Background: an optimization exercise with open tools, aiming at small area and a short achievable clock period. Do not read the settings as production practice. Where RTL was checked, it was by simulation tests only, not by an equivalence proof against the original. Some runs may be left out. An edit can pass the tests and still lose a function that they never use. No functional check of the RTL was part of runs 1 to 3.

[design/flow/run.sh]
#!/bin/bash
# synth_recipe.tcl (not shown) runs the flow's synth.tcl, then flattens the netlist and writes it again
# the make line also repeats each setting of config.mk as NAME=value (left out here)
make -C /OpenROAD-flow-scripts/flow DESIGN_CONFIG=/design/flow/config.mk WORK_HOME=/design/flow/orfs CLKGATE_MAP_FILE= SYNTH_SCRIPT=/design/flow/synth_recipe.tcl finish
[design/flow/config.mk]
export PLATFORM = sky130hd
export DESIGN_NAME = MultiTop
export DESIGN_NICKNAME = MultiTop
export VERILOG_FILES = /design/flow/design.v
export SDC_FILE = /design/flow/constraint.sdc
export NUM_CORES = 4
export LEC_CHECK = 0
export CAP_MARGIN = 20
export CORE_MARGIN = 2
export CORE_UTILIZATION = 40
export SLEW_MARGIN = 75
export SYNTH_HIERARCHICAL = 1
export SYNTH_MINIMUM_KEEP_SIZE = 0
[design/flow/constraint.sdc]
create_clock -name core_clock -period 17.0 [get_ports {clk}]
set_input_delay 3.4000 -clock core_clock [delete_from_list [all_inputs] [get_ports {clk}]]
set_output_delay 3.4000 -clock core_clock [all_outputs]
set_load 0.01 [all_outputs]
[design/flow/design.v]
module MultiTop(
    input             clk,
    input      [31:0] a,
    input      [31:0] b,
    output reg [31:0] prod
);
    reg  [31:0] a_q;
    reg  [31:0] b_q;
    wire [31:0] p;
    Multi multi(
        .a(a_q),
        .b(b_q),
        .prod(p)
    );
    always @(posedge clk) begin
        a_q  <= a;
        b_q  <= b;
        prod <= p;
    end
endmodule

module FA(input a, input b, input c, output s, output co);
    assign s = a ^ b ^ c;
    assign co = (a & b) | (c & (a ^ b));
endmodule
module HA(input a, input b, output s, output co);
    assign s = a ^ b;
    assign co = a & b;
endmodule
module BENC(input b2, input b1, input b0, output onen, output twon, output neg);
    assign onen = ~(b1 ^ b0);
    assign twon = ~((b2 ^ b1) & (b1 ^ b0 ^ 1'b1));
    assign neg = b2 & ~(b1 & b0);
endmodule
module XOR2(input a, input b, output y);
    assign y = a ^ b;
endmodule
module AND2(input a, input b, output y);
    assign y = a & b;
endmodule
module AO21(input a1, input a2, input b1, output x);
    assign x = (a1 & a2) | b1;
endmodule
module XNOR(input a, input b, output y);
    assign y = ~(a ^ b);
endmodule
module PPSEL(input onen, input xn0, input twon, input xn1, output pp);
    assign pp = ~((onen | xn0) & (twon | xn1));
endmodule
module Multi(
    input  [31:0] a,
    input  [31:0] b,
    output [31:0] prod
);
    wire w1, w2, w3, w4, w5, w6, w7, w8, w9, w10, w11, w12, w13, w14, w15, w16;
    wire w17, w18, w19, w20, w21, w22, w23, w24, w25, w26, w27, w28, w29, w30, w31, w32;
    wire w33, w34, w35, w36, w37, w38, w39, w40, w41, w42, w43, w44, w45, w46, w47, w48;
    wire w49, w50, w51, w52, w53, w54, w55, w56, w57, w58, w59, w60, w61, w62, w63, w64;
    wire w65, w66, w67, w68, w69, w70, w71, w72, w73, w74, w75, w76, w77, w78, w79, w80;
    wire w81, w82, w83, w84, w85, w86, w87, w88, w89, w90, w91, w92, w93, w94, w95, w96;
    wire w97, w98, w99, w100, w101, w102, w103, w104, w105, w106, w107, w108, w109, w110, w111, w112;
    wire w113, w114, w115, w116, w117, w118, w119, w120, w121, w122, w123, w124, w125, w126, w127, w128;
    wire w129, w130, w131, w132, w133, w134, w135, w136, w137, w138, w139, w140, w141, w142, w143, w144;
    wire w145, w146, w147, w148, w149, w150, w151, w152, w153, w154, w155, w156, w157, w158, w159, w160;
    wire w161, w162, w163, w164, w165, w166, w167, w168, w169, w170, w171, w172, w173, w174, w175, w176;
    wire w177, w178, w179, w180, w181, w182, w183, w184, w185, w186, w187, w188, w189, w190, w191, w192;
    wire w193, w194, w195, w196, w197, w198, w199, w200, w201, w202, w203, w204, w205, w206, w207, w208;
    wire w209, w210, w211, w212, w213, w214, w215, w216, w217, w218, w219, w220, w221, w222, w223, w224;
    wire w225, w226, w227, w228, w229, w230, w231, w232, w233, w234, w235, w236, w237, w238, w239, w240;
    wire w241, w242, w243, w244, w245, w246, w247, w248, w249, w250, w251, w252, w253, w254, w255, w256;
    wire w257, w258, w259, w260, w261, w262, w263, w264, w265, w266, w267, w268, w269, w270, w271, w272;
    wire w273, w274, w275, w276, w277, w278, w279, w280, w281, w282, w283, w284, w285, w286, w287, w288;
    wire w289, w290, w291, w292, w293, w294, w295, w296, w297, w298, w299, w300, w301, w302, w303, w304;
    wire w305, w306, w307, w308, w309, w310, w311, w312, w313, w314, w315, w316, w317, w318, w319, w320;
    wire w321, w322, w323, w324, w325, w326, w327, w328, w329, w330, w331, w332, w333, w334, w335, w336;
    wire w337, w338, w339, w340, w341, w342, w343, w344, w345, w346, w347, w348, w349, w350, w351, w352;
    wire w353, w354, w355, w356, w357, w358, w359, w360, w361, w362, w363, w364, w365, w366, w367, w368;
    wire w369, w370, w371, w372, w373, w374, w375, w376, w377, w378, w379, w380, w381, w382, w383, w384;
    wire w385, w386, w387, w388, w389, w390, w391, w392, w393, w394, w395, w396, w397, w398, w399, w400;
    wire w401, w402, w403, w404, w405, w406, w407, w408, w409, w410, w411, w412, w413, w414, w415, w416;
    wire w417, w418, w419, w420, w421, w422, w423, w424, w425, w426, w427, w428, w429, w430, w431, w432;
    wire w433, w434, w435, w436, w437, w438, w439, w440, w441, w442, w443, w444, w445, w446, w447, w448;
    wire w449, w450, w451, w452, w453, w454, w455, w456, w457, w458, w459, w460, w461, w462, w463, w464;
    wire w465, w466, w467, w468, w469, w470, w471, w472, w473, w474, w475, w476, w477, w478, w479, w480;
    wire w481, w482, w483, w484, w485, w486, w487, w488, w489, w490, w491, w492, w493, w494, w495, w496;
    wire onen0 = ~b[0];
    wire twon0 = ~(b[1] & ~b[0]);
    wire neg0 = b[1];
    wire [31:0] xn0;
    XNOR xnor0_0(.a(a[0]), .b(b[1]), .y(xn0[0]));
    XNOR xnor0_1(.a(a[1]), .b(b[1]), .y(xn0[1]));
    XNOR xnor0_2(.a(a[2]), .b(b[1]), .y(xn0[2]));
    XNOR xnor0_3(.a(a[3]), .b(b[1]), .y(xn0[3]));
    XNOR xnor0_4(.a(a[4]), .b(b[1]), .y(xn0[4]));
    XNOR xnor0_5(.a(a[5]), .b(b[1]), .y(xn0[5]));
    XNOR xnor0_6(.a(a[6]), .b(b[1]), .y(xn0[6]));
    XNOR xnor0_7(.a(a[7]), .b(b[1]), .y(xn0[7]));
    XNOR xnor0_8(.a(a[8]), .b(b[1]), .y(xn0[8]));
    XNOR xnor0_9(.a(a[9]), .b(b[1]), .y(xn0[9]));
    XNOR xnor0_10(.a(a[10]), .b(b[1]), .y(xn0[10]));
    XNOR xnor0_11(.a(a[11]), .b(b[1]), .y(xn0[11]));
    XNOR xnor0_12(.a(a[12]), .b(b[1]), .y(xn0[12]));
    XNOR xnor0_13(.a(a[13]), .b(b[1]), .y(xn0[13]));
    XNOR xnor0_14(.a(a[14]), .b(b[1]), .y(xn0[14]));
    XNOR xnor0_15(.a(a[15]), .b(b[1]), .y(xn0[15]));
    XNOR xnor0_16(.a(a[16]), .b(b[1]), .y(xn0[16]));
    XNOR xnor0_17(.a(a[17]), .b(b[1]), .y(xn0[17]));
    XNOR xnor0_18(.a(a[18]), .b(b[1]), .y(xn0[18]));
    XNOR xnor0_19(.a(a[19]), .b(b[1]), .y(xn0[19]));
    XNOR xnor0_20(.a(a[20]), .b(b[1]), .y(xn0[20]));
    XNOR xnor0_21(.a(a[21]), .b(b[1]), .y(xn0[21]));
    XNOR xnor0_22(.a(a[22]), .b(b[1]), .y(xn0[22]));
    XNOR xnor0_23(.a(a[23]), .b(b[1]), .y(xn0[23]));
    XNOR xnor0_24(.a(a[24]), .b(b[1]), .y(xn0[24]));
    XNOR xnor0_25(.a(a[25]), .b(b[1]), .y(xn0[25]));
    XNOR xnor0_26(.a(a[26]), .b(b[1]), .y(xn0[26]));
    XNOR xnor0_27(.a(a[27]), .b(b[1]), .y(xn0[27]));
    XNOR xnor0_28(.a(a[28]), .b(b[1]), .y(xn0[28]));
    XNOR xnor0_29(.a(a[29]), .b(b[1]), .y(xn0[29]));
    XNOR xnor0_30(.a(a[30]), .b(b[1]), .y(xn0[30]));
    XNOR xnor0_31(.a(a[31]), .b(b[1]), .y(xn0[31]));
    wire xs0 = ~b[1];
    wire [31:0] pp0;
    PPSEL sel0_0(.onen(onen0), .xn0(xn0[0]), .twon(twon0), .xn1(xs0), .pp(pp0[0]));
    PPSEL sel0_1(.onen(onen0), .xn0(xn0[1]), .twon(twon0), .xn1(xn0[0]), .pp(pp0[1]));
    PPSEL sel0_2(.onen(onen0), .xn0(xn0[2]), .twon(twon0), .xn1(xn0[1]), .pp(pp0[2]));
    PPSEL sel0_3(.onen(onen0), .xn0(xn0[3]), .twon(twon0), .xn1(xn0[2]), .pp(pp0[3]));
    PPSEL sel0_4(.onen(onen0), .xn0(xn0[4]), .twon(twon0), .xn1(xn0[3]), .pp(pp0[4]));
    PPSEL sel0_5(.onen(onen0), .xn0(xn0[5]), .twon(twon0), .xn1(xn0[4]), .pp(pp0[5]));
    PPSEL sel0_6(.onen(onen0), .xn0(xn0[6]), .twon(twon0), .xn1(xn0[5]), .pp(pp0[6]));
    PPSEL sel0_7(.onen(onen0), .xn0(xn0[7]), .twon(twon0), .xn1(xn0[6]), .pp(pp0[7]));
    PPSEL sel0_8(.onen(onen0), .xn0(xn0[8]), .twon(twon0), .xn1(xn0[7]), .pp(pp0[8]));
    PPSEL sel0_9(.onen(onen0), .xn0(xn0[9]), .twon(twon0), .xn1(xn0[8]), .pp(pp0[9]));
    PPSEL sel0_10(.onen(onen0), .xn0(xn0[10]), .twon(twon0), .xn1(xn0[9]), .pp(pp0[10]));
    PPSEL sel0_11(.onen(onen0), .xn0(xn0[11]), .twon(twon0), .xn1(xn0[10]), .pp(pp0[11]));
    PPSEL sel0_12(.onen(onen0), .xn0(xn0[12]), .twon(twon0), .xn1(xn0[11]), .pp(pp0[12]));
    PPSEL sel0_13(.onen(onen0), .xn0(xn0[13]), .twon(twon0), .xn1(xn0[12]), .pp(pp0[13]));
    PPSEL sel0_14(.onen(onen0), .xn0(xn0[14]), .twon(twon0), .xn1(xn0[13]), .pp(pp0[14]));
    PPSEL sel0_15(.onen(onen0), .xn0(xn0[15]), .twon(twon0), .xn1(xn0[14]), .pp(pp0[15]));
    PPSEL sel0_16(.onen(onen0), .xn0(xn0[16]), .twon(twon0), .xn1(xn0[15]), .pp(pp0[16]));
    PPSEL sel0_17(.onen(onen0), .xn0(xn0[17]), .twon(twon0), .xn1(xn0[16]), .pp(pp0[17]));
    PPSEL sel0_18(.onen(onen0), .xn0(xn0[18]), .twon(twon0), .xn1(xn0[17]), .pp(pp0[18]));
    PPSEL sel0_19(.onen(onen0), .xn0(xn0[19]), .twon(twon0), .xn1(xn0[18]), .pp(pp0[19]));
    PPSEL sel0_20(.onen(onen0), .xn0(xn0[20]), .twon(twon0), .xn1(xn0[19]), .pp(pp0[20]));
    PPSEL sel0_21(.onen(onen0), .xn0(xn0[21]), .twon(twon0), .xn1(xn0[20]), .pp(pp0[21]));
    PPSEL sel0_22(.onen(onen0), .xn0(xn0[22]), .twon(twon0), .xn1(xn0[21]), .pp(pp0[22]));
    PPSEL sel0_23(.onen(onen0), .xn0(xn0[23]), .twon(twon0), .xn1(xn0[22]), .pp(pp0[23]));
    PPSEL sel0_24(.onen(onen0), .xn0(xn0[24]), .twon(twon0), .xn1(xn0[23]), .pp(pp0[24]));
    PPSEL sel0_25(.onen(onen0), .xn0(xn0[25]), .twon(twon0), .xn1(xn0[24]), .pp(pp0[25]));
    PPSEL sel0_26(.onen(onen0), .xn0(xn0[26]), .twon(twon0), .xn1(xn0[25]), .pp(pp0[26]));
    PPSEL sel0_27(.onen(onen0), .xn0(xn0[27]), .twon(twon0), .xn1(xn0[26]), .pp(pp0[27]));
    PPSEL sel0_28(.onen(onen0), .xn0(xn0[28]), .twon(twon0), .xn1(xn0[27]), .pp(pp0[28]));
    PPSEL sel0_29(.onen(onen0), .xn0(xn0[29]), .twon(twon0), .xn1(xn0[28]), .pp(pp0[29]));
    PPSEL sel0_30(.onen(onen0), .xn0(xn0[30]), .twon(twon0), .xn1(xn0[29]), .pp(pp0[30]));
    PPSEL sel0_31(.onen(onen0), .xn0(xn0[31]), .twon(twon0), .xn1(xn0[30]), .pp(pp0[31]));
    wire onen1, twon1, neg1;
    BENC benc1(.b2(b[3]), .b1(b[2]), .b0(b[1]), .onen(onen1), .twon(twon1), .neg(neg1));
    wire [29:0] xn1;
    XNOR xnor1_0(.a(a[0]), .b(b[3]), .y(xn1[0]));
    XNOR xnor1_1(.a(a[1]), .b(b[3]), .y(xn1[1]));
    XNOR xnor1_2(.a(a[2]), .b(b[3]), .y(xn1[2]));
    XNOR xnor1_3(.a(a[3]), .b(b[3]), .y(xn1[3]));
    XNOR xnor1_4(.a(a[4]), .b(b[3]), .y(xn1[4]));
    XNOR xnor1_5(.a(a[5]), .b(b[3]), .y(xn1[5]));
    XNOR xnor1_6(.a(a[6]), .b(b[3]), .y(xn1[6]));
    XNOR xnor1_7(.a(a[7]), .b(b[3]), .y(xn1[7]));
    XNOR xnor1_8(.a(a[8]), .b(b[3]), .y(xn1[8]));
    XNOR xnor1_9(.a(a[9]), .b(b[3]), .y(xn1[9]));
    XNOR xnor1_10(.a(a[10]), .b(b[3]), .y(xn1[10]));
    XNOR xnor1_11(.a(a[11]), .b(b[3]), .y(xn1[11]));
    XNOR xnor1_12(.a(a[12]), .b(b[3]), .y(xn1[12]));
    XNOR xnor1_13(.a(a[13]), .b(b[3]), .y(xn1[13]));
    XNOR xnor1_14(.a(a[14]), .b(b[3]), .y(xn1[14]));
    XNOR xnor1_15(.a(a[15]), .b(b[3]), .y(xn1[15]));
    XNOR xnor1_16(.a(a[16]), .b(b[3]), .y(xn1[16]));
    XNOR xnor1_17(.a(a[17]), .b(b[3]), .y(xn1[17]));
    XNOR xnor1_18(.a(a[18]), .b(b[3]), .y(xn1[18]));
    XNOR xnor1_19(.a(a[19]), .b(b[3]), .y(xn1[19]));
    XNOR xnor1_20(.a(a[20]), .b(b[3]), .y(xn1[20]));
    XNOR xnor1_21(.a(a[21]), .b(b[3]), .y(xn1[21]));
    XNOR xnor1_22(.a(a[22]), .b(b[3]), .y(xn1[22]));
    XNOR xnor1_23(.a(a[23]), .b(b[3]), .y(xn1[23]));
    XNOR xnor1_24(.a(a[24]), .b(b[3]), .y(xn1[24]));
    XNOR xnor1_25(.a(a[25]), .b(b[3]), .y(xn1[25]));
    XNOR xnor1_26(.a(a[26]), .b(b[3]), .y(xn1[26]));
    XNOR xnor1_27(.a(a[27]), .b(b[3]), .y(xn1[27]));
    XNOR xnor1_28(.a(a[28]), .b(b[3]), .y(xn1[28]));
    XNOR xnor1_29(.a(a[29]), .b(b[3]), .y(xn1[29]));
    wire xs1 = ~b[3];
    wire [29:0] pp1;
    PPSEL sel1_0(.onen(onen1), .xn0(xn1[0]), .twon(twon1), .xn1(xs1), .pp(pp1[0]));
    PPSEL sel1_1(.onen(onen1), .xn0(xn1[1]), .twon(twon1), .xn1(xn1[0]), .pp(pp1[1]));
    PPSEL sel1_2(.onen(onen1), .xn0(xn1[2]), .twon(twon1), .xn1(xn1[1]), .pp(pp1[2]));
    PPSEL sel1_3(.onen(onen1), .xn0(xn1[3]), .twon(twon1), .xn1(xn1[2]), .pp(pp1[3]));
    PPSEL sel1_4(.onen(onen1), .xn0(xn1[4]), .twon(twon1), .xn1(xn1[3]), .pp(pp1[4]));
    PPSEL sel1_5(.onen(onen1), .xn0(xn1[5]), .twon(twon1), .xn1(xn1[4]), .pp(pp1[5]));
    PPSEL sel1_6(.onen(onen1), .xn0(xn1[6]), .twon(twon1), .xn1(xn1[5]), .pp(pp1[6]));
    PPSEL sel1_7(.onen(onen1), .xn0(xn1[7]), .twon(twon1), .xn1(xn1[6]), .pp(pp1[7]));
    PPSEL sel1_8(.onen(onen1), .xn0(xn1[8]), .twon(twon1), .xn1(xn1[7]), .pp(pp1[8]));
    PPSEL sel1_9(.onen(onen1), .xn0(xn1[9]), .twon(twon1), .xn1(xn1[8]), .pp(pp1[9]));
    PPSEL sel1_10(.onen(onen1), .xn0(xn1[10]), .twon(twon1), .xn1(xn1[9]), .pp(pp1[10]));
    PPSEL sel1_11(.onen(onen1), .xn0(xn1[11]), .twon(twon1), .xn1(xn1[10]), .pp(pp1[11]));
    PPSEL sel1_12(.onen(onen1), .xn0(xn1[12]), .twon(twon1), .xn1(xn1[11]), .pp(pp1[12]));
    PPSEL sel1_13(.onen(onen1), .xn0(xn1[13]), .twon(twon1), .xn1(xn1[12]), .pp(pp1[13]));
    PPSEL sel1_14(.onen(onen1), .xn0(xn1[14]), .twon(twon1), .xn1(xn1[13]), .pp(pp1[14]));
    PPSEL sel1_15(.onen(onen1), .xn0(xn1[15]), .twon(twon1), .xn1(xn1[14]), .pp(pp1[15]));
    PPSEL sel1_16(.onen(onen1), .xn0(xn1[16]), .twon(twon1), .xn1(xn1[15]), .pp(pp1[16]));
    PPSEL sel1_17(.onen(onen1), .xn0(xn1[17]), .twon(twon1), .xn1(xn1[16]), .pp(pp1[17]));
    PPSEL sel1_18(.onen(onen1), .xn0(xn1[18]), .twon(twon1), .xn1(xn1[17]), .pp(pp1[18]));
    PPSEL sel1_19(.onen(onen1), .xn0(xn1[19]), .twon(twon1), .xn1(xn1[18]), .pp(pp1[19]));
    PPSEL sel1_20(.onen(onen1), .xn0(xn1[20]), .twon(twon1), .xn1(xn1[19]), .pp(pp1[20]));
    PPSEL sel1_21(.onen(onen1), .xn0(xn1[21]), .twon(twon1), .xn1(xn1[20]), .pp(pp1[21]));
    PPSEL sel1_22(.onen(onen1), .xn0(xn1[22]), .twon(twon1), .xn1(xn1[21]), .pp(pp1[22]));
    PPSEL sel1_23(.onen(onen1), .xn0(xn1[23]), .twon(twon1), .xn1(xn1[22]), .pp(pp1[23]));
    PPSEL sel1_24(.onen(onen1), .xn0(xn1[24]), .twon(twon1), .xn1(xn1[23]), .pp(pp1[24]));
    PPSEL sel1_25(.onen(onen1), .xn0(xn1[25]), .twon(twon1), .xn1(xn1[24]), .pp(pp1[25]));
    PPSEL sel1_26(.onen(onen1), .xn0(xn1[26]), .twon(twon1), .xn1(xn1[25]), .pp(pp1[26]));
    PPSEL sel1_27(.onen(onen1), .xn0(xn1[27]), .twon(twon1), .xn1(xn1[26]), .pp(pp1[27]));
    PPSEL sel1_28(.onen(onen1), .xn0(xn1[28]), .twon(twon1), .xn1(xn1[27]), .pp(pp1[28]));
    PPSEL sel1_29(.onen(onen1), .xn0(xn1[29]), .twon(twon1), .xn1(xn1[28]), .pp(pp1[29]));
    wire onen2, twon2, neg2;
    BENC benc2(.b2(b[5]), .b1(b[4]), .b0(b[3]), .onen(onen2), .twon(twon2), .neg(neg2));
    wire [27:0] xn2;
    XNOR xnor2_0(.a(a[0]), .b(b[5]), .y(xn2[0]));
    XNOR xnor2_1(.a(a[1]), .b(b[5]), .y(xn2[1]));
    XNOR xnor2_2(.a(a[2]), .b(b[5]), .y(xn2[2]));
    XNOR xnor2_3(.a(a[3]), .b(b[5]), .y(xn2[3]));
    XNOR xnor2_4(.a(a[4]), .b(b[5]), .y(xn2[4]));
    XNOR xnor2_5(.a(a[5]), .b(b[5]), .y(xn2[5]));
    XNOR xnor2_6(.a(a[6]), .b(b[5]), .y(xn2[6]));
    XNOR xnor2_7(.a(a[7]), .b(b[5]), .y(xn2[7]));
    XNOR xnor2_8(.a(a[8]), .b(b[5]), .y(xn2[8]));
    XNOR xnor2_9(.a(a[9]), .b(b[5]), .y(xn2[9]));
    XNOR xnor2_10(.a(a[10]), .b(b[5]), .y(xn2[10]));
    XNOR xnor2_11(.a(a[11]), .b(b[5]), .y(xn2[11]));
    XNOR xnor2_12(.a(a[12]), .b(b[5]), .y(xn2[12]));
    XNOR xnor2_13(.a(a[13]), .b(b[5]), .y(xn2[13]));
    XNOR xnor2_14(.a(a[14]), .b(b[5]), .y(xn2[14]));
    XNOR xnor2_15(.a(a[15]), .b(b[5]), .y(xn2[15]));
    XNOR xnor2_16(.a(a[16]), .b(b[5]), .y(xn2[16]));
    XNOR xnor2_17(.a(a[17]), .b(b[5]), .y(xn2[17]));
    XNOR xnor2_18(.a(a[18]), .b(b[5]), .y(xn2[18]));
    XNOR xnor2_19(.a(a[19]), .b(b[5]), .y(xn2[19]));
    XNOR xnor2_20(.a(a[20]), .b(b[5]), .y(xn2[20]));
    XNOR xnor2_21(.a(a[21]), .b(b[5]), .y(xn2[21]));
    XNOR xnor2_22(.a(a[22]), .b(b[5]), .y(xn2[22]));
    XNOR xnor2_23(.a(a[23]), .b(b[5]), .y(xn2[23]));
    XNOR xnor2_24(.a(a[24]), .b(b[5]), .y(xn2[24]));
    XNOR xnor2_25(.a(a[25]), .b(b[5]), .y(xn2[25]));
    XNOR xnor2_26(.a(a[26]), .b(b[5]), .y(xn2[26]));
    XNOR xnor2_27(.a(a[27]), .b(b[5]), .y(xn2[27]));
    wire xs2 = ~b[5];
    wire [27:0] pp2;
    PPSEL sel2_0(.onen(onen2), .xn0(xn2[0]), .twon(twon2), .xn1(xs2), .pp(pp2[0]));
    PPSEL sel2_1(.onen(onen2), .xn0(xn2[1]), .twon(twon2), .xn1(xn2[0]), .pp(pp2[1]));
    PPSEL sel2_2(.onen(onen2), .xn0(xn2[2]), .twon(twon2), .xn1(xn2[1]), .pp(pp2[2]));
    PPSEL sel2_3(.onen(onen2), .xn0(xn2[3]), .twon(twon2), .xn1(xn2[2]), .pp(pp2[3]));
    PPSEL sel2_4(.onen(onen2), .xn0(xn2[4]), .twon(twon2), .xn1(xn2[3]), .pp(pp2[4]));
    PPSEL sel2_5(.onen(onen2), .xn0(xn2[5]), .twon(twon2), .xn1(xn2[4]), .pp(pp2[5]));
    PPSEL sel2_6(.onen(onen2), .xn0(xn2[6]), .twon(twon2), .xn1(xn2[5]), .pp(pp2[6]));
    PPSEL sel2_7(.onen(onen2), .xn0(xn2[7]), .twon(twon2), .xn1(xn2[6]), .pp(pp2[7]));
    PPSEL sel2_8(.onen(onen2), .xn0(xn2[8]), .twon(twon2), .xn1(xn2[7]), .pp(pp2[8]));
    PPSEL sel2_9(.onen(onen2), .xn0(xn2[9]), .twon(twon2), .xn1(xn2[8]), .pp(pp2[9]));
    PPSEL sel2_10(.onen(onen2), .xn0(xn2[10]), .twon(twon2), .xn1(xn2[9]), .pp(pp2[10]));
    PPSEL sel2_11(.onen(onen2), .xn0(xn2[11]), .twon(twon2), .xn1(xn2[10]), .pp(pp2[11]));
    PPSEL sel2_12(.onen(onen2), .xn0(xn2[12]), .twon(twon2), .xn1(xn2[11]), .pp(pp2[12]));
    PPSEL sel2_13(.onen(onen2), .xn0(xn2[13]), .twon(twon2), .xn1(xn2[12]), .pp(pp2[13]));
    PPSEL sel2_14(.onen(onen2), .xn0(xn2[14]), .twon(twon2), .xn1(xn2[13]), .pp(pp2[14]));
    PPSEL sel2_15(.onen(onen2), .xn0(xn2[15]), .twon(twon2), .xn1(xn2[14]), .pp(pp2[15]));
    PPSEL sel2_16(.onen(onen2), .xn0(xn2[16]), .twon(twon2), .xn1(xn2[15]), .pp(pp2[16]));
    PPSEL sel2_17(.onen(onen2), .xn0(xn2[17]), .twon(twon2), .xn1(xn2[16]), .pp(pp2[17]));
    PPSEL sel2_18(.onen(onen2), .xn0(xn2[18]), .twon(twon2), .xn1(xn2[17]), .pp(pp2[18]));
    PPSEL sel2_19(.onen(onen2), .xn0(xn2[19]), .twon(twon2), .xn1(xn2[18]), .pp(pp2[19]));
    PPSEL sel2_20(.onen(onen2), .xn0(xn2[20]), .twon(twon2), .xn1(xn2[19]), .pp(pp2[20]));
    PPSEL sel2_21(.onen(onen2), .xn0(xn2[21]), .twon(twon2), .xn1(xn2[20]), .pp(pp2[21]));
    PPSEL sel2_22(.onen(onen2), .xn0(xn2[22]), .twon(twon2), .xn1(xn2[21]), .pp(pp2[22]));
    PPSEL sel2_23(.onen(onen2), .xn0(xn2[23]), .twon(twon2), .xn1(xn2[22]), .pp(pp2[23]));
    PPSEL sel2_24(.onen(onen2), .xn0(xn2[24]), .twon(twon2), .xn1(xn2[23]), .pp(pp2[24]));
    PPSEL sel2_25(.onen(onen2), .xn0(xn2[25]), .twon(twon2), .xn1(xn2[24]), .pp(pp2[25]));
    PPSEL sel2_26(.onen(onen2), .xn0(xn2[26]), .twon(twon2), .xn1(xn2[25]), .pp(pp2[26]));
    PPSEL sel2_27(.onen(onen2), .xn0(xn2[27]), .twon(twon2), .xn1(xn2[26]), .pp(pp2[27]));
    wire onen3, twon3, neg3;
    BENC benc3(.b2(b[7]), .b1(b[6]), .b0(b[5]), .onen(onen3), .twon(twon3), .neg(neg3));
    wire [25:0] xn3;
    XNOR xnor3_0(.a(a[0]), .b(b[7]), .y(xn3[0]));
    XNOR xnor3_1(.a(a[1]), .b(b[7]), .y(xn3[1]));
    XNOR xnor3_2(.a(a[2]), .b(b[7]), .y(xn3[2]));
    XNOR xnor3_3(.a(a[3]), .b(b[7]), .y(xn3[3]));
    XNOR xnor3_4(.a(a[4]), .b(b[7]), .y(xn3[4]));
    XNOR xnor3_5(.a(a[5]), .b(b[7]), .y(xn3[5]));
    XNOR xnor3_6(.a(a[6]), .b(b[7]), .y(xn3[6]));
    XNOR xnor3_7(.a(a[7]), .b(b[7]), .y(xn3[7]));
    XNOR xnor3_8(.a(a[8]), .b(b[7]), .y(xn3[8]));
    XNOR xnor3_9(.a(a[9]), .b(b[7]), .y(xn3[9]));
    XNOR xnor3_10(.a(a[10]), .b(b[7]), .y(xn3[10]));
    XNOR xnor3_11(.a(a[11]), .b(b[7]), .y(xn3[11]));
    XNOR xnor3_12(.a(a[12]), .b(b[7]), .y(xn3[12]));
    XNOR xnor3_13(.a(a[13]), .b(b[7]), .y(xn3[13]));
    XNOR xnor3_14(.a(a[14]), .b(b[7]), .y(xn3[14]));
    XNOR xnor3_15(.a(a[15]), .b(b[7]), .y(xn3[15]));
    XNOR xnor3_16(.a(a[16]), .b(b[7]), .y(xn3[16]));
    XNOR xnor3_17(.a(a[17]), .b(b[7]), .y(xn3[17]));
    XNOR xnor3_18(.a(a[18]), .b(b[7]), .y(xn3[18]));
    XNOR xnor3_19(.a(a[19]), .b(b[7]), .y(xn3[19]));
    XNOR xnor3_20(.a(a[20]), .b(b[7]), .y(xn3[20]));
    XNOR xnor3_21(.a(a[21]), .b(b[7]), .y(xn3[21]));
    XNOR xnor3_22(.a(a[22]), .b(b[7]), .y(xn3[22]));
    XNOR xnor3_23(.a(a[23]), .b(b[7]), .y(xn3[23]));
    XNOR xnor3_24(.a(a[24]), .b(b[7]), .y(xn3[24]));
    XNOR xnor3_25(.a(a[25]), .b(b[7]), .y(xn3[25]));
    wire xs3 = ~b[7];
    wire [25:0] pp3;
    PPSEL sel3_0(.onen(onen3), .xn0(xn3[0]), .twon(twon3), .xn1(xs3), .pp(pp3[0]));
    PPSEL sel3_1(.onen(onen3), .xn0(xn3[1]), .twon(twon3), .xn1(xn3[0]), .pp(pp3[1]));
    PPSEL sel3_2(.onen(onen3), .xn0(xn3[2]), .twon(twon3), .xn1(xn3[1]), .pp(pp3[2]));
    PPSEL sel3_3(.onen(onen3), .xn0(xn3[3]), .twon(twon3), .xn1(xn3[2]), .pp(pp3[3]));
    PPSEL sel3_4(.onen(onen3), .xn0(xn3[4]), .twon(twon3), .xn1(xn3[3]), .pp(pp3[4]));
    PPSEL sel3_5(.onen(onen3), .xn0(xn3[5]), .twon(twon3), .xn1(xn3[4]), .pp(pp3[5]));
    PPSEL sel3_6(.onen(onen3), .xn0(xn3[6]), .twon(twon3), .xn1(xn3[5]), .pp(pp3[6]));
    PPSEL sel3_7(.onen(onen3), .xn0(xn3[7]), .twon(twon3), .xn1(xn3[6]), .pp(pp3[7]));
    PPSEL sel3_8(.onen(onen3), .xn0(xn3[8]), .twon(twon3), .xn1(xn3[7]), .pp(pp3[8]));
    PPSEL sel3_9(.onen(onen3), .xn0(xn3[9]), .twon(twon3), .xn1(xn3[8]), .pp(pp3[9]));
    PPSEL sel3_10(.onen(onen3), .xn0(xn3[10]), .twon(twon3), .xn1(xn3[9]), .pp(pp3[10]));
    PPSEL sel3_11(.onen(onen3), .xn0(xn3[11]), .twon(twon3), .xn1(xn3[10]), .pp(pp3[11]));
    PPSEL sel3_12(.onen(onen3), .xn0(xn3[12]), .twon(twon3), .xn1(xn3[11]), .pp(pp3[12]));
    PPSEL sel3_13(.onen(onen3), .xn0(xn3[13]), .twon(twon3), .xn1(xn3[12]), .pp(pp3[13]));
    PPSEL sel3_14(.onen(onen3), .xn0(xn3[14]), .twon(twon3), .xn1(xn3[13]), .pp(pp3[14]));
    PPSEL sel3_15(.onen(onen3), .xn0(xn3[15]), .twon(twon3), .xn1(xn3[14]), .pp(pp3[15]));
    PPSEL sel3_16(.onen(onen3), .xn0(xn3[16]), .twon(twon3), .xn1(xn3[15]), .pp(pp3[16]));
    PPSEL sel3_17(.onen(onen3), .xn0(xn3[17]), .twon(twon3), .xn1(xn3[16]), .pp(pp3[17]));
    PPSEL sel3_18(.onen(onen3), .xn0(xn3[18]), .twon(twon3), .xn1(xn3[17]), .pp(pp3[18]));
    PPSEL sel3_19(.onen(onen3), .xn0(xn3[19]), .twon(twon3), .xn1(xn3[18]), .pp(pp3[19]));
    PPSEL sel3_20(.onen(onen3), .xn0(xn3[20]), .twon(twon3), .xn1(xn3[19]), .pp(pp3[20]));
    PPSEL sel3_21(.onen(onen3), .xn0(xn3[21]), .twon(twon3), .xn1(xn3[20]), .pp(pp3[21]));
    PPSEL sel3_22(.onen(onen3), .xn0(xn3[22]), .twon(twon3), .xn1(xn3[21]), .pp(pp3[22]));
    PPSEL sel3_23(.onen(onen3), .xn0(xn3[23]), .twon(twon3), .xn1(xn3[22]), .pp(pp3[23]));
    PPSEL sel3_24(.onen(onen3), .xn0(xn3[24]), .twon(twon3), .xn1(xn3[23]), .pp(pp3[24]));
    PPSEL sel3_25(.onen(onen3), .xn0(xn3[25]), .twon(twon3), .xn1(xn3[24]), .pp(pp3[25]));
    wire onen4, twon4, neg4;
    BENC benc4(.b2(b[9]), .b1(b[8]), .b0(b[7]), .onen(onen4), .twon(twon4), .neg(neg4));
    wire [23:0] xn4;
    XNOR xnor4_0(.a(a[0]), .b(b[9]), .y(xn4[0]));
    XNOR xnor4_1(.a(a[1]), .b(b[9]), .y(xn4[1]));
    XNOR xnor4_2(.a(a[2]), .b(b[9]), .y(xn4[2]));
    XNOR xnor4_3(.a(a[3]), .b(b[9]), .y(xn4[3]));
    XNOR xnor4_4(.a(a[4]), .b(b[9]), .y(xn4[4]));
    XNOR xnor4_5(.a(a[5]), .b(b[9]), .y(xn4[5]));
    XNOR xnor4_6(.a(a[6]), .b(b[9]), .y(xn4[6]));
    XNOR xnor4_7(.a(a[7]), .b(b[9]), .y(xn4[7]));
    XNOR xnor4_8(.a(a[8]), .b(b[9]), .y(xn4[8]));
    XNOR xnor4_9(.a(a[9]), .b(b[9]), .y(xn4[9]));
    XNOR xnor4_10(.a(a[10]), .b(b[9]), .y(xn4[10]));
    XNOR xnor4_11(.a(a[11]), .b(b[9]), .y(xn4[11]));
    XNOR xnor4_12(.a(a[12]), .b(b[9]), .y(xn4[12]));
    XNOR xnor4_13(.a(a[13]), .b(b[9]), .y(xn4[13]));
    XNOR xnor4_14(.a(a[14]), .b(b[9]), .y(xn4[14]));
    XNOR xnor4_15(.a(a[15]), .b(b[9]), .y(xn4[15]));
    XNOR xnor4_16(.a(a[16]), .b(b[9]), .y(xn4[16]));
    XNOR xnor4_17(.a(a[17]), .b(b[9]), .y(xn4[17]));
    XNOR xnor4_18(.a(a[18]), .b(b[9]), .y(xn4[18]));
    XNOR xnor4_19(.a(a[19]), .b(b[9]), .y(xn4[19]));
    XNOR xnor4_20(.a(a[20]), .b(b[9]), .y(xn4[20]));
    XNOR xnor4_21(.a(a[21]), .b(b[9]), .y(xn4[21]));
    XNOR xnor4_22(.a(a[22]), .b(b[9]), .y(xn4[22]));
    XNOR xnor4_23(.a(a[23]), .b(b[9]), .y(xn4[23]));
    wire xs4 = ~b[9];
    wire [23:0] pp4;
    PPSEL sel4_0(.onen(onen4), .xn0(xn4[0]), .twon(twon4), .xn1(xs4), .pp(pp4[0]));
    PPSEL sel4_1(.onen(onen4), .xn0(xn4[1]), .twon(twon4), .xn1(xn4[0]), .pp(pp4[1]));
    PPSEL sel4_2(.onen(onen4), .xn0(xn4[2]), .twon(twon4), .xn1(xn4[1]), .pp(pp4[2]));
    PPSEL sel4_3(.onen(onen4), .xn0(xn4[3]), .twon(twon4), .xn1(xn4[2]), .pp(pp4[3]));
    PPSEL sel4_4(.onen(onen4), .xn0(xn4[4]), .twon(twon4), .xn1(xn4[3]), .pp(pp4[4]));
    PPSEL sel4_5(.onen(onen4), .xn0(xn4[5]), .twon(twon4), .xn1(xn4[4]), .pp(pp4[5]));
    PPSEL sel4_6(.onen(onen4), .xn0(xn4[6]), .twon(twon4), .xn1(xn4[5]), .pp(pp4[6]));
    PPSEL sel4_7(.onen(onen4), .xn0(xn4[7]), .twon(twon4), .xn1(xn4[6]), .pp(pp4[7]));
    PPSEL sel4_8(.onen(onen4), .xn0(xn4[8]), .twon(twon4), .xn1(xn4[7]), .pp(pp4[8]));
    PPSEL sel4_9(.onen(onen4), .xn0(xn4[9]), .twon(twon4), .xn1(xn4[8]), .pp(pp4[9]));
    PPSEL sel4_10(.onen(onen4), .xn0(xn4[10]), .twon(twon4), .xn1(xn4[9]), .pp(pp4[10]));
    PPSEL sel4_11(.onen(onen4), .xn0(xn4[11]), .twon(twon4), .xn1(xn4[10]), .pp(pp4[11]));
    PPSEL sel4_12(.onen(onen4), .xn0(xn4[12]), .twon(twon4), .xn1(xn4[11]), .pp(pp4[12]));
    PPSEL sel4_13(.onen(onen4), .xn0(xn4[13]), .twon(twon4), .xn1(xn4[12]), .pp(pp4[13]));
    PPSEL sel4_14(.onen(onen4), .xn0(xn4[14]), .twon(twon4), .xn1(xn4[13]), .pp(pp4[14]));
    PPSEL sel4_15(.onen(onen4), .xn0(xn4[15]), .twon(twon4), .xn1(xn4[14]), .pp(pp4[15]));
    PPSEL sel4_16(.onen(onen4), .xn0(xn4[16]), .twon(twon4), .xn1(xn4[15]), .pp(pp4[16]));
    PPSEL sel4_17(.onen(onen4), .xn0(xn4[17]), .twon(twon4), .xn1(xn4[16]), .pp(pp4[17]));
    PPSEL sel4_18(.onen(onen4), .xn0(xn4[18]), .twon(twon4), .xn1(xn4[17]), .pp(pp4[18]));
    PPSEL sel4_19(.onen(onen4), .xn0(xn4[19]), .twon(twon4), .xn1(xn4[18]), .pp(pp4[19]));
    PPSEL sel4_20(.onen(onen4), .xn0(xn4[20]), .twon(twon4), .xn1(xn4[19]), .pp(pp4[20]));
    PPSEL sel4_21(.onen(onen4), .xn0(xn4[21]), .twon(twon4), .xn1(xn4[20]), .pp(pp4[21]));
    PPSEL sel4_22(.onen(onen4), .xn0(xn4[22]), .twon(twon4), .xn1(xn4[21]), .pp(pp4[22]));
    PPSEL sel4_23(.onen(onen4), .xn0(xn4[23]), .twon(twon4), .xn1(xn4[22]), .pp(pp4[23]));
    wire onen5, twon5, neg5;
    BENC benc5(.b2(b[11]), .b1(b[10]), .b0(b[9]), .onen(onen5), .twon(twon5), .neg(neg5));
    wire [21:0] xn5;
    XNOR xnor5_0(.a(a[0]), .b(b[11]), .y(xn5[0]));
    XNOR xnor5_1(.a(a[1]), .b(b[11]), .y(xn5[1]));
    XNOR xnor5_2(.a(a[2]), .b(b[11]), .y(xn5[2]));
    XNOR xnor5_3(.a(a[3]), .b(b[11]), .y(xn5[3]));
    XNOR xnor5_4(.a(a[4]), .b(b[11]), .y(xn5[4]));
    XNOR xnor5_5(.a(a[5]), .b(b[11]), .y(xn5[5]));
    XNOR xnor5_6(.a(a[6]), .b(b[11]), .y(xn5[6]));
    XNOR xnor5_7(.a(a[7]), .b(b[11]), .y(xn5[7]));
    XNOR xnor5_8(.a(a[8]), .b(b[11]), .y(xn5[8]));
    XNOR xnor5_9(.a(a[9]), .b(b[11]), .y(xn5[9]));
    XNOR xnor5_10(.a(a[10]), .b(b[11]), .y(xn5[10]));
    XNOR xnor5_11(.a(a[11]), .b(b[11]), .y(xn5[11]));
    XNOR xnor5_12(.a(a[12]), .b(b[11]), .y(xn5[12]));
    XNOR xnor5_13(.a(a[13]), .b(b[11]), .y(xn5[13]));
    XNOR xnor5_14(.a(a[14]), .b(b[11]), .y(xn5[14]));
    XNOR xnor5_15(.a(a[15]), .b(b[11]), .y(xn5[15]));
    XNOR xnor5_16(.a(a[16]), .b(b[11]), .y(xn5[16]));
    XNOR xnor5_17(.a(a[17]), .b(b[11]), .y(xn5[17]));
    XNOR xnor5_18(.a(a[18]), .b(b[11]), .y(xn5[18]));
    XNOR xnor5_19(.a(a[19]), .b(b[11]), .y(xn5[19]));
    XNOR xnor5_20(.a(a[20]), .b(b[11]), .y(xn5[20]));
    XNOR xnor5_21(.a(a[21]), .b(b[11]), .y(xn5[21]));
    wire xs5 = ~b[11];
    wire [21:0] pp5;
    PPSEL sel5_0(.onen(onen5), .xn0(xn5[0]), .twon(twon5), .xn1(xs5), .pp(pp5[0]));
    PPSEL sel5_1(.onen(onen5), .xn0(xn5[1]), .twon(twon5), .xn1(xn5[0]), .pp(pp5[1]));
    PPSEL sel5_2(.onen(onen5), .xn0(xn5[2]), .twon(twon5), .xn1(xn5[1]), .pp(pp5[2]));
    PPSEL sel5_3(.onen(onen5), .xn0(xn5[3]), .twon(twon5), .xn1(xn5[2]), .pp(pp5[3]));
    PPSEL sel5_4(.onen(onen5), .xn0(xn5[4]), .twon(twon5), .xn1(xn5[3]), .pp(pp5[4]));
    PPSEL sel5_5(.onen(onen5), .xn0(xn5[5]), .twon(twon5), .xn1(xn5[4]), .pp(pp5[5]));
    PPSEL sel5_6(.onen(onen5), .xn0(xn5[6]), .twon(twon5), .xn1(xn5[5]), .pp(pp5[6]));
    PPSEL sel5_7(.onen(onen5), .xn0(xn5[7]), .twon(twon5), .xn1(xn5[6]), .pp(pp5[7]));
    PPSEL sel5_8(.onen(onen5), .xn0(xn5[8]), .twon(twon5), .xn1(xn5[7]), .pp(pp5[8]));
    PPSEL sel5_9(.onen(onen5), .xn0(xn5[9]), .twon(twon5), .xn1(xn5[8]), .pp(pp5[9]));
    PPSEL sel5_10(.onen(onen5), .xn0(xn5[10]), .twon(twon5), .xn1(xn5[9]), .pp(pp5[10]));
    PPSEL sel5_11(.onen(onen5), .xn0(xn5[11]), .twon(twon5), .xn1(xn5[10]), .pp(pp5[11]));
    PPSEL sel5_12(.onen(onen5), .xn0(xn5[12]), .twon(twon5), .xn1(xn5[11]), .pp(pp5[12]));
    PPSEL sel5_13(.onen(onen5), .xn0(xn5[13]), .twon(twon5), .xn1(xn5[12]), .pp(pp5[13]));
    PPSEL sel5_14(.onen(onen5), .xn0(xn5[14]), .twon(twon5), .xn1(xn5[13]), .pp(pp5[14]));
    PPSEL sel5_15(.onen(onen5), .xn0(xn5[15]), .twon(twon5), .xn1(xn5[14]), .pp(pp5[15]));
    PPSEL sel5_16(.onen(onen5), .xn0(xn5[16]), .twon(twon5), .xn1(xn5[15]), .pp(pp5[16]));
    PPSEL sel5_17(.onen(onen5), .xn0(xn5[17]), .twon(twon5), .xn1(xn5[16]), .pp(pp5[17]));
    PPSEL sel5_18(.onen(onen5), .xn0(xn5[18]), .twon(twon5), .xn1(xn5[17]), .pp(pp5[18]));
    PPSEL sel5_19(.onen(onen5), .xn0(xn5[19]), .twon(twon5), .xn1(xn5[18]), .pp(pp5[19]));
    PPSEL sel5_20(.onen(onen5), .xn0(xn5[20]), .twon(twon5), .xn1(xn5[19]), .pp(pp5[20]));
    PPSEL sel5_21(.onen(onen5), .xn0(xn5[21]), .twon(twon5), .xn1(xn5[20]), .pp(pp5[21]));
    wire onen6, twon6, neg6;
    BENC benc6(.b2(b[13]), .b1(b[12]), .b0(b[11]), .onen(onen6), .twon(twon6), .neg(neg6));
    wire [19:0] xn6;
    XNOR xnor6_0(.a(a[0]), .b(b[13]), .y(xn6[0]));
    XNOR xnor6_1(.a(a[1]), .b(b[13]), .y(xn6[1]));
    XNOR xnor6_2(.a(a[2]), .b(b[13]), .y(xn6[2]));
    XNOR xnor6_3(.a(a[3]), .b(b[13]), .y(xn6[3]));
    XNOR xnor6_4(.a(a[4]), .b(b[13]), .y(xn6[4]));
    XNOR xnor6_5(.a(a[5]), .b(b[13]), .y(xn6[5]));
    XNOR xnor6_6(.a(a[6]), .b(b[13]), .y(xn6[6]));
    XNOR xnor6_7(.a(a[7]), .b(b[13]), .y(xn6[7]));
    XNOR xnor6_8(.a(a[8]), .b(b[13]), .y(xn6[8]));
    XNOR xnor6_9(.a(a[9]), .b(b[13]), .y(xn6[9]));
    XNOR xnor6_10(.a(a[10]), .b(b[13]), .y(xn6[10]));
    XNOR xnor6_11(.a(a[11]), .b(b[13]), .y(xn6[11]));
    XNOR xnor6_12(.a(a[12]), .b(b[13]), .y(xn6[12]));
    XNOR xnor6_13(.a(a[13]), .b(b[13]), .y(xn6[13]));
    XNOR xnor6_14(.a(a[14]), .b(b[13]), .y(xn6[14]));
    XNOR xnor6_15(.a(a[15]), .b(b[13]), .y(xn6[15]));
    XNOR xnor6_16(.a(a[16]), .b(b[13]), .y(xn6[16]));
    XNOR xnor6_17(.a(a[17]), .b(b[13]), .y(xn6[17]));
    XNOR xnor6_18(.a(a[18]), .b(b[13]), .y(xn6[18]));
    XNOR xnor6_19(.a(a[19]), .b(b[13]), .y(xn6[19]));
    wire xs6 = ~b[13];
    wire [19:0] pp6;
    PPSEL sel6_0(.onen(onen6), .xn0(xn6[0]), .twon(twon6), .xn1(xs6), .pp(pp6[0]));
    PPSEL sel6_1(.onen(onen6), .xn0(xn6[1]), .twon(twon6), .xn1(xn6[0]), .pp(pp6[1]));
    PPSEL sel6_2(.onen(onen6), .xn0(xn6[2]), .twon(twon6), .xn1(xn6[1]), .pp(pp6[2]));
    PPSEL sel6_3(.onen(onen6), .xn0(xn6[3]), .twon(twon6), .xn1(xn6[2]), .pp(pp6[3]));
    PPSEL sel6_4(.onen(onen6), .xn0(xn6[4]), .twon(twon6), .xn1(xn6[3]), .pp(pp6[4]));
    PPSEL sel6_5(.onen(onen6), .xn0(xn6[5]), .twon(twon6), .xn1(xn6[4]), .pp(pp6[5]));
    PPSEL sel6_6(.onen(onen6), .xn0(xn6[6]), .twon(twon6), .xn1(xn6[5]), .pp(pp6[6]));
    PPSEL sel6_7(.onen(onen6), .xn0(xn6[7]), .twon(twon6), .xn1(xn6[6]), .pp(pp6[7]));
    PPSEL sel6_8(.onen(onen6), .xn0(xn6[8]), .twon(twon6), .xn1(xn6[7]), .pp(pp6[8]));
    PPSEL sel6_9(.onen(onen6), .xn0(xn6[9]), .twon(twon6), .xn1(xn6[8]), .pp(pp6[9]));
    PPSEL sel6_10(.onen(onen6), .xn0(xn6[10]), .twon(twon6), .xn1(xn6[9]), .pp(pp6[10]));
    PPSEL sel6_11(.onen(onen6), .xn0(xn6[11]), .twon(twon6), .xn1(xn6[10]), .pp(pp6[11]));
    PPSEL sel6_12(.onen(onen6), .xn0(xn6[12]), .twon(twon6), .xn1(xn6[11]), .pp(pp6[12]));
    PPSEL sel6_13(.onen(onen6), .xn0(xn6[13]), .twon(twon6), .xn1(xn6[12]), .pp(pp6[13]));
    PPSEL sel6_14(.onen(onen6), .xn0(xn6[14]), .twon(twon6), .xn1(xn6[13]), .pp(pp6[14]));
    PPSEL sel6_15(.onen(onen6), .xn0(xn6[15]), .twon(twon6), .xn1(xn6[14]), .pp(pp6[15]));
    PPSEL sel6_16(.onen(onen6), .xn0(xn6[16]), .twon(twon6), .xn1(xn6[15]), .pp(pp6[16]));
    PPSEL sel6_17(.onen(onen6), .xn0(xn6[17]), .twon(twon6), .xn1(xn6[16]), .pp(pp6[17]));
    PPSEL sel6_18(.onen(onen6), .xn0(xn6[18]), .twon(twon6), .xn1(xn6[17]), .pp(pp6[18]));
    PPSEL sel6_19(.onen(onen6), .xn0(xn6[19]), .twon(twon6), .xn1(xn6[18]), .pp(pp6[19]));
    wire onen7, twon7, neg7;
    BENC benc7(.b2(b[15]), .b1(b[14]), .b0(b[13]), .onen(onen7), .twon(twon7), .neg(neg7));
    wire [17:0] xn7;
    XNOR xnor7_0(.a(a[0]), .b(b[15]), .y(xn7[0]));
    XNOR xnor7_1(.a(a[1]), .b(b[15]), .y(xn7[1]));
    XNOR xnor7_2(.a(a[2]), .b(b[15]), .y(xn7[2]));
    XNOR xnor7_3(.a(a[3]), .b(b[15]), .y(xn7[3]));
    XNOR xnor7_4(.a(a[4]), .b(b[15]), .y(xn7[4]));
    XNOR xnor7_5(.a(a[5]), .b(b[15]), .y(xn7[5]));
    XNOR xnor7_6(.a(a[6]), .b(b[15]), .y(xn7[6]));
    XNOR xnor7_7(.a(a[7]), .b(b[15]), .y(xn7[7]));
    XNOR xnor7_8(.a(a[8]), .b(b[15]), .y(xn7[8]));
    XNOR xnor7_9(.a(a[9]), .b(b[15]), .y(xn7[9]));
    XNOR xnor7_10(.a(a[10]), .b(b[15]), .y(xn7[10]));
    XNOR xnor7_11(.a(a[11]), .b(b[15]), .y(xn7[11]));
    XNOR xnor7_12(.a(a[12]), .b(b[15]), .y(xn7[12]));
    XNOR xnor7_13(.a(a[13]), .b(b[15]), .y(xn7[13]));
    XNOR xnor7_14(.a(a[14]), .b(b[15]), .y(xn7[14]));
    XNOR xnor7_15(.a(a[15]), .b(b[15]), .y(xn7[15]));
    XNOR xnor7_16(.a(a[16]), .b(b[15]), .y(xn7[16]));
    XNOR xnor7_17(.a(a[17]), .b(b[15]), .y(xn7[17]));
    wire xs7 = ~b[15];
    wire [17:0] pp7;
    PPSEL sel7_0(.onen(onen7), .xn0(xn7[0]), .twon(twon7), .xn1(xs7), .pp(pp7[0]));
    PPSEL sel7_1(.onen(onen7), .xn0(xn7[1]), .twon(twon7), .xn1(xn7[0]), .pp(pp7[1]));
    PPSEL sel7_2(.onen(onen7), .xn0(xn7[2]), .twon(twon7), .xn1(xn7[1]), .pp(pp7[2]));
    PPSEL sel7_3(.onen(onen7), .xn0(xn7[3]), .twon(twon7), .xn1(xn7[2]), .pp(pp7[3]));
    PPSEL sel7_4(.onen(onen7), .xn0(xn7[4]), .twon(twon7), .xn1(xn7[3]), .pp(pp7[4]));
    PPSEL sel7_5(.onen(onen7), .xn0(xn7[5]), .twon(twon7), .xn1(xn7[4]), .pp(pp7[5]));
    PPSEL sel7_6(.onen(onen7), .xn0(xn7[6]), .twon(twon7), .xn1(xn7[5]), .pp(pp7[6]));
    PPSEL sel7_7(.onen(onen7), .xn0(xn7[7]), .twon(twon7), .xn1(xn7[6]), .pp(pp7[7]));
    PPSEL sel7_8(.onen(onen7), .xn0(xn7[8]), .twon(twon7), .xn1(xn7[7]), .pp(pp7[8]));
    PPSEL sel7_9(.onen(onen7), .xn0(xn7[9]), .twon(twon7), .xn1(xn7[8]), .pp(pp7[9]));
    PPSEL sel7_10(.onen(onen7), .xn0(xn7[10]), .twon(twon7), .xn1(xn7[9]), .pp(pp7[10]));
    PPSEL sel7_11(.onen(onen7), .xn0(xn7[11]), .twon(twon7), .xn1(xn7[10]), .pp(pp7[11]));
    PPSEL sel7_12(.onen(onen7), .xn0(xn7[12]), .twon(twon7), .xn1(xn7[11]), .pp(pp7[12]));
    PPSEL sel7_13(.onen(onen7), .xn0(xn7[13]), .twon(twon7), .xn1(xn7[12]), .pp(pp7[13]));
    PPSEL sel7_14(.onen(onen7), .xn0(xn7[14]), .twon(twon7), .xn1(xn7[13]), .pp(pp7[14]));
    PPSEL sel7_15(.onen(onen7), .xn0(xn7[15]), .twon(twon7), .xn1(xn7[14]), .pp(pp7[15]));
    PPSEL sel7_16(.onen(onen7), .xn0(xn7[16]), .twon(twon7), .xn1(xn7[15]), .pp(pp7[16]));
    PPSEL sel7_17(.onen(onen7), .xn0(xn7[17]), .twon(twon7), .xn1(xn7[16]), .pp(pp7[17]));
    wire onen8, twon8, neg8;
    BENC benc8(.b2(b[17]), .b1(b[16]), .b0(b[15]), .onen(onen8), .twon(twon8), .neg(neg8));
    wire [15:0] xn8;
    XNOR xnor8_0(.a(a[0]), .b(b[17]), .y(xn8[0]));
    XNOR xnor8_1(.a(a[1]), .b(b[17]), .y(xn8[1]));
    XNOR xnor8_2(.a(a[2]), .b(b[17]), .y(xn8[2]));
    XNOR xnor8_3(.a(a[3]), .b(b[17]), .y(xn8[3]));
    XNOR xnor8_4(.a(a[4]), .b(b[17]), .y(xn8[4]));
    XNOR xnor8_5(.a(a[5]), .b(b[17]), .y(xn8[5]));
    XNOR xnor8_6(.a(a[6]), .b(b[17]), .y(xn8[6]));
    XNOR xnor8_7(.a(a[7]), .b(b[17]), .y(xn8[7]));
    XNOR xnor8_8(.a(a[8]), .b(b[17]), .y(xn8[8]));
    XNOR xnor8_9(.a(a[9]), .b(b[17]), .y(xn8[9]));
    XNOR xnor8_10(.a(a[10]), .b(b[17]), .y(xn8[10]));
    XNOR xnor8_11(.a(a[11]), .b(b[17]), .y(xn8[11]));
    XNOR xnor8_12(.a(a[12]), .b(b[17]), .y(xn8[12]));
    XNOR xnor8_13(.a(a[13]), .b(b[17]), .y(xn8[13]));
    XNOR xnor8_14(.a(a[14]), .b(b[17]), .y(xn8[14]));
    XNOR xnor8_15(.a(a[15]), .b(b[17]), .y(xn8[15]));
    wire xs8 = ~b[17];
    wire [15:0] pp8;
    PPSEL sel8_0(.onen(onen8), .xn0(xn8[0]), .twon(twon8), .xn1(xs8), .pp(pp8[0]));
    PPSEL sel8_1(.onen(onen8), .xn0(xn8[1]), .twon(twon8), .xn1(xn8[0]), .pp(pp8[1]));
    PPSEL sel8_2(.onen(onen8), .xn0(xn8[2]), .twon(twon8), .xn1(xn8[1]), .pp(pp8[2]));
    PPSEL sel8_3(.onen(onen8), .xn0(xn8[3]), .twon(twon8), .xn1(xn8[2]), .pp(pp8[3]));
    PPSEL sel8_4(.onen(onen8), .xn0(xn8[4]), .twon(twon8), .xn1(xn8[3]), .pp(pp8[4]));
    PPSEL sel8_5(.onen(onen8), .xn0(xn8[5]), .twon(twon8), .xn1(xn8[4]), .pp(pp8[5]));
    PPSEL sel8_6(.onen(onen8), .xn0(xn8[6]), .twon(twon8), .xn1(xn8[5]), .pp(pp8[6]));
    PPSEL sel8_7(.onen(onen8), .xn0(xn8[7]), .twon(twon8), .xn1(xn8[6]), .pp(pp8[7]));
    PPSEL sel8_8(.onen(onen8), .xn0(xn8[8]), .twon(twon8), .xn1(xn8[7]), .pp(pp8[8]));
    PPSEL sel8_9(.onen(onen8), .xn0(xn8[9]), .twon(twon8), .xn1(xn8[8]), .pp(pp8[9]));
    PPSEL sel8_10(.onen(onen8), .xn0(xn8[10]), .twon(twon8), .xn1(xn8[9]), .pp(pp8[10]));
    PPSEL sel8_11(.onen(onen8), .xn0(xn8[11]), .twon(twon8), .xn1(xn8[10]), .pp(pp8[11]));
    PPSEL sel8_12(.onen(onen8), .xn0(xn8[12]), .twon(twon8), .xn1(xn8[11]), .pp(pp8[12]));
    PPSEL sel8_13(.onen(onen8), .xn0(xn8[13]), .twon(twon8), .xn1(xn8[12]), .pp(pp8[13]));
    PPSEL sel8_14(.onen(onen8), .xn0(xn8[14]), .twon(twon8), .xn1(xn8[13]), .pp(pp8[14]));
    PPSEL sel8_15(.onen(onen8), .xn0(xn8[15]), .twon(twon8), .xn1(xn8[14]), .pp(pp8[15]));
    wire onen9, twon9, neg9;
    BENC benc9(.b2(b[19]), .b1(b[18]), .b0(b[17]), .onen(onen9), .twon(twon9), .neg(neg9));
    wire [13:0] xn9;
    XNOR xnor9_0(.a(a[0]), .b(b[19]), .y(xn9[0]));
    XNOR xnor9_1(.a(a[1]), .b(b[19]), .y(xn9[1]));
    XNOR xnor9_2(.a(a[2]), .b(b[19]), .y(xn9[2]));
    XNOR xnor9_3(.a(a[3]), .b(b[19]), .y(xn9[3]));
    XNOR xnor9_4(.a(a[4]), .b(b[19]), .y(xn9[4]));
    XNOR xnor9_5(.a(a[5]), .b(b[19]), .y(xn9[5]));
    XNOR xnor9_6(.a(a[6]), .b(b[19]), .y(xn9[6]));
    XNOR xnor9_7(.a(a[7]), .b(b[19]), .y(xn9[7]));
    XNOR xnor9_8(.a(a[8]), .b(b[19]), .y(xn9[8]));
    XNOR xnor9_9(.a(a[9]), .b(b[19]), .y(xn9[9]));
    XNOR xnor9_10(.a(a[10]), .b(b[19]), .y(xn9[10]));
    XNOR xnor9_11(.a(a[11]), .b(b[19]), .y(xn9[11]));
    XNOR xnor9_12(.a(a[12]), .b(b[19]), .y(xn9[12]));
    XNOR xnor9_13(.a(a[13]), .b(b[19]), .y(xn9[13]));
    wire xs9 = ~b[19];
    wire [13:0] pp9;
    PPSEL sel9_0(.onen(onen9), .xn0(xn9[0]), .twon(twon9), .xn1(xs9), .pp(pp9[0]));
    PPSEL sel9_1(.onen(onen9), .xn0(xn9[1]), .twon(twon9), .xn1(xn9[0]), .pp(pp9[1]));
    PPSEL sel9_2(.onen(onen9), .xn0(xn9[2]), .twon(twon9), .xn1(xn9[1]), .pp(pp9[2]));
    PPSEL sel9_3(.onen(onen9), .xn0(xn9[3]), .twon(twon9), .xn1(xn9[2]), .pp(pp9[3]));
    PPSEL sel9_4(.onen(onen9), .xn0(xn9[4]), .twon(twon9), .xn1(xn9[3]), .pp(pp9[4]));
    PPSEL sel9_5(.onen(onen9), .xn0(xn9[5]), .twon(twon9), .xn1(xn9[4]), .pp(pp9[5]));
    PPSEL sel9_6(.onen(onen9), .xn0(xn9[6]), .twon(twon9), .xn1(xn9[5]), .pp(pp9[6]));
    PPSEL sel9_7(.onen(onen9), .xn0(xn9[7]), .twon(twon9), .xn1(xn9[6]), .pp(pp9[7]));
    PPSEL sel9_8(.onen(onen9), .xn0(xn9[8]), .twon(twon9), .xn1(xn9[7]), .pp(pp9[8]));
    PPSEL sel9_9(.onen(onen9), .xn0(xn9[9]), .twon(twon9), .xn1(xn9[8]), .pp(pp9[9]));
    PPSEL sel9_10(.onen(onen9), .xn0(xn9[10]), .twon(twon9), .xn1(xn9[9]), .pp(pp9[10]));
    PPSEL sel9_11(.onen(onen9), .xn0(xn9[11]), .twon(twon9), .xn1(xn9[10]), .pp(pp9[11]));
    PPSEL sel9_12(.onen(onen9), .xn0(xn9[12]), .twon(twon9), .xn1(xn9[11]), .pp(pp9[12]));
    PPSEL sel9_13(.onen(onen9), .xn0(xn9[13]), .twon(twon9), .xn1(xn9[12]), .pp(pp9[13]));
    wire onen10, twon10, neg10;
    BENC benc10(.b2(b[21]), .b1(b[20]), .b0(b[19]), .onen(onen10), .twon(twon10), .neg(neg10));
    wire [11:0] xn10;
    XNOR xnor10_0(.a(a[0]), .b(b[21]), .y(xn10[0]));
    XNOR xnor10_1(.a(a[1]), .b(b[21]), .y(xn10[1]));
    XNOR xnor10_2(.a(a[2]), .b(b[21]), .y(xn10[2]));
    XNOR xnor10_3(.a(a[3]), .b(b[21]), .y(xn10[3]));
    XNOR xnor10_4(.a(a[4]), .b(b[21]), .y(xn10[4]));
    XNOR xnor10_5(.a(a[5]), .b(b[21]), .y(xn10[5]));
    XNOR xnor10_6(.a(a[6]), .b(b[21]), .y(xn10[6]));
    XNOR xnor10_7(.a(a[7]), .b(b[21]), .y(xn10[7]));
    XNOR xnor10_8(.a(a[8]), .b(b[21]), .y(xn10[8]));
    XNOR xnor10_9(.a(a[9]), .b(b[21]), .y(xn10[9]));
    XNOR xnor10_10(.a(a[10]), .b(b[21]), .y(xn10[10]));
    XNOR xnor10_11(.a(a[11]), .b(b[21]), .y(xn10[11]));
    wire xs10 = ~b[21];
    wire [11:0] pp10;
    PPSEL sel10_0(.onen(onen10), .xn0(xn10[0]), .twon(twon10), .xn1(xs10), .pp(pp10[0]));
    PPSEL sel10_1(.onen(onen10), .xn0(xn10[1]), .twon(twon10), .xn1(xn10[0]), .pp(pp10[1]));
    PPSEL sel10_2(.onen(onen10), .xn0(xn10[2]), .twon(twon10), .xn1(xn10[1]), .pp(pp10[2]));
    PPSEL sel10_3(.onen(onen10), .xn0(xn10[3]), .twon(twon10), .xn1(xn10[2]), .pp(pp10[3]));
    PPSEL sel10_4(.onen(onen10), .xn0(xn10[4]), .twon(twon10), .xn1(xn10[3]), .pp(pp10[4]));
    PPSEL sel10_5(.onen(onen10), .xn0(xn10[5]), .twon(twon10), .xn1(xn10[4]), .pp(pp10[5]));
    PPSEL sel10_6(.onen(onen10), .xn0(xn10[6]), .twon(twon10), .xn1(xn10[5]), .pp(pp10[6]));
    PPSEL sel10_7(.onen(onen10), .xn0(xn10[7]), .twon(twon10), .xn1(xn10[6]), .pp(pp10[7]));
    PPSEL sel10_8(.onen(onen10), .xn0(xn10[8]), .twon(twon10), .xn1(xn10[7]), .pp(pp10[8]));
    PPSEL sel10_9(.onen(onen10), .xn0(xn10[9]), .twon(twon10), .xn1(xn10[8]), .pp(pp10[9]));
    PPSEL sel10_10(.onen(onen10), .xn0(xn10[10]), .twon(twon10), .xn1(xn10[9]), .pp(pp10[10]));
    PPSEL sel10_11(.onen(onen10), .xn0(xn10[11]), .twon(twon10), .xn1(xn10[10]), .pp(pp10[11]));
    wire onen11, twon11, neg11;
    BENC benc11(.b2(b[23]), .b1(b[22]), .b0(b[21]), .onen(onen11), .twon(twon11), .neg(neg11));
    wire [9:0] xn11;
    XNOR xnor11_0(.a(a[0]), .b(b[23]), .y(xn11[0]));
    XNOR xnor11_1(.a(a[1]), .b(b[23]), .y(xn11[1]));
    XNOR xnor11_2(.a(a[2]), .b(b[23]), .y(xn11[2]));
    XNOR xnor11_3(.a(a[3]), .b(b[23]), .y(xn11[3]));
    XNOR xnor11_4(.a(a[4]), .b(b[23]), .y(xn11[4]));
    XNOR xnor11_5(.a(a[5]), .b(b[23]), .y(xn11[5]));
    XNOR xnor11_6(.a(a[6]), .b(b[23]), .y(xn11[6]));
    XNOR xnor11_7(.a(a[7]), .b(b[23]), .y(xn11[7]));
    XNOR xnor11_8(.a(a[8]), .b(b[23]), .y(xn11[8]));
    XNOR xnor11_9(.a(a[9]), .b(b[23]), .y(xn11[9]));
    wire xs11 = ~b[23];
    wire [9:0] pp11;
    PPSEL sel11_0(.onen(onen11), .xn0(xn11[0]), .twon(twon11), .xn1(xs11), .pp(pp11[0]));
    PPSEL sel11_1(.onen(onen11), .xn0(xn11[1]), .twon(twon11), .xn1(xn11[0]), .pp(pp11[1]));
    PPSEL sel11_2(.onen(onen11), .xn0(xn11[2]), .twon(twon11), .xn1(xn11[1]), .pp(pp11[2]));
    PPSEL sel11_3(.onen(onen11), .xn0(xn11[3]), .twon(twon11), .xn1(xn11[2]), .pp(pp11[3]));
    PPSEL sel11_4(.onen(onen11), .xn0(xn11[4]), .twon(twon11), .xn1(xn11[3]), .pp(pp11[4]));
    PPSEL sel11_5(.onen(onen11), .xn0(xn11[5]), .twon(twon11), .xn1(xn11[4]), .pp(pp11[5]));
    PPSEL sel11_6(.onen(onen11), .xn0(xn11[6]), .twon(twon11), .xn1(xn11[5]), .pp(pp11[6]));
    PPSEL sel11_7(.onen(onen11), .xn0(xn11[7]), .twon(twon11), .xn1(xn11[6]), .pp(pp11[7]));
    PPSEL sel11_8(.onen(onen11), .xn0(xn11[8]), .twon(twon11), .xn1(xn11[7]), .pp(pp11[8]));
    PPSEL sel11_9(.onen(onen11), .xn0(xn11[9]), .twon(twon11), .xn1(xn11[8]), .pp(pp11[9]));
    wire onen12, twon12, neg12;
    BENC benc12(.b2(b[25]), .b1(b[24]), .b0(b[23]), .onen(onen12), .twon(twon12), .neg(neg12));
    wire [7:0] xn12;
    XNOR xnor12_0(.a(a[0]), .b(b[25]), .y(xn12[0]));
    XNOR xnor12_1(.a(a[1]), .b(b[25]), .y(xn12[1]));
    XNOR xnor12_2(.a(a[2]), .b(b[25]), .y(xn12[2]));
    XNOR xnor12_3(.a(a[3]), .b(b[25]), .y(xn12[3]));
    XNOR xnor12_4(.a(a[4]), .b(b[25]), .y(xn12[4]));
    XNOR xnor12_5(.a(a[5]), .b(b[25]), .y(xn12[5]));
    XNOR xnor12_6(.a(a[6]), .b(b[25]), .y(xn12[6]));
    XNOR xnor12_7(.a(a[7]), .b(b[25]), .y(xn12[7]));
    wire xs12 = ~b[25];
    wire [7:0] pp12;
    PPSEL sel12_0(.onen(onen12), .xn0(xn12[0]), .twon(twon12), .xn1(xs12), .pp(pp12[0]));
    PPSEL sel12_1(.onen(onen12), .xn0(xn12[1]), .twon(twon12), .xn1(xn12[0]), .pp(pp12[1]));
    PPSEL sel12_2(.onen(onen12), .xn0(xn12[2]), .twon(twon12), .xn1(xn12[1]), .pp(pp12[2]));
    PPSEL sel12_3(.onen(onen12), .xn0(xn12[3]), .twon(twon12), .xn1(xn12[2]), .pp(pp12[3]));
    PPSEL sel12_4(.onen(onen12), .xn0(xn12[4]), .twon(twon12), .xn1(xn12[3]), .pp(pp12[4]));
    PPSEL sel12_5(.onen(onen12), .xn0(xn12[5]), .twon(twon12), .xn1(xn12[4]), .pp(pp12[5]));
    PPSEL sel12_6(.onen(onen12), .xn0(xn12[6]), .twon(twon12), .xn1(xn12[5]), .pp(pp12[6]));
    PPSEL sel12_7(.onen(onen12), .xn0(xn12[7]), .twon(twon12), .xn1(xn12[6]), .pp(pp12[7]));
    wire onen13, twon13, neg13;
    BENC benc13(.b2(b[27]), .b1(b[26]), .b0(b[25]), .onen(onen13), .twon(twon13), .neg(neg13));
    wire [5:0] xn13;
    XNOR xnor13_0(.a(a[0]), .b(b[27]), .y(xn13[0]));
    XNOR xnor13_1(.a(a[1]), .b(b[27]), .y(xn13[1]));
    XNOR xnor13_2(.a(a[2]), .b(b[27]), .y(xn13[2]));
    XNOR xnor13_3(.a(a[3]), .b(b[27]), .y(xn13[3]));
    XNOR xnor13_4(.a(a[4]), .b(b[27]), .y(xn13[4]));
    XNOR xnor13_5(.a(a[5]), .b(b[27]), .y(xn13[5]));
    wire xs13 = ~b[27];
    wire [5:0] pp13;
    PPSEL sel13_0(.onen(onen13), .xn0(xn13[0]), .twon(twon13), .xn1(xs13), .pp(pp13[0]));
    PPSEL sel13_1(.onen(onen13), .xn0(xn13[1]), .twon(twon13), .xn1(xn13[0]), .pp(pp13[1]));
    PPSEL sel13_2(.onen(onen13), .xn0(xn13[2]), .twon(twon13), .xn1(xn13[1]), .pp(pp13[2]));
    PPSEL sel13_3(.onen(onen13), .xn0(xn13[3]), .twon(twon13), .xn1(xn13[2]), .pp(pp13[3]));
    PPSEL sel13_4(.onen(onen13), .xn0(xn13[4]), .twon(twon13), .xn1(xn13[3]), .pp(pp13[4]));
    PPSEL sel13_5(.onen(onen13), .xn0(xn13[5]), .twon(twon13), .xn1(xn13[4]), .pp(pp13[5]));
    wire onen14, twon14, neg14;
    BENC benc14(.b2(b[29]), .b1(b[28]), .b0(b[27]), .onen(onen14), .twon(twon14), .neg(neg14));
    wire [3:0] xn14;
    XNOR xnor14_0(.a(a[0]), .b(b[29]), .y(xn14[0]));
    XNOR xnor14_1(.a(a[1]), .b(b[29]), .y(xn14[1]));
    XNOR xnor14_2(.a(a[2]), .b(b[29]), .y(xn14[2]));
    XNOR xnor14_3(.a(a[3]), .b(b[29]), .y(xn14[3]));
    wire xs14 = ~b[29];
    wire [3:0] pp14;
    PPSEL sel14_0(.onen(onen14), .xn0(xn14[0]), .twon(twon14), .xn1(xs14), .pp(pp14[0]));
    PPSEL sel14_1(.onen(onen14), .xn0(xn14[1]), .twon(twon14), .xn1(xn14[0]), .pp(pp14[1]));
    PPSEL sel14_2(.onen(onen14), .xn0(xn14[2]), .twon(twon14), .xn1(xn14[1]), .pp(pp14[2]));
    PPSEL sel14_3(.onen(onen14), .xn0(xn14[3]), .twon(twon14), .xn1(xn14[2]), .pp(pp14[3]));
    wire onen15, twon15, neg15;
    BENC benc15(.b2(b[31]), .b1(b[30]), .b0(b[29]), .onen(onen15), .twon(twon15), .neg(neg15));
    wire [1:0] xn15;
    XNOR xnor15_0(.a(a[0]), .b(b[31]), .y(xn15[0]));
    XNOR xnor15_1(.a(a[1]), .b(b[31]), .y(xn15[1]));
    wire xs15 = ~b[31];
    wire [1:0] pp15;
    PPSEL sel15_0(.onen(onen15), .xn0(xn15[0]), .twon(twon15), .xn1(xs15), .pp(pp15[0]));
    PPSEL sel15_1(.onen(onen15), .xn0(xn15[1]), .twon(twon15), .xn1(xn15[0]), .pp(pp15[1]));
    HA ha1(.a(neg0), .b(pp0[0]), .s(w1), .co(w2));
    HA ha2(.a(pp0[1]), .b(w2), .s(w3), .co(w4));
    FA fa1(.a(neg1), .b(pp0[2]), .c(pp1[0]), .s(w5), .co(w6));
    HA ha3(.a(w4), .b(w5), .s(w7), .co(w8));
    FA fa2(.a(pp0[3]), .b(pp1[1]), .c(w6), .s(w9), .co(w10));
    HA ha4(.a(w8), .b(w9), .s(w11), .co(w12));
    FA fa3(.a(neg2), .b(pp0[4]), .c(pp1[2]), .s(w13), .co(w14));
    FA fa4(.a(pp2[0]), .b(w13), .c(w10), .s(w15), .co(w16));
    HA ha5(.a(w12), .b(w15), .s(w17), .co(w18));
    FA fa5(.a(pp0[5]), .b(pp1[3]), .c(pp2[1]), .s(w19), .co(w20));
    FA fa6(.a(w14), .b(w19), .c(w16), .s(w21), .co(w22));
    HA ha6(.a(w18), .b(w21), .s(w23), .co(w24));
    FA fa7(.a(neg3), .b(pp0[6]), .c(pp1[4]), .s(w25), .co(w26));
    FA fa8(.a(pp2[2]), .b(pp3[0]), .c(w20), .s(w27), .co(w28));
    FA fa9(.a(w25), .b(w27), .c(w22), .s(w29), .co(w30));
    HA ha7(.a(w24), .b(w29), .s(w31), .co(w32));
    FA fa10(.a(pp0[7]), .b(pp1[5]), .c(pp2[3]), .s(w33), .co(w34));
    FA fa11(.a(pp3[1]), .b(w26), .c(w33), .s(w35), .co(w36));
    FA fa12(.a(w28), .b(w35), .c(w30), .s(w37), .co(w38));
    HA ha8(.a(w32), .b(w37), .s(w39), .co(w40));
    FA fa13(.a(neg4), .b(pp0[8]), .c(pp1[6]), .s(w41), .co(w42));
    FA fa14(.a(pp2[4]), .b(pp3[2]), .c(pp4[0]), .s(w43), .co(w44));
    FA fa15(.a(w34), .b(w41), .c(w43), .s(w45), .co(w46));
    FA fa16(.a(w36), .b(w45), .c(w38), .s(w47), .co(w48));
    FA fa17(.a(pp0[9]), .b(pp1[7]), .c(pp2[5]), .s(w49), .co(w50));
    FA fa18(.a(pp3[3]), .b(pp4[1]), .c(w42), .s(w51), .co(w52));
    FA fa19(.a(w44), .b(w49), .c(w51), .s(w53), .co(w54));
    HA ha9(.a(w46), .b(w53), .s(w55), .co(w56));
    FA fa20(.a(neg5), .b(pp0[10]), .c(pp1[8]), .s(w57), .co(w58));
    FA fa21(.a(pp2[6]), .b(pp3[4]), .c(pp4[2]), .s(w59), .co(w60));
    FA fa22(.a(pp5[0]), .b(w50), .c(w57), .s(w61), .co(w62));
    FA fa23(.a(w59), .b(w52), .c(w61), .s(w63), .co(w64));
    HA ha10(.a(w54), .b(w63), .s(w65), .co(w66));
    FA fa24(.a(pp0[11]), .b(pp1[9]), .c(pp2[7]), .s(w67), .co(w68));
    FA fa25(.a(pp3[5]), .b(pp4[3]), .c(pp5[1]), .s(w69), .co(w70));
    FA fa26(.a(w58), .b(w60), .c(w67), .s(w71), .co(w72));
    FA fa27(.a(w69), .b(w62), .c(w71), .s(w73), .co(w74));
    HA ha11(.a(w64), .b(w73), .s(w75), .co(w76));
    FA fa28(.a(neg6), .b(pp0[12]), .c(pp1[10]), .s(w77), .co(w78));
    FA fa29(.a(pp2[8]), .b(pp3[6]), .c(pp4[4]), .s(w79), .co(w80));
    FA fa30(.a(pp5[2]), .b(pp6[0]), .c(w68), .s(w81), .co(w82));
    FA fa31(.a(w70), .b(w77), .c(w79), .s(w83), .co(w84));
    FA fa32(.a(w81), .b(w72), .c(w83), .s(w85), .co(w86));
    HA ha12(.a(w74), .b(w85), .s(w87), .co(w88));
    FA fa33(.a(pp0[13]), .b(pp1[11]), .c(pp2[9]), .s(w89), .co(w90));
    FA fa34(.a(pp3[7]), .b(pp4[5]), .c(pp5[3]), .s(w91), .co(w92));
    FA fa35(.a(pp6[1]), .b(w78), .c(w80), .s(w93), .co(w94));
    FA fa36(.a(w89), .b(w91), .c(w82), .s(w95), .co(w96));
    FA fa37(.a(w84), .b(w93), .c(w95), .s(w97), .co(w98));
    HA ha13(.a(w86), .b(w88), .s(w99), .co(w100));
    FA fa38(.a(neg7), .b(pp0[14]), .c(pp1[12]), .s(w101), .co(w102));
    FA fa39(.a(pp2[10]), .b(pp3[8]), .c(pp4[6]), .s(w103), .co(w104));
    FA fa40(.a(pp5[4]), .b(pp6[2]), .c(pp7[0]), .s(w105), .co(w106));
    FA fa41(.a(w90), .b(w92), .c(w101), .s(w107), .co(w108));
    FA fa42(.a(w103), .b(w105), .c(w94), .s(w109), .co(w110));
    FA fa43(.a(w107), .b(w96), .c(w109), .s(w111), .co(w112));
    HA ha14(.a(w98), .b(w111), .s(w113), .co(w114));
    FA fa44(.a(pp0[15]), .b(pp1[13]), .c(pp2[11]), .s(w115), .co(w116));
    FA fa45(.a(pp3[9]), .b(pp4[7]), .c(pp5[5]), .s(w117), .co(w118));
    FA fa46(.a(pp6[3]), .b(pp7[1]), .c(w102), .s(w119), .co(w120));
    FA fa47(.a(w104), .b(w106), .c(w115), .s(w121), .co(w122));
    FA fa48(.a(w117), .b(w119), .c(w108), .s(w123), .co(w124));
    FA fa49(.a(w121), .b(w110), .c(w123), .s(w125), .co(w126));
    HA ha15(.a(w112), .b(w125), .s(w127), .co(w128));
    FA fa50(.a(neg8), .b(pp0[16]), .c(pp1[14]), .s(w129), .co(w130));
    FA fa51(.a(pp2[12]), .b(pp3[10]), .c(pp4[8]), .s(w131), .co(w132));
    FA fa52(.a(pp5[6]), .b(pp6[4]), .c(pp7[2]), .s(w133), .co(w134));
    FA fa53(.a(pp8[0]), .b(w116), .c(w118), .s(w135), .co(w136));
    FA fa54(.a(w129), .b(w131), .c(w133), .s(w137), .co(w138));
    FA fa55(.a(w120), .b(w122), .c(w135), .s(w139), .co(w140));
    FA fa56(.a(w137), .b(w124), .c(w139), .s(w141), .co(w142));
    HA ha16(.a(w126), .b(w141), .s(w143), .co(w144));
    FA fa57(.a(pp0[17]), .b(pp1[15]), .c(pp2[13]), .s(w145), .co(w146));
    FA fa58(.a(pp3[11]), .b(pp4[9]), .c(pp5[7]), .s(w147), .co(w148));
    FA fa59(.a(pp6[5]), .b(pp7[3]), .c(pp8[1]), .s(w149), .co(w150));
    FA fa60(.a(w130), .b(w132), .c(w134), .s(w151), .co(w152));
    FA fa61(.a(w145), .b(w147), .c(w149), .s(w153), .co(w154));
    FA fa62(.a(w136), .b(w138), .c(w151), .s(w155), .co(w156));
    FA fa63(.a(w153), .b(w140), .c(w155), .s(w157), .co(w158));
    HA ha17(.a(w142), .b(w157), .s(w159), .co(w160));
    FA fa64(.a(neg9), .b(pp0[18]), .c(pp1[16]), .s(w161), .co(w162));
    FA fa65(.a(pp2[14]), .b(pp3[12]), .c(pp4[10]), .s(w163), .co(w164));
    FA fa66(.a(pp5[8]), .b(pp6[6]), .c(pp7[4]), .s(w165), .co(w166));
    FA fa67(.a(pp8[2]), .b(pp9[0]), .c(w146), .s(w167), .co(w168));
    FA fa68(.a(w148), .b(w150), .c(w161), .s(w169), .co(w170));
    FA fa69(.a(w163), .b(w165), .c(w152), .s(w171), .co(w172));
    FA fa70(.a(w167), .b(w154), .c(w169), .s(w173), .co(w174));
    FA fa71(.a(w171), .b(w156), .c(w173), .s(w175), .co(w176));
    HA ha18(.a(w158), .b(w175), .s(w177), .co(w178));
    FA fa72(.a(pp0[19]), .b(pp1[17]), .c(pp2[15]), .s(w179), .co(w180));
    FA fa73(.a(pp3[13]), .b(pp4[11]), .c(pp5[9]), .s(w181), .co(w182));
    FA fa74(.a(pp6[7]), .b(pp7[5]), .c(pp8[3]), .s(w183), .co(w184));
    FA fa75(.a(pp9[1]), .b(w162), .c(w164), .s(w185), .co(w186));
    FA fa76(.a(w166), .b(w179), .c(w181), .s(w187), .co(w188));
    FA fa77(.a(w183), .b(w168), .c(w170), .s(w189), .co(w190));
    FA fa78(.a(w185), .b(w187), .c(w172), .s(w191), .co(w192));
    FA fa79(.a(w189), .b(w174), .c(w191), .s(w193), .co(w194));
    HA ha19(.a(w176), .b(w178), .s(w195), .co(w196));
    FA fa80(.a(neg10), .b(pp0[20]), .c(pp1[18]), .s(w197), .co(w198));
    FA fa81(.a(pp2[16]), .b(pp3[14]), .c(pp4[12]), .s(w199), .co(w200));
    FA fa82(.a(pp5[10]), .b(pp6[8]), .c(pp7[6]), .s(w201), .co(w202));
    FA fa83(.a(pp8[4]), .b(pp9[2]), .c(pp10[0]), .s(w203), .co(w204));
    FA fa84(.a(w180), .b(w182), .c(w184), .s(w205), .co(w206));
    FA fa85(.a(w197), .b(w199), .c(w201), .s(w207), .co(w208));
    FA fa86(.a(w203), .b(w186), .c(w188), .s(w209), .co(w210));
    FA fa87(.a(w205), .b(w207), .c(w190), .s(w211), .co(w212));
    FA fa88(.a(w209), .b(w192), .c(w211), .s(w213), .co(w214));
    HA ha20(.a(w194), .b(w213), .s(w215), .co(w216));
    FA fa89(.a(pp0[21]), .b(pp1[19]), .c(pp2[17]), .s(w217), .co(w218));
    FA fa90(.a(pp3[15]), .b(pp4[13]), .c(pp5[11]), .s(w219), .co(w220));
    FA fa91(.a(pp6[9]), .b(pp7[7]), .c(pp8[5]), .s(w221), .co(w222));
    FA fa92(.a(pp9[3]), .b(pp10[1]), .c(w198), .s(w223), .co(w224));
    FA fa93(.a(w200), .b(w202), .c(w204), .s(w225), .co(w226));
    FA fa94(.a(w217), .b(w219), .c(w221), .s(w227), .co(w228));
    FA fa95(.a(w206), .b(w223), .c(w208), .s(w229), .co(w230));
    FA fa96(.a(w225), .b(w227), .c(w210), .s(w231), .co(w232));
    FA fa97(.a(w229), .b(w212), .c(w231), .s(w233), .co(w234));
    HA ha21(.a(w214), .b(w233), .s(w235), .co(w236));
    FA fa98(.a(neg11), .b(pp0[22]), .c(pp1[20]), .s(w237), .co(w238));
    FA fa99(.a(pp2[18]), .b(pp3[16]), .c(pp4[14]), .s(w239), .co(w240));
    FA fa100(.a(pp5[12]), .b(pp6[10]), .c(pp7[8]), .s(w241), .co(w242));
    FA fa101(.a(pp8[6]), .b(pp9[4]), .c(pp10[2]), .s(w243), .co(w244));
    FA fa102(.a(pp11[0]), .b(w218), .c(w220), .s(w245), .co(w246));
    FA fa103(.a(w222), .b(w237), .c(w239), .s(w247), .co(w248));
    FA fa104(.a(w241), .b(w243), .c(w224), .s(w249), .co(w250));
    FA fa105(.a(w226), .b(w228), .c(w245), .s(w251), .co(w252));
    FA fa106(.a(w247), .b(w249), .c(w230), .s(w253), .co(w254));
    FA fa107(.a(w251), .b(w232), .c(w253), .s(w255), .co(w256));
    HA ha22(.a(w234), .b(w255), .s(w257), .co(w258));
    FA fa108(.a(pp0[23]), .b(pp1[21]), .c(pp2[19]), .s(w259), .co(w260));
    FA fa109(.a(pp3[17]), .b(pp4[15]), .c(pp5[13]), .s(w261), .co(w262));
    FA fa110(.a(pp6[11]), .b(pp7[9]), .c(pp8[7]), .s(w263), .co(w264));
    FA fa111(.a(pp9[5]), .b(pp10[3]), .c(pp11[1]), .s(w265), .co(w266));
    FA fa112(.a(w238), .b(w240), .c(w242), .s(w267), .co(w268));
    FA fa113(.a(w244), .b(w259), .c(w261), .s(w269), .co(w270));
    FA fa114(.a(w263), .b(w265), .c(w246), .s(w271), .co(w272));
    FA fa115(.a(w248), .b(w267), .c(w269), .s(w273), .co(w274));
    FA fa116(.a(w250), .b(w271), .c(w252), .s(w275), .co(w276));
    FA fa117(.a(w273), .b(w254), .c(w275), .s(w277), .co(w278));
    HA ha23(.a(w256), .b(w277), .s(w279), .co(w280));
    FA fa118(.a(neg12), .b(pp0[24]), .c(pp1[22]), .s(w281), .co(w282));
    FA fa119(.a(pp2[20]), .b(pp3[18]), .c(pp4[16]), .s(w283), .co(w284));
    FA fa120(.a(pp5[14]), .b(pp6[12]), .c(pp7[10]), .s(w285), .co(w286));
    FA fa121(.a(pp8[8]), .b(pp9[6]), .c(pp10[4]), .s(w287), .co(w288));
    FA fa122(.a(pp11[2]), .b(pp12[0]), .c(w260), .s(w289), .co(w290));
    FA fa123(.a(w262), .b(w264), .c(w266), .s(w291), .co(w292));
    FA fa124(.a(w281), .b(w283), .c(w285), .s(w293), .co(w294));
    FA fa125(.a(w287), .b(w268), .c(w289), .s(w295), .co(w296));
    FA fa126(.a(w270), .b(w291), .c(w293), .s(w297), .co(w298));
    FA fa127(.a(w272), .b(w295), .c(w274), .s(w299), .co(w300));
    FA fa128(.a(w297), .b(w276), .c(w299), .s(w301), .co(w302));
    HA ha24(.a(w278), .b(w301), .s(w303), .co(w304));
    FA fa129(.a(pp0[25]), .b(pp1[23]), .c(pp2[21]), .s(w305), .co(w306));
    FA fa130(.a(pp3[19]), .b(pp4[17]), .c(pp5[15]), .s(w307), .co(w308));
    FA fa131(.a(pp6[13]), .b(pp7[11]), .c(pp8[9]), .s(w309), .co(w310));
    FA fa132(.a(pp9[7]), .b(pp10[5]), .c(pp11[3]), .s(w311), .co(w312));
    FA fa133(.a(pp12[1]), .b(w282), .c(w284), .s(w313), .co(w314));
    FA fa134(.a(w286), .b(w288), .c(w305), .s(w315), .co(w316));
    FA fa135(.a(w307), .b(w309), .c(w311), .s(w317), .co(w318));
    FA fa136(.a(w290), .b(w292), .c(w294), .s(w319), .co(w320));
    FA fa137(.a(w313), .b(w315), .c(w317), .s(w321), .co(w322));
    FA fa138(.a(w296), .b(w319), .c(w298), .s(w323), .co(w324));
    FA fa139(.a(w321), .b(w300), .c(w323), .s(w325), .co(w326));
    HA ha25(.a(w302), .b(w325), .s(w327), .co(w328));
    FA fa140(.a(neg13), .b(pp0[26]), .c(pp1[24]), .s(w329), .co(w330));
    FA fa141(.a(pp2[22]), .b(pp3[20]), .c(pp4[18]), .s(w331), .co(w332));
    FA fa142(.a(pp5[16]), .b(pp6[14]), .c(pp7[12]), .s(w333), .co(w334));
    FA fa143(.a(pp8[10]), .b(pp9[8]), .c(pp10[6]), .s(w335), .co(w336));
    FA fa144(.a(pp11[4]), .b(pp12[2]), .c(pp13[0]), .s(w337), .co(w338));
    FA fa145(.a(w306), .b(w308), .c(w310), .s(w339), .co(w340));
    FA fa146(.a(w312), .b(w329), .c(w331), .s(w341), .co(w342));
    FA fa147(.a(w333), .b(w335), .c(w337), .s(w343), .co(w344));
    FA fa148(.a(w314), .b(w316), .c(w318), .s(w345), .co(w346));
    FA fa149(.a(w339), .b(w341), .c(w343), .s(w347), .co(w348));
    FA fa150(.a(w320), .b(w322), .c(w345), .s(w349), .co(w350));
    FA fa151(.a(w347), .b(w324), .c(w349), .s(w351), .co(w352));
    HA ha26(.a(w326), .b(w351), .s(w353), .co(w354));
    FA fa152(.a(pp0[27]), .b(pp1[25]), .c(pp2[23]), .s(w355), .co(w356));
    FA fa153(.a(pp3[21]), .b(pp4[19]), .c(pp5[17]), .s(w357), .co(w358));
    FA fa154(.a(pp6[15]), .b(pp7[13]), .c(pp8[11]), .s(w359), .co(w360));
    FA fa155(.a(pp9[9]), .b(pp10[7]), .c(pp11[5]), .s(w361), .co(w362));
    FA fa156(.a(pp12[3]), .b(pp13[1]), .c(w330), .s(w363), .co(w364));
    FA fa157(.a(w332), .b(w334), .c(w336), .s(w365), .co(w366));
    FA fa158(.a(w338), .b(w355), .c(w357), .s(w367), .co(w368));
    FA fa159(.a(w359), .b(w361), .c(w340), .s(w369), .co(w370));
    FA fa160(.a(w363), .b(w342), .c(w344), .s(w371), .co(w372));
    FA fa161(.a(w365), .b(w367), .c(w369), .s(w373), .co(w374));
    FA fa162(.a(w346), .b(w348), .c(w371), .s(w375), .co(w376));
    FA fa163(.a(w373), .b(w350), .c(w375), .s(w377), .co(w378));
    HA ha27(.a(w352), .b(w377), .s(w379), .co(w380));
    FA fa164(.a(neg14), .b(pp0[28]), .c(pp1[26]), .s(w381), .co(w382));
    FA fa165(.a(pp2[24]), .b(pp3[22]), .c(pp4[20]), .s(w383), .co(w384));
    FA fa166(.a(pp5[18]), .b(pp6[16]), .c(pp7[14]), .s(w385), .co(w386));
    FA fa167(.a(pp8[12]), .b(pp9[10]), .c(pp10[8]), .s(w387), .co(w388));
    FA fa168(.a(pp11[6]), .b(pp12[4]), .c(pp13[2]), .s(w389), .co(w390));
    FA fa169(.a(pp14[0]), .b(w356), .c(w358), .s(w391), .co(w392));
    FA fa170(.a(w360), .b(w362), .c(w381), .s(w393), .co(w394));
    FA fa171(.a(w383), .b(w385), .c(w387), .s(w395), .co(w396));
    FA fa172(.a(w389), .b(w364), .c(w366), .s(w397), .co(w398));
    FA fa173(.a(w368), .b(w391), .c(w393), .s(w399), .co(w400));
    FA fa174(.a(w395), .b(w370), .c(w397), .s(w401), .co(w402));
    FA fa175(.a(w372), .b(w399), .c(w374), .s(w403), .co(w404));
    FA fa176(.a(w401), .b(w376), .c(w403), .s(w405), .co(w406));
    HA ha28(.a(w378), .b(w405), .s(w407), .co(w408));
    FA fa177(.a(pp0[29]), .b(pp1[27]), .c(pp2[25]), .s(w409), .co(w410));
    FA fa178(.a(pp3[23]), .b(pp4[21]), .c(pp5[19]), .s(w411), .co(w412));
    FA fa179(.a(pp6[17]), .b(pp7[15]), .c(pp8[13]), .s(w413), .co(w414));
    FA fa180(.a(pp9[11]), .b(pp10[9]), .c(pp11[7]), .s(w415), .co(w416));
    FA fa181(.a(pp12[5]), .b(pp13[3]), .c(pp14[1]), .s(w417), .co(w418));
    FA fa182(.a(w382), .b(w384), .c(w386), .s(w419), .co(w420));
    FA fa183(.a(w388), .b(w390), .c(w409), .s(w421), .co(w422));
    FA fa184(.a(w411), .b(w413), .c(w415), .s(w423), .co(w424));
    FA fa185(.a(w417), .b(w392), .c(w394), .s(w425), .co(w426));
    FA fa186(.a(w396), .b(w419), .c(w421), .s(w427), .co(w428));
    FA fa187(.a(w423), .b(w398), .c(w400), .s(w429), .co(w430));
    FA fa188(.a(w425), .b(w427), .c(w402), .s(w431), .co(w432));
    FA fa189(.a(w429), .b(w404), .c(w431), .s(w433), .co(w434));
    HA ha29(.a(w406), .b(w433), .s(w435), .co(w436));
    FA fa190(.a(neg15), .b(pp0[30]), .c(pp1[28]), .s(w437), .co(w438));
    FA fa191(.a(pp2[26]), .b(pp3[24]), .c(pp4[22]), .s(w439), .co(w440));
    FA fa192(.a(pp5[20]), .b(pp6[18]), .c(pp7[16]), .s(w441), .co(w442));
    FA fa193(.a(pp8[14]), .b(pp9[12]), .c(pp10[10]), .s(w443), .co(w444));
    FA fa194(.a(pp11[8]), .b(pp12[6]), .c(pp13[4]), .s(w445), .co(w446));
    FA fa195(.a(pp14[2]), .b(pp15[0]), .c(w410), .s(w447), .co(w448));
    FA fa196(.a(w412), .b(w414), .c(w416), .s(w449), .co(w450));
    FA fa197(.a(w418), .b(w437), .c(w439), .s(w451), .co(w452));
    FA fa198(.a(w441), .b(w443), .c(w445), .s(w453), .co(w454));
    FA fa199(.a(w420), .b(w447), .c(w422), .s(w455), .co(w456));
    FA fa200(.a(w424), .b(w449), .c(w451), .s(w457), .co(w458));
    FA fa201(.a(w453), .b(w426), .c(w428), .s(w459), .co(w460));
    FA fa202(.a(w455), .b(w457), .c(w430), .s(w461), .co(w462));
    FA fa203(.a(w459), .b(w432), .c(w461), .s(w463), .co(w464));
    HA ha30(.a(w434), .b(w463), .s(w465), .co(w466));
    assign prod[0] = w1;
    assign prod[1] = w3;
    assign prod[2] = w7;
    assign prod[3] = w11;
    assign prod[4] = w17;
    assign prod[5] = w23;
    assign prod[6] = w31;
    assign prod[7] = w39;
    wire g8, p8;
    HA hgp8(.a(w40), .b(w47), .s(p8), .co(g8));
    wire g9, p9;
    HA hgp9(.a(w48), .b(w55), .s(p9), .co(g9));
    wire g10, p10;
    HA hgp10(.a(w56), .b(w65), .s(p10), .co(g10));
    wire g11, p11;
    HA hgp11(.a(w66), .b(w75), .s(p11), .co(g11));
    wire g12, p12;
    HA hgp12(.a(w76), .b(w87), .s(p12), .co(g12));
    wire g13, p13;
    HA hgp13(.a(w97), .b(w99), .s(p13), .co(g13));
    wire g14, p14;
    HA hgp14(.a(w100), .b(w113), .s(p14), .co(g14));
    wire g15, p15;
    HA hgp15(.a(w114), .b(w127), .s(p15), .co(g15));
    wire g16, p16;
    HA hgp16(.a(w128), .b(w143), .s(p16), .co(g16));
    wire g17, p17;
    HA hgp17(.a(w144), .b(w159), .s(p17), .co(g17));
    wire g18, p18;
    HA hgp18(.a(w160), .b(w177), .s(p18), .co(g18));
    wire g19, p19;
    HA hgp19(.a(w193), .b(w195), .s(p19), .co(g19));
    wire g20, p20;
    HA hgp20(.a(w196), .b(w215), .s(p20), .co(g20));
    wire g21, p21;
    HA hgp21(.a(w216), .b(w235), .s(p21), .co(g21));
    wire g22, p22;
    HA hgp22(.a(w236), .b(w257), .s(p22), .co(g22));
    wire g23, p23;
    HA hgp23(.a(w258), .b(w279), .s(p23), .co(g23));
    wire g24, p24;
    HA hgp24(.a(w280), .b(w303), .s(p24), .co(g24));
    wire g25, p25;
    HA hgp25(.a(w304), .b(w327), .s(p25), .co(g25));
    wire g26, p26;
    HA hgp26(.a(w328), .b(w353), .s(p26), .co(g26));
    wire g27, p27;
    HA hgp27(.a(w354), .b(w379), .s(p27), .co(g27));
    wire g28, p28;
    HA hgp28(.a(w380), .b(w407), .s(p28), .co(g28));
    wire g29, p29;
    HA hgp29(.a(w408), .b(w435), .s(p29), .co(g29));
    wire g30, p30;
    HA hgp30(.a(w436), .b(w465), .s(p30), .co(g30));
    wire G9_8;
    AO21 gao9_8(.a1(p9), .a2(g8), .b1(g9), .x(G9_8));
    wire G11_10;
    AO21 gao11_10(.a1(p11), .a2(g10), .b1(g11), .x(G11_10));
    wire P11_10;
    AND2 pand11_10(.a(p11), .b(p10), .y(P11_10));
    wire G13_12;
    AO21 gao13_12(.a1(p13), .a2(g12), .b1(g13), .x(G13_12));
    wire P13_12;
    AND2 pand13_12(.a(p13), .b(p12), .y(P13_12));
    wire G15_14;
    AO21 gao15_14(.a1(p15), .a2(g14), .b1(g15), .x(G15_14));
    wire P15_14;
    AND2 pand15_14(.a(p15), .b(p14), .y(P15_14));
    wire G17_16;
    AO21 gao17_16(.a1(p17), .a2(g16), .b1(g17), .x(G17_16));
    wire P17_16;
    AND2 pand17_16(.a(p17), .b(p16), .y(P17_16));
    wire G19_18;
    AO21 gao19_18(.a1(p19), .a2(g18), .b1(g19), .x(G19_18));
    wire P19_18;
    AND2 pand19_18(.a(p19), .b(p18), .y(P19_18));
    wire G21_20;
    AO21 gao21_20(.a1(p21), .a2(g20), .b1(g21), .x(G21_20));
    wire P21_20;
    AND2 pand21_20(.a(p21), .b(p20), .y(P21_20));
    wire G23_22;
    AO21 gao23_22(.a1(p23), .a2(g22), .b1(g23), .x(G23_22));
    wire P23_22;
    AND2 pand23_22(.a(p23), .b(p22), .y(P23_22));
    wire G25_24;
    AO21 gao25_24(.a1(p25), .a2(g24), .b1(g25), .x(G25_24));
    wire P25_24;
    AND2 pand25_24(.a(p25), .b(p24), .y(P25_24));
    wire G27_26;
    AO21 gao27_26(.a1(p27), .a2(g26), .b1(g27), .x(G27_26));
    wire P27_26;
    AND2 pand27_26(.a(p27), .b(p26), .y(P27_26));
    wire G29_28;
    AO21 gao29_28(.a1(p29), .a2(g28), .b1(g29), .x(G29_28));
    wire P29_28;
    AND2 pand29_28(.a(p29), .b(p28), .y(P29_28));
    wire G11_8;
    AO21 gao11_8(.a1(P11_10), .a2(G9_8), .b1(G11_10), .x(G11_8));
    wire G15_12;
    AO21 gao15_12(.a1(P15_14), .a2(G13_12), .b1(G15_14), .x(G15_12));
    wire P15_12;
    AND2 pand15_12(.a(P15_14), .b(P13_12), .y(P15_12));
    wire G19_16;
    AO21 gao19_16(.a1(P19_18), .a2(G17_16), .b1(G19_18), .x(G19_16));
    wire P19_16;
    AND2 pand19_16(.a(P19_18), .b(P17_16), .y(P19_16));
    wire G23_20;
    AO21 gao23_20(.a1(P23_22), .a2(G21_20), .b1(G23_22), .x(G23_20));
    wire P23_20;
    AND2 pand23_20(.a(P23_22), .b(P21_20), .y(P23_20));
    wire G27_24;
    AO21 gao27_24(.a1(P27_26), .a2(G25_24), .b1(G27_26), .x(G27_24));
    wire P27_24;
    AND2 pand27_24(.a(P27_26), .b(P25_24), .y(P27_24));
    wire G15_8;
    AO21 gao15_8(.a1(P15_12), .a2(G11_8), .b1(G15_12), .x(G15_8));
    wire G23_16;
    AO21 gao23_16(.a1(P23_20), .a2(G19_16), .b1(G23_20), .x(G23_16));
    wire P23_16;
    AND2 pand23_16(.a(P23_20), .b(P19_16), .y(P23_16));
    wire G23_8;
    AO21 gao23_8(.a1(P23_16), .a2(G15_8), .b1(G23_16), .x(G23_8));
    wire G19_8;
    AO21 gao19_8(.a1(P19_16), .a2(G15_8), .b1(G19_16), .x(G19_8));
    wire G27_8;
    AO21 gao27_8(.a1(P27_24), .a2(G23_8), .b1(G27_24), .x(G27_8));
    wire G13_8;
    AO21 gao13_8(.a1(P13_12), .a2(G11_8), .b1(G13_12), .x(G13_8));
    wire G17_8;
    AO21 gao17_8(.a1(P17_16), .a2(G15_8), .b1(G17_16), .x(G17_8));
    wire G21_8;
    AO21 gao21_8(.a1(P21_20), .a2(G19_8), .b1(G21_20), .x(G21_8));
    wire G25_8;
    AO21 gao25_8(.a1(P25_24), .a2(G23_8), .b1(G25_24), .x(G25_8));
    wire G29_8;
    AO21 gao29_8(.a1(P29_28), .a2(G27_8), .b1(G29_28), .x(G29_8));
    wire G10_8;
    AO21 gao10_8(.a1(p10), .a2(G9_8), .b1(g10), .x(G10_8));
    wire G12_8;
    AO21 gao12_8(.a1(p12), .a2(G11_8), .b1(g12), .x(G12_8));
    wire G14_8;
    AO21 gao14_8(.a1(p14), .a2(G13_8), .b1(g14), .x(G14_8));
    wire G16_8;
    AO21 gao16_8(.a1(p16), .a2(G15_8), .b1(g16), .x(G16_8));
    wire G18_8;
    AO21 gao18_8(.a1(p18), .a2(G17_8), .b1(g18), .x(G18_8));
    wire G20_8;
    AO21 gao20_8(.a1(p20), .a2(G19_8), .b1(g20), .x(G20_8));
    wire G22_8;
    AO21 gao22_8(.a1(p22), .a2(G21_8), .b1(g22), .x(G22_8));
    wire G24_8;
    AO21 gao24_8(.a1(p24), .a2(G23_8), .b1(g24), .x(G24_8));
    wire G26_8;
    AO21 gao26_8(.a1(p26), .a2(G25_8), .b1(g26), .x(G26_8));
    wire G28_8;
    AO21 gao28_8(.a1(p28), .a2(G27_8), .b1(g28), .x(G28_8));
    wire G30_8;
    AO21 gao30_8(.a1(p30), .a2(G29_8), .b1(g30), .x(G30_8));
    assign prod[8] = p8;
    XOR2 sx9(.a(p9), .b(g8), .y(prod[9]));
    XOR2 sx10(.a(p10), .b(G9_8), .y(prod[10]));
    XOR2 sx11(.a(p11), .b(G10_8), .y(prod[11]));
    XOR2 sx12(.a(p12), .b(G11_8), .y(prod[12]));
    XOR2 sx13(.a(p13), .b(G12_8), .y(prod[13]));
    XOR2 sx14(.a(p14), .b(G13_8), .y(prod[14]));
    XOR2 sx15(.a(p15), .b(G14_8), .y(prod[15]));
    XOR2 sx16(.a(p16), .b(G15_8), .y(prod[16]));
    XOR2 sx17(.a(p17), .b(G16_8), .y(prod[17]));
    XOR2 sx18(.a(p18), .b(G17_8), .y(prod[18]));
    XOR2 sx19(.a(p19), .b(G18_8), .y(prod[19]));
    XOR2 sx20(.a(p20), .b(G19_8), .y(prod[20]));
    XOR2 sx21(.a(p21), .b(G20_8), .y(prod[21]));
    XOR2 sx22(.a(p22), .b(G21_8), .y(prod[22]));
    XOR2 sx23(.a(p23), .b(G22_8), .y(prod[23]));
    XOR2 sx24(.a(p24), .b(G23_8), .y(prod[24]));
    XOR2 sx25(.a(p25), .b(G24_8), .y(prod[25]));
    XOR2 sx26(.a(p26), .b(G25_8), .y(prod[26]));
    XOR2 sx27(.a(p27), .b(G26_8), .y(prod[27]));
    XOR2 sx28(.a(p28), .b(G27_8), .y(prod[28]));
    XOR2 sx29(.a(p29), .b(G28_8), .y(prod[29]));
    XOR2 sx30(.a(p30), .b(G29_8), .y(prod[30]));
    XOR2 txw467(.a(pp0[31]), .b(pp1[29]), .y(w467));
    XOR2 txw468(.a(pp2[27]), .b(pp3[25]), .y(w468));
    XOR2 txw469(.a(pp4[23]), .b(pp5[21]), .y(w469));
    XOR2 txw470(.a(pp6[19]), .b(pp7[17]), .y(w470));
    XOR2 txw471(.a(pp8[15]), .b(pp9[13]), .y(w471));
    XOR2 txw472(.a(pp10[11]), .b(pp11[9]), .y(w472));
    XOR2 txw473(.a(pp12[7]), .b(pp13[5]), .y(w473));
    XOR2 txw474(.a(pp14[3]), .b(pp15[1]), .y(w474));
    XOR2 txw475(.a(w467), .b(w468), .y(w475));
    XOR2 txw476(.a(w469), .b(w470), .y(w476));
    XOR2 txw477(.a(w471), .b(w472), .y(w477));
    XOR2 txw478(.a(w473), .b(w474), .y(w478));
    XOR2 txw479(.a(w438), .b(w440), .y(w479));
    XOR2 txw480(.a(w442), .b(w444), .y(w480));
    XOR2 txw481(.a(w446), .b(w475), .y(w481));
    XOR2 txw482(.a(w476), .b(w477), .y(w482));
    XOR2 txw483(.a(w478), .b(w479), .y(w483));
    XOR2 txw484(.a(w480), .b(w481), .y(w484));
    XOR2 txw485(.a(w482), .b(w448), .y(w485));
    XOR2 txw486(.a(w450), .b(w452), .y(w486));
    XOR2 txw487(.a(w454), .b(w483), .y(w487));
    XOR2 txw488(.a(w484), .b(w485), .y(w488));
    XOR2 txw489(.a(w486), .b(w487), .y(w489));
    XOR2 txw490(.a(w456), .b(w488), .y(w490));
    XOR2 txw491(.a(w458), .b(w489), .y(w491));
    XOR2 txw492(.a(w490), .b(w491), .y(w492));
    XOR2 txw493(.a(w460), .b(w492), .y(w493));
    XOR2 txw494(.a(w462), .b(w493), .y(w494));
    XOR2 txw495(.a(w494), .b(w464), .y(w495));
    XOR2 txw496(.a(w495), .b(w466), .y(w496));
    XOR2 sx31(.a(w496), .b(G30_8), .y(prod[31]));
endmodule
==> run_1/ir_drop.png <==
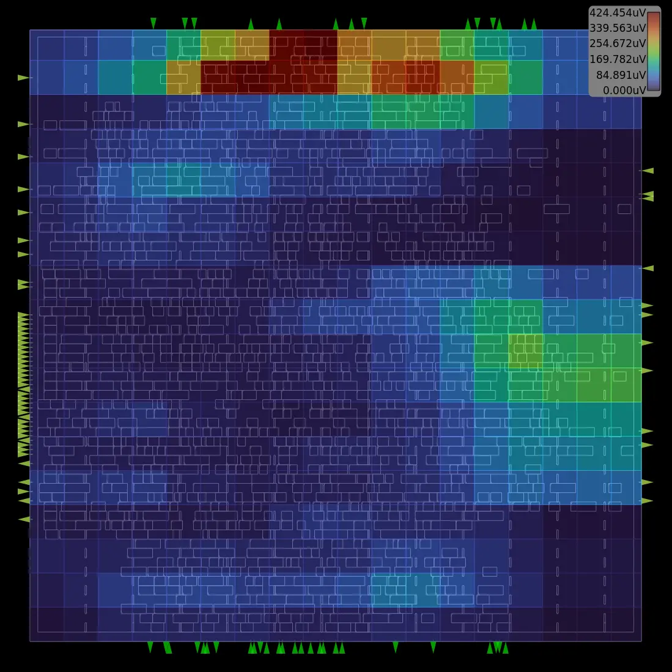

==> run_1/layer_met4.png <==
Scale bar: 50 um. Supply wires on this layer in gray.
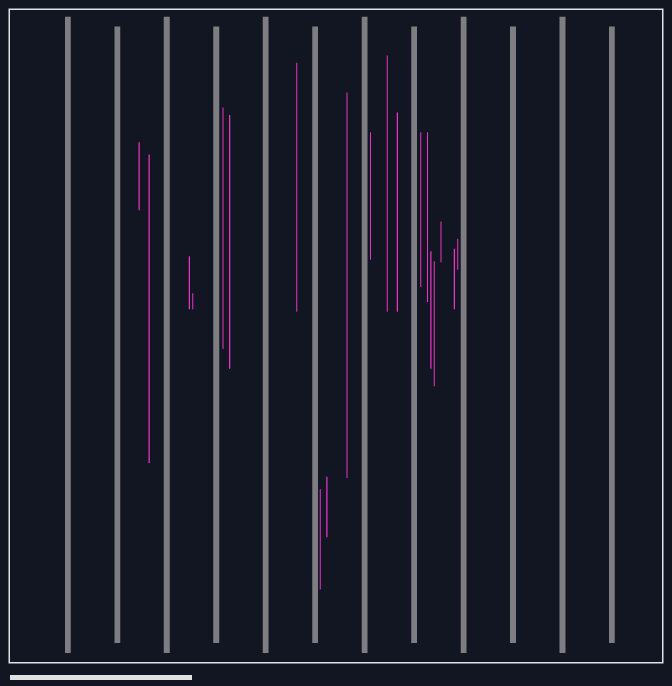
main direction: vertical
share of all routed wire: 2.5%
wire length on this layer: 822 um
nets with wire on the layer: 18
longest straight run: 105 um
DRT Wirelength: 33400 um
via count: 9175

==> run_1/sizes.png <==
Scale bar: 50 um.
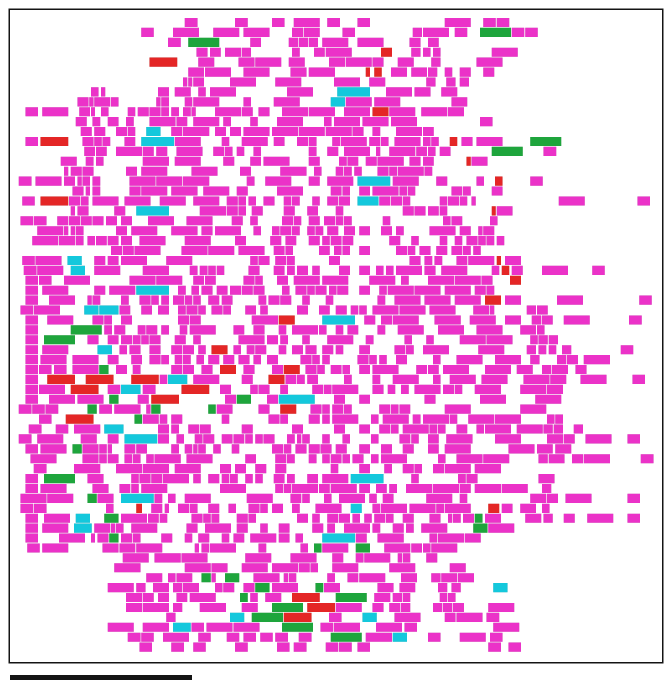
| color | size | cells | share | most used |
|---|---|---|---|---|
| magenta | _0 and _1 cells | 1138 | 92% | xnor2_1 |
| green | _3 and _4 cells | 32 | 2.6% | dfxtp_4 |
| red | _2 cells | 33 | 2.7% | dfxtp_2 |
| cyan | _6 and larger | 30 | 2.4% | clkbuf_16 |
Plain + repair buffers: 123
final cell area excluding filler cells: 0.0144 mm2
P&R area growth vs syn: 17.8%

==> reports/results.ini, run 1 <==
[flow_run]
drv_cap=0

[hold_path]
holdPathStages=1

[drt]
route.met3.wl_um=2070
wire_per_inst_um=20.5
firstDrtPassIters=5

[critical_path]
reg2reg_to=prod[31]
cp_num_buf_inv=2
r2r_start=b_q[1]
critPathKind=flip-flop to flip-flop
cp_max_fo=31

[final_layout]
ff_latch_area_mm2=0.00198
multi_input_gates=966
clock_area_frac=0.0214
antennaDiodeCount=0

[synth]
synth_xor_area_frac=0.243
synth_compound_area_frac=0.162
async_flop_share=0
yosys_warnings=7
synth_nets=1439
ys_top_cells_by_area=fa_1, xnor2_1, dfxtp_1
synth_top_family_by_area=adder cells

[clock_tree]
cts_setup_buffers=0
numCtsBuffers=9
cts.sinks=96

[die]
start_util=0.403
core_area_mm2=0.0303

[status]
status=no timing/DRC/antenna violations

[placed_design]
io_buffers=96

[sta]
tns_ns=0

==> run_1/logic_types.png <==
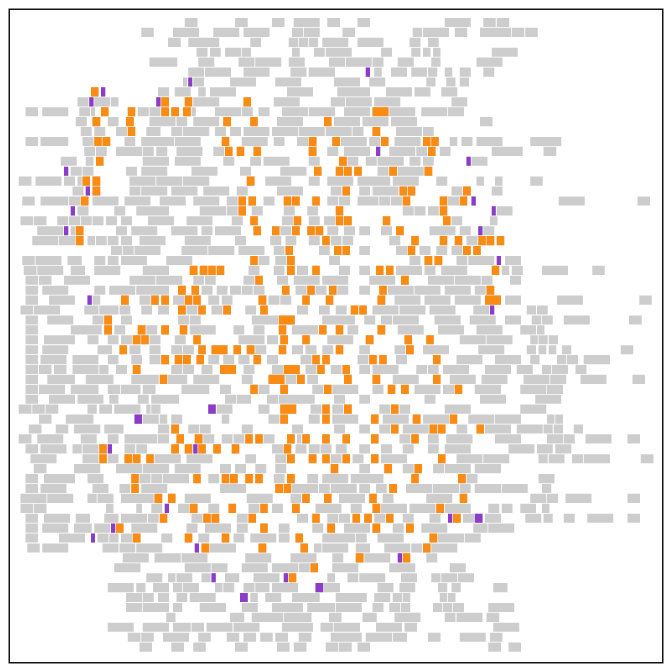

==> run 2: changes to the inputs <==
--- a/design/flow/design.v
+++ b/design/flow/design.v
@@ -28,10 +28,19 @@
     assign co = a & b;
 endmodule
 module BENC(input b2, input b1, input b0, output onen, output twon, output neg);
-    assign onen = ~(b1 ^ b0);
-    assign twon = ~((b2 ^ b1) & (b1 ^ b0 ^ 1'b1));
+    wire one, t;
+    XOR2 xone(.a(b1), .b(b0), .y(one));
+    INV ione(.a(one), .y(onen));
+    XOR2 xt(.a(b2), .b(b1), .y(t));
+    NAND2 ntwo(.a(t), .b(one), .y(twon));
     assign neg = b2 & ~(b1 & b0);
 endmodule
+module INV(input a, output y);
+    assign y = ~a;
+endmodule
+module NAND2(input a, input b, output y);
+    assign y = ~(a & b);
+endmodule
 module XOR2(input a, input b, output y);
     assign y = a ^ b;
 endmodule
@@ -711,7 +720,7 @@
     HA ha1(.a(neg0), .b(pp0[0]), .s(w1), .co(w2));
     HA ha2(.a(pp0[1]), .b(w2), .s(w3), .co(w4));
     FA fa1(.a(neg1), .b(pp0[2]), .c(pp1[0]), .s(w5), .co(w6));
-    HA ha3(.a(w4), .b(w5), .s(w7), .co(w8));
+    HA ha3(.a(w5), .b(w4), .s(w7), .co(w8));
     FA fa2(.a(pp0[3]), .b(pp1[1]), .c(w6), .s(w9), .co(w10));
     HA ha4(.a(w8), .b(w9), .s(w11), .co(w12));
     FA fa3(.a(neg2), .b(pp0[4]), .c(pp1[2]), .s(w13), .co(w14));
@@ -750,7 +759,7 @@
     FA fa29(.a(pp2[8]), .b(pp3[6]), .c(pp4[4]), .s(w79), .co(w80));
     FA fa30(.a(pp5[2]), .b(pp6[0]), .c(w68), .s(w81), .co(w82));
     FA fa31(.a(w70), .b(w77), .c(w79), .s(w83), .co(w84));
-    FA fa32(.a(w81), .b(w72), .c(w83), .s(w85), .co(w86));
+    FA fa32(.a(w72), .b(w81), .c(w83), .s(w85), .co(w86));
     HA ha12(.a(w74), .b(w85), .s(w87), .co(w88));
     FA fa33(.a(pp0[13]), .b(pp1[11]), .c(pp2[9]), .s(w89), .co(w90));
     FA fa34(.a(pp3[7]), .b(pp4[5]), .c(pp5[3]), .s(w91), .co(w92));
@@ -769,7 +778,7 @@
     FA fa45(.a(pp3[9]), .b(pp4[7]), .c(pp5[5]), .s(w117), .co(w118));
     FA fa46(.a(pp6[3]), .b(pp7[1]), .c(w102), .s(w119), .co(w120));
     FA fa47(.a(w104), .b(w106), .c(w115), .s(w121), .co(w122));
-    FA fa48(.a(w117), .b(w119), .c(w108), .s(w123), .co(w124));
+    FA fa48(.a(w117), .b(w108), .c(w119), .s(w123), .co(w124));
     FA fa49(.a(w121), .b(w110), .c(w123), .s(w125), .co(w126));
     HA ha15(.a(w112), .b(w125), .s(w127), .co(w128));
     FA fa50(.a(neg8), .b(pp0[16]), .c(pp1[14]), .s(w129), .co(w130));
@@ -804,7 +813,7 @@
     FA fa76(.a(w166), .b(w179), .c(w181), .s(w187), .co(w188));
     FA fa77(.a(w183), .b(w168), .c(w170), .s(w189), .co(w190));
     FA fa78(.a(w185), .b(w187), .c(w172), .s(w191), .co(w192));
-    FA fa79(.a(w189), .b(w174), .c(w191), .s(w193), .co(w194));
+    FA fa79(.a(w174), .b(w189), .c(w191), .s(w193), .co(w194));
     HA ha19(.a(w176), .b(w178), .s(w195), .co(w196));
     FA fa80(.a(neg10), .b(pp0[20]), .c(pp1[18]), .s(w197), .co(w198));
     FA fa81(.a(pp2[16]), .b(pp3[14]), .c(pp4[12]), .s(w199), .co(w200));
@@ -869,7 +878,7 @@
     FA fa135(.a(w307), .b(w309), .c(w311), .s(w317), .co(w318));
     FA fa136(.a(w290), .b(w292), .c(w294), .s(w319), .co(w320));
     FA fa137(.a(w313), .b(w315), .c(w317), .s(w321), .co(w322));
-    FA fa138(.a(w296), .b(w319), .c(w298), .s(w323), .co(w324));
+    FA fa138(.a(w296), .b(w298), .c(w319), .s(w323), .co(w324));
     FA fa139(.a(w321), .b(w300), .c(w323), .s(w325), .co(w326));
     HA ha25(.a(w302), .b(w325), .s(w327), .co(w328));
     FA fa140(.a(neg13), .b(pp0[26]), .c(pp1[24]), .s(w329), .co(w330));
@@ -894,8 +903,8 @@
     FA fa158(.a(w338), .b(w355), .c(w357), .s(w367), .co(w368));
     FA fa159(.a(w359), .b(w361), .c(w340), .s(w369), .co(w370));
     FA fa160(.a(w363), .b(w342), .c(w344), .s(w371), .co(w372));
-    FA fa161(.a(w365), .b(w367), .c(w369), .s(w373), .co(w374));
-    FA fa162(.a(w346), .b(w348), .c(w371), .s(w375), .co(w376));
+    FA fa161(.a(w365), .b(w367), .c(w346), .s(w373), .co(w374));
+    FA fa162(.a(w369), .b(w348), .c(w371), .s(w375), .co(w376));
     FA fa163(.a(w373), .b(w350), .c(w375), .s(w377), .co(w378));
     HA ha27(.a(w352), .b(w377), .s(w379), .co(w380));
     FA fa164(.a(neg14), .b(pp0[28]), .c(pp1[26]), .s(w381), .co(w382));
@@ -911,7 +920,7 @@
     FA fa174(.a(w395), .b(w370), .c(w397), .s(w401), .co(w402));
     FA fa175(.a(w372), .b(w399), .c(w374), .s(w403), .co(w404));
     FA fa176(.a(w401), .b(w376), .c(w403), .s(w405), .co(w406));
-    HA ha28(.a(w378), .b(w405), .s(w407), .co(w408));
+    HA ha28(.a(w378), .b(w380), .s(w407), .co(w408));
     FA fa177(.a(pp0[29]), .b(pp1[27]), .c(pp2[25]), .s(w409), .co(w410));
     FA fa178(.a(pp3[23]), .b(pp4[21]), .c(pp5[19]), .s(w411), .co(w412));
     FA fa179(.a(pp6[17]), .b(pp7[15]), .c(pp8[13]), .s(w413), .co(w414));
@@ -935,7 +944,7 @@
     FA fa196(.a(w412), .b(w414), .c(w416), .s(w449), .co(w450));
     FA fa197(.a(w418), .b(w437), .c(w439), .s(w451), .co(w452));
     FA fa198(.a(w441), .b(w443), .c(w445), .s(w453), .co(w454));
-    FA fa199(.a(w420), .b(w447), .c(w422), .s(w455), .co(w456));
+    FA fa199(.a(w420), .b(w422), .c(w447), .s(w455), .co(w456));
     FA fa200(.a(w424), .b(w449), .c(w451), .s(w457), .co(w458));
     FA fa201(.a(w453), .b(w426), .c(w428), .s(w459), .co(w460));
     FA fa202(.a(w455), .b(w457), .c(w430), .s(w461), .co(w462));
@@ -990,7 +999,7 @@
     wire g27, p27;
     HA hgp27(.a(w354), .b(w379), .s(p27), .co(g27));
     wire g28, p28;
-    HA hgp28(.a(w380), .b(w407), .s(p28), .co(g28));
+    HA hgp28(.a(w405), .b(w407), .s(p28), .co(g28));
     wire g29, p29;
     HA hgp29(.a(w408), .b(w435), .s(p29), .co(g29));
     wire g30, p30;
@@ -1145,8 +1154,8 @@
     XOR2 txw487(.a(w454), .b(w483), .y(w487));
     XOR2 txw488(.a(w484), .b(w485), .y(w488));
     XOR2 txw489(.a(w486), .b(w487), .y(w489));
-    XOR2 txw490(.a(w456), .b(w488), .y(w490));
-    XOR2 txw491(.a(w458), .b(w489), .y(w491));
+    XOR2 txw490(.a(w456), .b(w458), .y(w490));
+    XOR2 txw491(.a(w488), .b(w489), .y(w491));
     XOR2 txw492(.a(w490), .b(w491), .y(w492));
     XOR2 txw493(.a(w460), .b(w492), .y(w493));
     XOR2 txw494(.a(w462), .b(w493), .y(w494));
==> run_2/logic_types.png <==
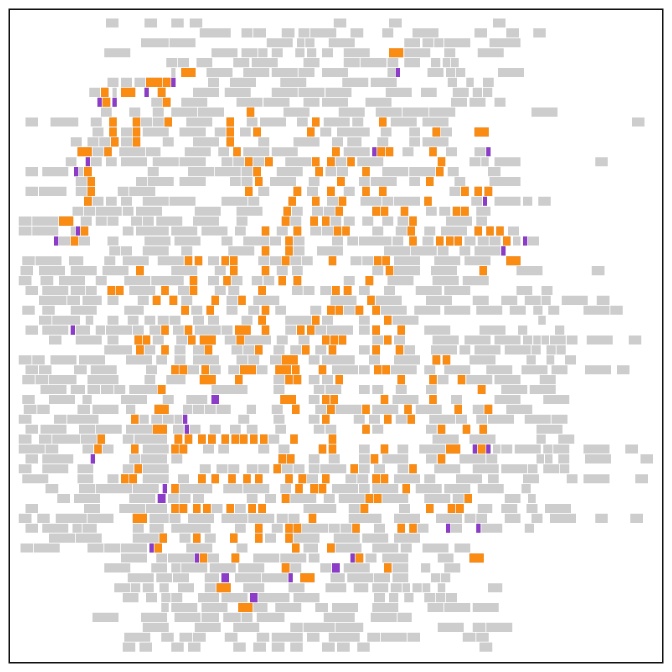
| color | family | cells |
|---|---|---|
| orange | aoi and oai cells | 287 |
| purple | inv cells | 32 |
most common cell after layout, fill and taps aside: xnor2_1
Post-Layout Cell Count: 1630
multi-input gate share of total cell area: 0.708

==> run_2/sizes.png <==
Scale bar: 50 um.
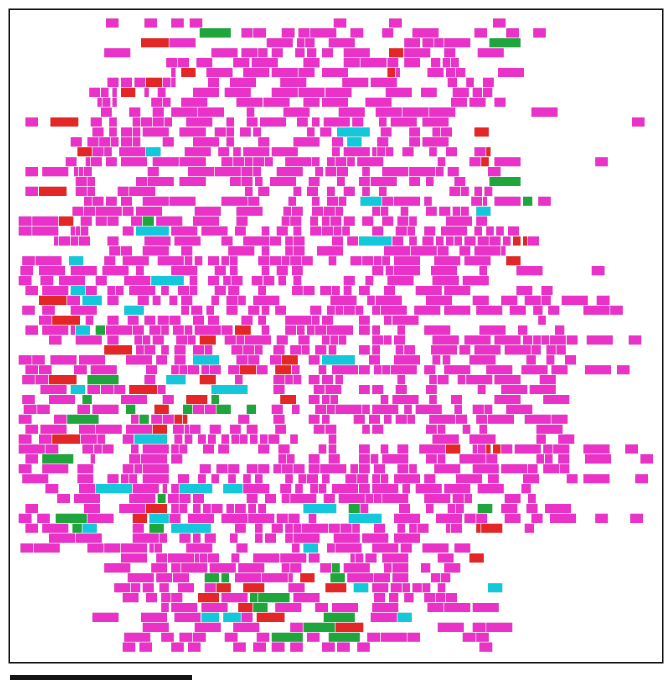
| color | size | cells | share |
|---|---|---|---|
| magenta | _0 and _1 cells | 1118 | 91% |
| green | _3 and _4 cells | 33 | 2.7% |
| cyan | _6 and larger | 33 | 2.7% |
| red | _2 cells | 50 | 4.1% |

==> reports/results.ini, run 2 <==
[critical_path]
cp_num_buf_inv=2  ; unchanged
reg2reg_to=prod[31]  ; unchanged
cp_max_fo=30  ; was 31
r2r_start=b_q[1]  ; unchanged
critPathKind=flip-flop to flip-flop  ; unchanged

[final_layout]
clock_area_frac=0.0222  ; was 0.0214
antennaDiodeCount=0  ; unchanged
design_area_mm2=0.0145  ; was 0.0144 mm2
ff_latch_area_mm2=0.00198  ; about the same
num-nonclk-buffers=124  ; was 123

[clock_tree]
cts.sinks=96  ; unchanged
numCtsBuffers=9  ; unchanged

[drt]
wire_per_inst_um=20.8  ; was 20.5 um
firstDrtPassIters=5  ; unchanged
route.met3.wl_um=2100  ; was 2070 um

[synth]
synth_top_family_by_area=adder cells  ; unchanged
synth_compound_area_frac=0.175  ; was 0.162
yosys_warnings=7  ; unchanged
synth_xor_area_frac=0.254  ; was 0.243
synth_nets=1424  ; was 1439
ys_top_cells_by_area=fa_1, xnor2_1, dfxtp_1  ; unchanged
async_flop_share=0  ; unchanged

[placed_design]
io_buffers=96  ; unchanged

[status]
status=no timing/DRC/antenna violations  ; unchanged

[die]
core_area_mm2=0.0303  ; unchanged
start_util=0.404  ; was 0.403

[sta]
tns_ns=0  ; unchanged

==> run_2/layer_met4.png <==
Scale bar: 50 um. Supply wires on this layer in gray.
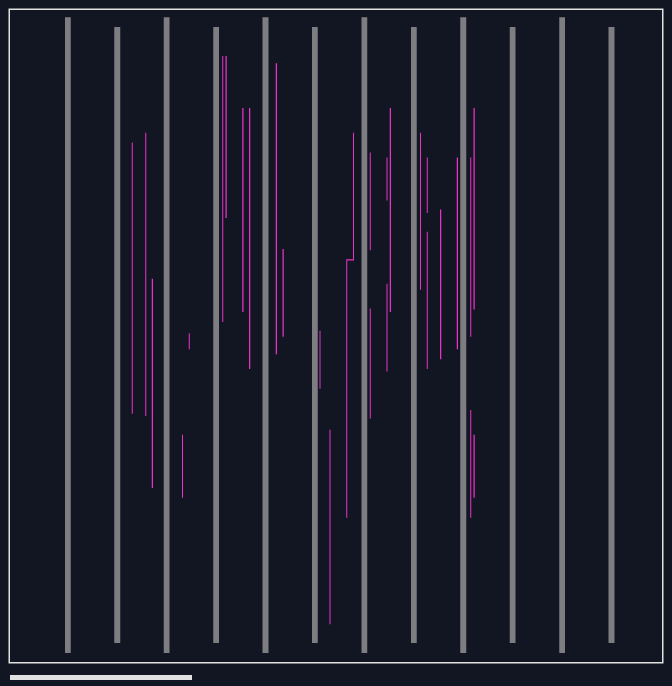
nets with wire on the layer: 23
wire length on this layer: 1240 um
share of all routed wire: 3.7%
main direction: vertical
longest straight run: 79.6 um
via count: 9192
DRT Wirelength: 33800 um

==> run_2/ir_drop.png <==
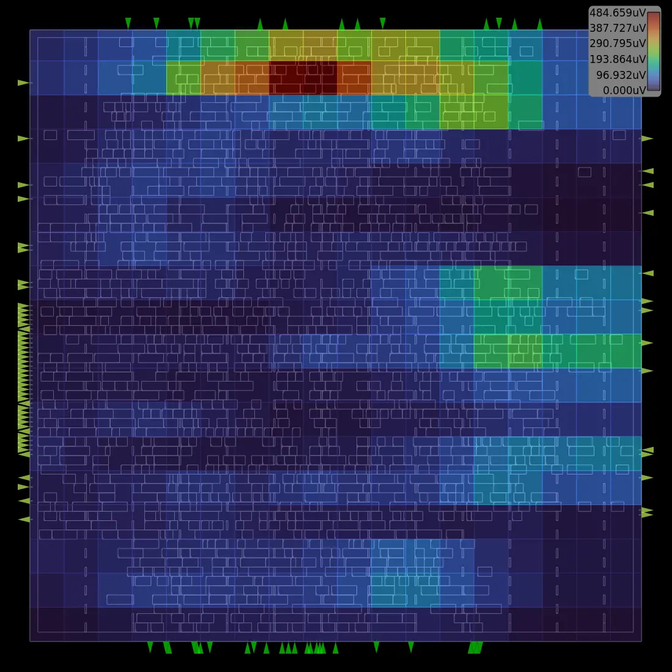

--- run 3: outline of the changes from run 2 ---
design/flow/design.v: 1165 -> 1204 lines; modules unchanged: 9
  BENC: edited, 8 -> 8 lines
  Multi: edited, 1107 -> 1149 lines
  removed: INV
==> module BENC as of run 3 <==
module BENC(input b2, input b1, input b0, output onen, output twon, output neg);
    wire t, onen2;
    XNOR xone(.a(b1), .b(b0), .y(onen));
    XNOR xone2(.a(b1), .b(b0), .y(onen2));
    XOR2 xt(.a(b2), .b(b1), .y(t));
    NAND2 ntwo(.a(t), .b(onen2), .y(twon));
    assign neg = b2 & ~(b1 & b0);
endmodule
==> run_3/ir_drop.png <==
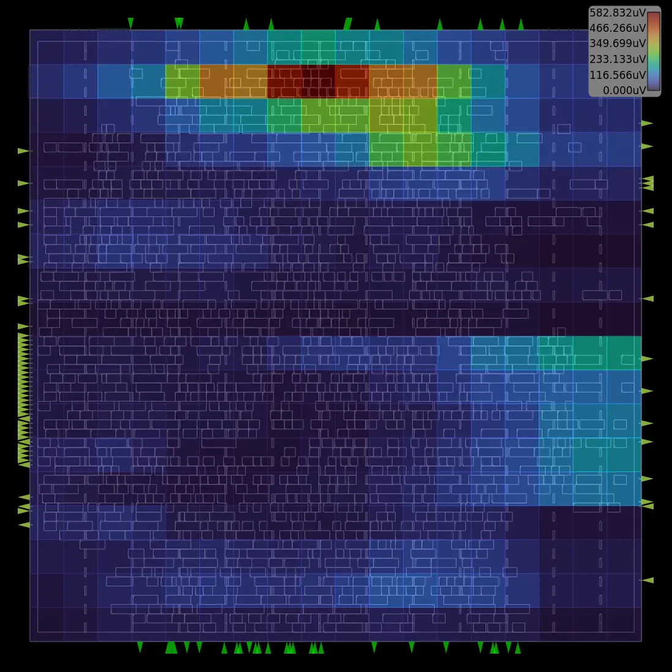

==> run_3/sizes.png <==
Scale bar: 50 um.
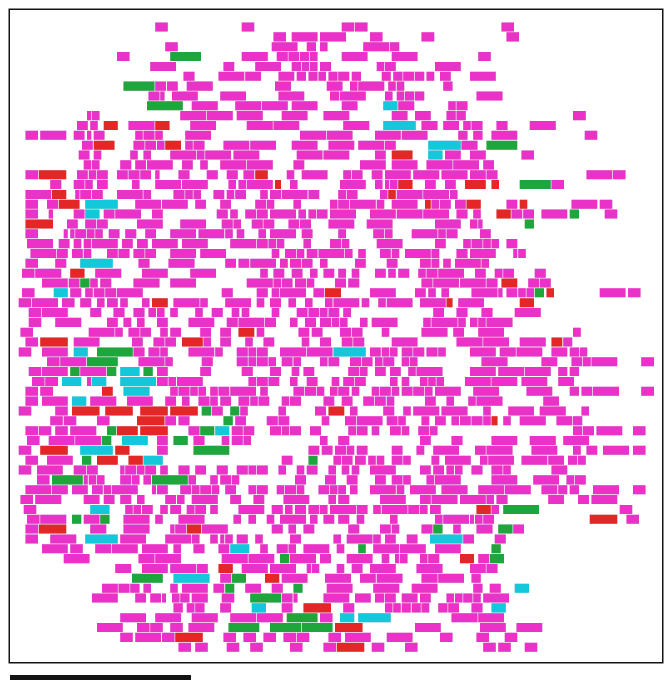
| color | size | cells | share |
|---|---|---|---|
| green | _3 and _4 cells | 44 | 3.5% |
| red | _2 cells | 55 | 4.4% |
| cyan | _6 and larger | 30 | 2.4% |
| magenta | _0 and _1 cells | 1133 | 90% |
Plain + repair buffers: 136
P&R area growth vs syn: 19.5%

==> reports/results.ini, run 3 <==
[status]
status=no timing/DRC/antenna violations  ; unchanged

[placed_design]
dpl_cell_area_mm2=0.0144  ; was 0.0141 mm2
io_buffers=96  ; unchanged

[critical_path]
path_cells=buf_6 -> xnor2_4 -> buf_2 -> buf_2 -> o22ai_1 -> fa_1 -> fa_1 -> fa_1 -> fa_1 -> fa_1 -> fa_1 -> ha_1 -> ha_1 -> and2_1 -> and2_1 -> and2_1 -> a21o_1 -> xor2_1  ; was buf_8 -> buf_12 -> xor2_2 -> nand2_4 -> o22ai_1 -> fa_1 -> fa_1 -> fa_1 -> fa_1 -> fa_1 -> fa_1 -> fa_1 -> ha_1 -> a21o_1 -> a21o_1 -> a21o_1 -> a21o_1 -> a21o_1 -> a21o_1 -> a21o_1 -> xor2_1
critPathKind=flip-flop to flip-flop  ; unchanged
cp_max_fo=26  ; was 30
reg2reg_to=prod[31]  ; unchanged
r2r_slack_ns=11.26  ; was 10.71 ns
cp_num_buf_inv=3  ; was 2
r2r_start=b_q[13]  ; was b_q[1]

[clock_tree]
cts.sinks=96  ; unchanged
cts-root-buf=clkbuf_16  ; unchanged
numCtsBuffers=9  ; unchanged
clk_path_buf_depth=2  ; unchanged
cts_tree=done  ; unchanged
cts_setup_buffers=0  ; unchanged

[final_layout]
final_cell_count_no_fill=1658  ; was 1630
multi_input_gates=997  ; was 966
ff_latch_area_mm2=0.00199  ; was 0.00198 mm2
fillers=2807  ; was 2772
antennaDiodeCount=0  ; unchanged
design_area_mm2=0.0148  ; was 0.0145 mm2
multi_input_area_share=0.716  ; was 0.708
clock_area_frac=0.0194  ; was 0.0222
final_common_cell=xnor2_1  ; unchanged

[global_route]
antenna_found_initial=0  ; unchanged
grt_max_degree=39  ; was 38
grtUsageMet1=0.299  ; was 0.303

[die]
core_area_mm2=0.0306  ; was 0.0303 mm2
start_util=0.406  ; was 0.404
pin_count=97  ; unchanged

[synth]
synth_top_family_by_area=adder cells  ; unchanged
synth_ff_type=dfxtp_1  ; unchanged
netlist_instances=1117  ; was 1103
synth_compound_area_frac=0.176  ; was 0.175
async_flop_share=0  ; unchanged
synth_xor_area_frac=0.262  ; was 0.254
ys_top_cells_by_area=fa_1, xnor2_1, dfxtp_1  ; unchanged
yosys_warnings=7  ; unchanged
synth_nets=1431  ; was 1424
synth_edf_count=0  ; unchanged

[drt]
highest_layer=met4  ; unchanged
route.met3.wl_um=2280  ; was 2100 um
firstDrtPassIters=5  ; unchanged
wire_per_inst_um=20.9  ; was 20.8 um
routed_wl_um=34700  ; was 33800 um

[sta]
setup_viol=0  ; unchanged
tns_ns=0  ; unchanged
fin_skew_ns=0.00644  ; was 0.00826 ns

[flow_run]
drv_cap=0  ; unchanged

[hold_path]
holdPathStages=3  ; was 4

==> run_3/metal_density.png <==
The die is cut into 36 by 36 equal tiles; black is low, pale yellow is high, scaled to the fullest tile. Values are wire area over tile area, all layers added.
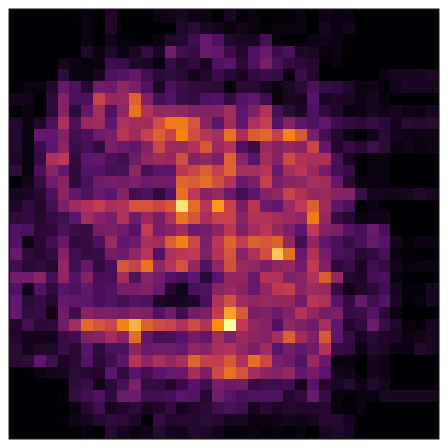
fullest tile: 0.84
nearly empty tiles: 18%
mean over tiles: 0.17
tiles over half the peak: 8.0%
emptiest ninth of the die: north-east

==> run_3/logic_types.png <==
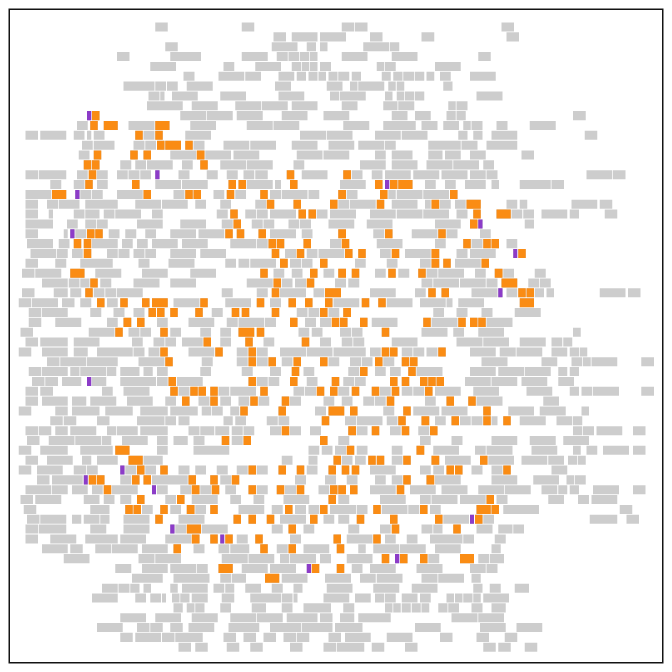

--- run 4: outline of the changes from run 3 ---
design/flow/design.v: 1204 -> 1203 lines; modules unchanged: 9
  BENC: edited, 8 -> 7 lines
  Multi: edited, 1149 -> 1149 lines
==> module BENC as of run 4 <==
module BENC(input b2, input b1, input b0, output onen, output twon, output neg);
    wire t;
    XNOR xone(.a(b1), .b(b0), .y(onen));
    XOR2 xt(.a(b2), .b(b1), .y(t));
    NAND2 ntwo(.a(t), .b(onen), .y(twon));
    assign neg = b2 & ~(b1 & b0);
endmodule
==> run_4/logic_types.png <==
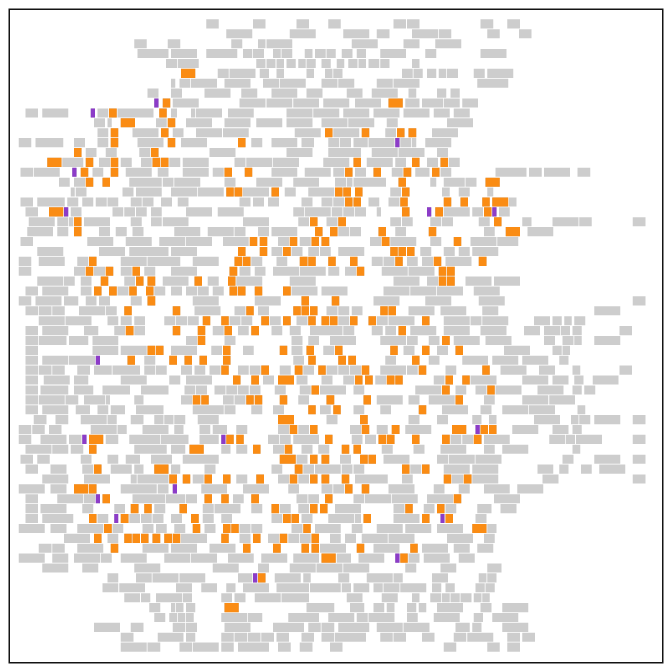
| color | family | cells |
|---|---|---|
| orange | aoi and oai cells | 287 |
| purple | inv cells | 17 |
Post-Layout Cell Count: 1644
multi-input gate share of total cell area: 0.712

==> run_4/metal_density.png <==
The die is cut into 36 by 36 equal tiles; black is low, pale yellow is high, scaled to the fullest tile. Values are wire area over tile area, all layers added.
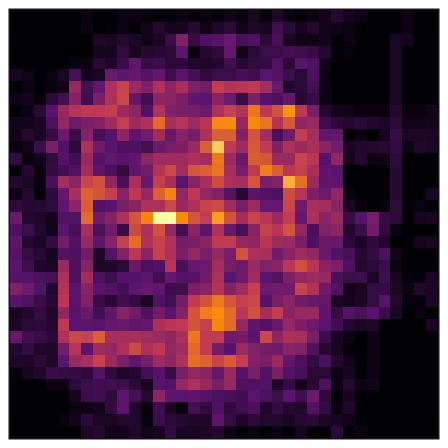
mean over tiles: 0.17
nearly empty tiles: 19%
fullest tile: 0.80

==> run_4/routing.png <==
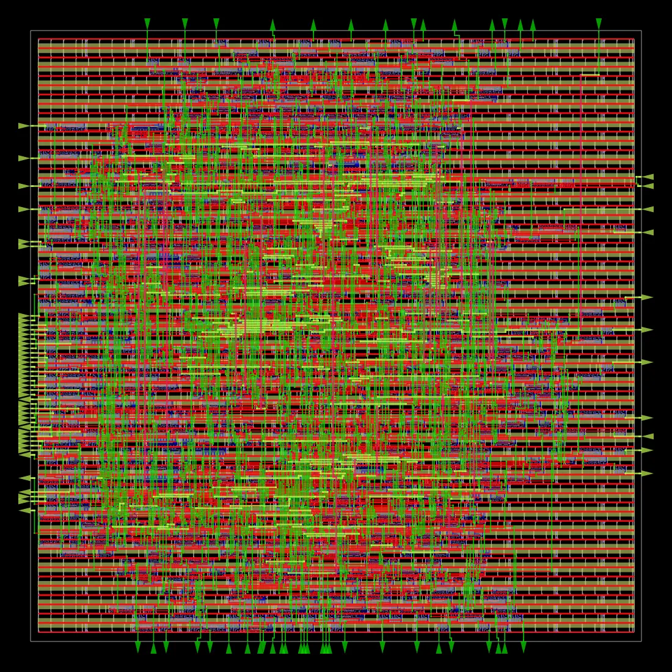
Overall Global Routing Usage: 0.224
DR WL met3: 2160 um
DRT Wirelength: 34200 um
via count: 9337
Highest Signal Layer: met4

==> reports/results.ini, run 4 <==
[placed_design]
dpl_cell_area_mm2=0.0143  ; was 0.0144 mm2
io_buffers=96  ; unchanged

[critical_path]
cp_max_fo=29  ; was 26
critPathKind=flip-flop to flip-flop  ; unchanged
r2r_start=b_q[9]  ; was b_q[13]
path_cells=buf_6 -> xnor2_1 -> buf_4 -> nand2_4 -> o22ai_1 -> fa_1 -> fa_1 -> fa_1 -> fa_1 -> fa_1 -> fa_1 -> fa_1 -> ha_1 -> and2_1 -> a21o_1 -> a21o_1 -> xor2_1  ; was buf_6 -> xnor2_4 -> buf_2 -> buf_2 -> o22ai_1 -> fa_1 -> fa_1 -> fa_1 -> fa_1 -> fa_1 -> fa_1 -> ha_1 -> ha_1 -> and2_1 -> and2_1 -> and2_1 -> a21o_1 -> xor2_1
r2r_slack_ns=11.25  ; was 11.26 ns

[synth]
synth_nets=1418  ; was 1431
netlist_instances=1103  ; was 1117
async_flop_share=0  ; unchanged
synth_compound_area_frac=0.178  ; was 0.176
synth_ff_type=dfxtp_1  ; unchanged
ys_top_cells_by_area=fa_1, xnor2_1, dfxtp_1  ; unchanged
synth_xor_area_frac=0.254  ; was 0.262
yosys_warnings=7  ; unchanged

[hold_path]
holdPathStages=2  ; was 3

[final_layout]
antennaDiodeCount=0  ; unchanged
clock_area_frac=0.0205  ; was 0.0194
final_common_cell=xnor2_1  ; unchanged
design_area_mm2=0.0146  ; was 0.0148 mm2
fillers=2845  ; was 2807
multi_input_gates=983  ; was 997

[clock_tree]
clk_path_buf_depth=2  ; unchanged
cts_tree=done  ; unchanged
cts-root-buf=clkbuf_16  ; unchanged
numCtsBuffers=9  ; unchanged
cts.sinks=96  ; unchanged

[global_route]
antenna_found_initial=0  ; unchanged
grt_max_degree=38  ; was 39

[drt]
wire_per_inst_um=20.8  ; was 20.9 um
firstDrtPassIters=7  ; was 5

[die]
core_area_mm2=0.0304  ; was 0.0306 mm2
start_util=0.404  ; was 0.406
pin_count=97  ; unchanged

[sta]
fin_skew_ns=0.0157  ; was 0.00644 ns

[status]
status=no timing/DRC/antenna violations  ; unchanged

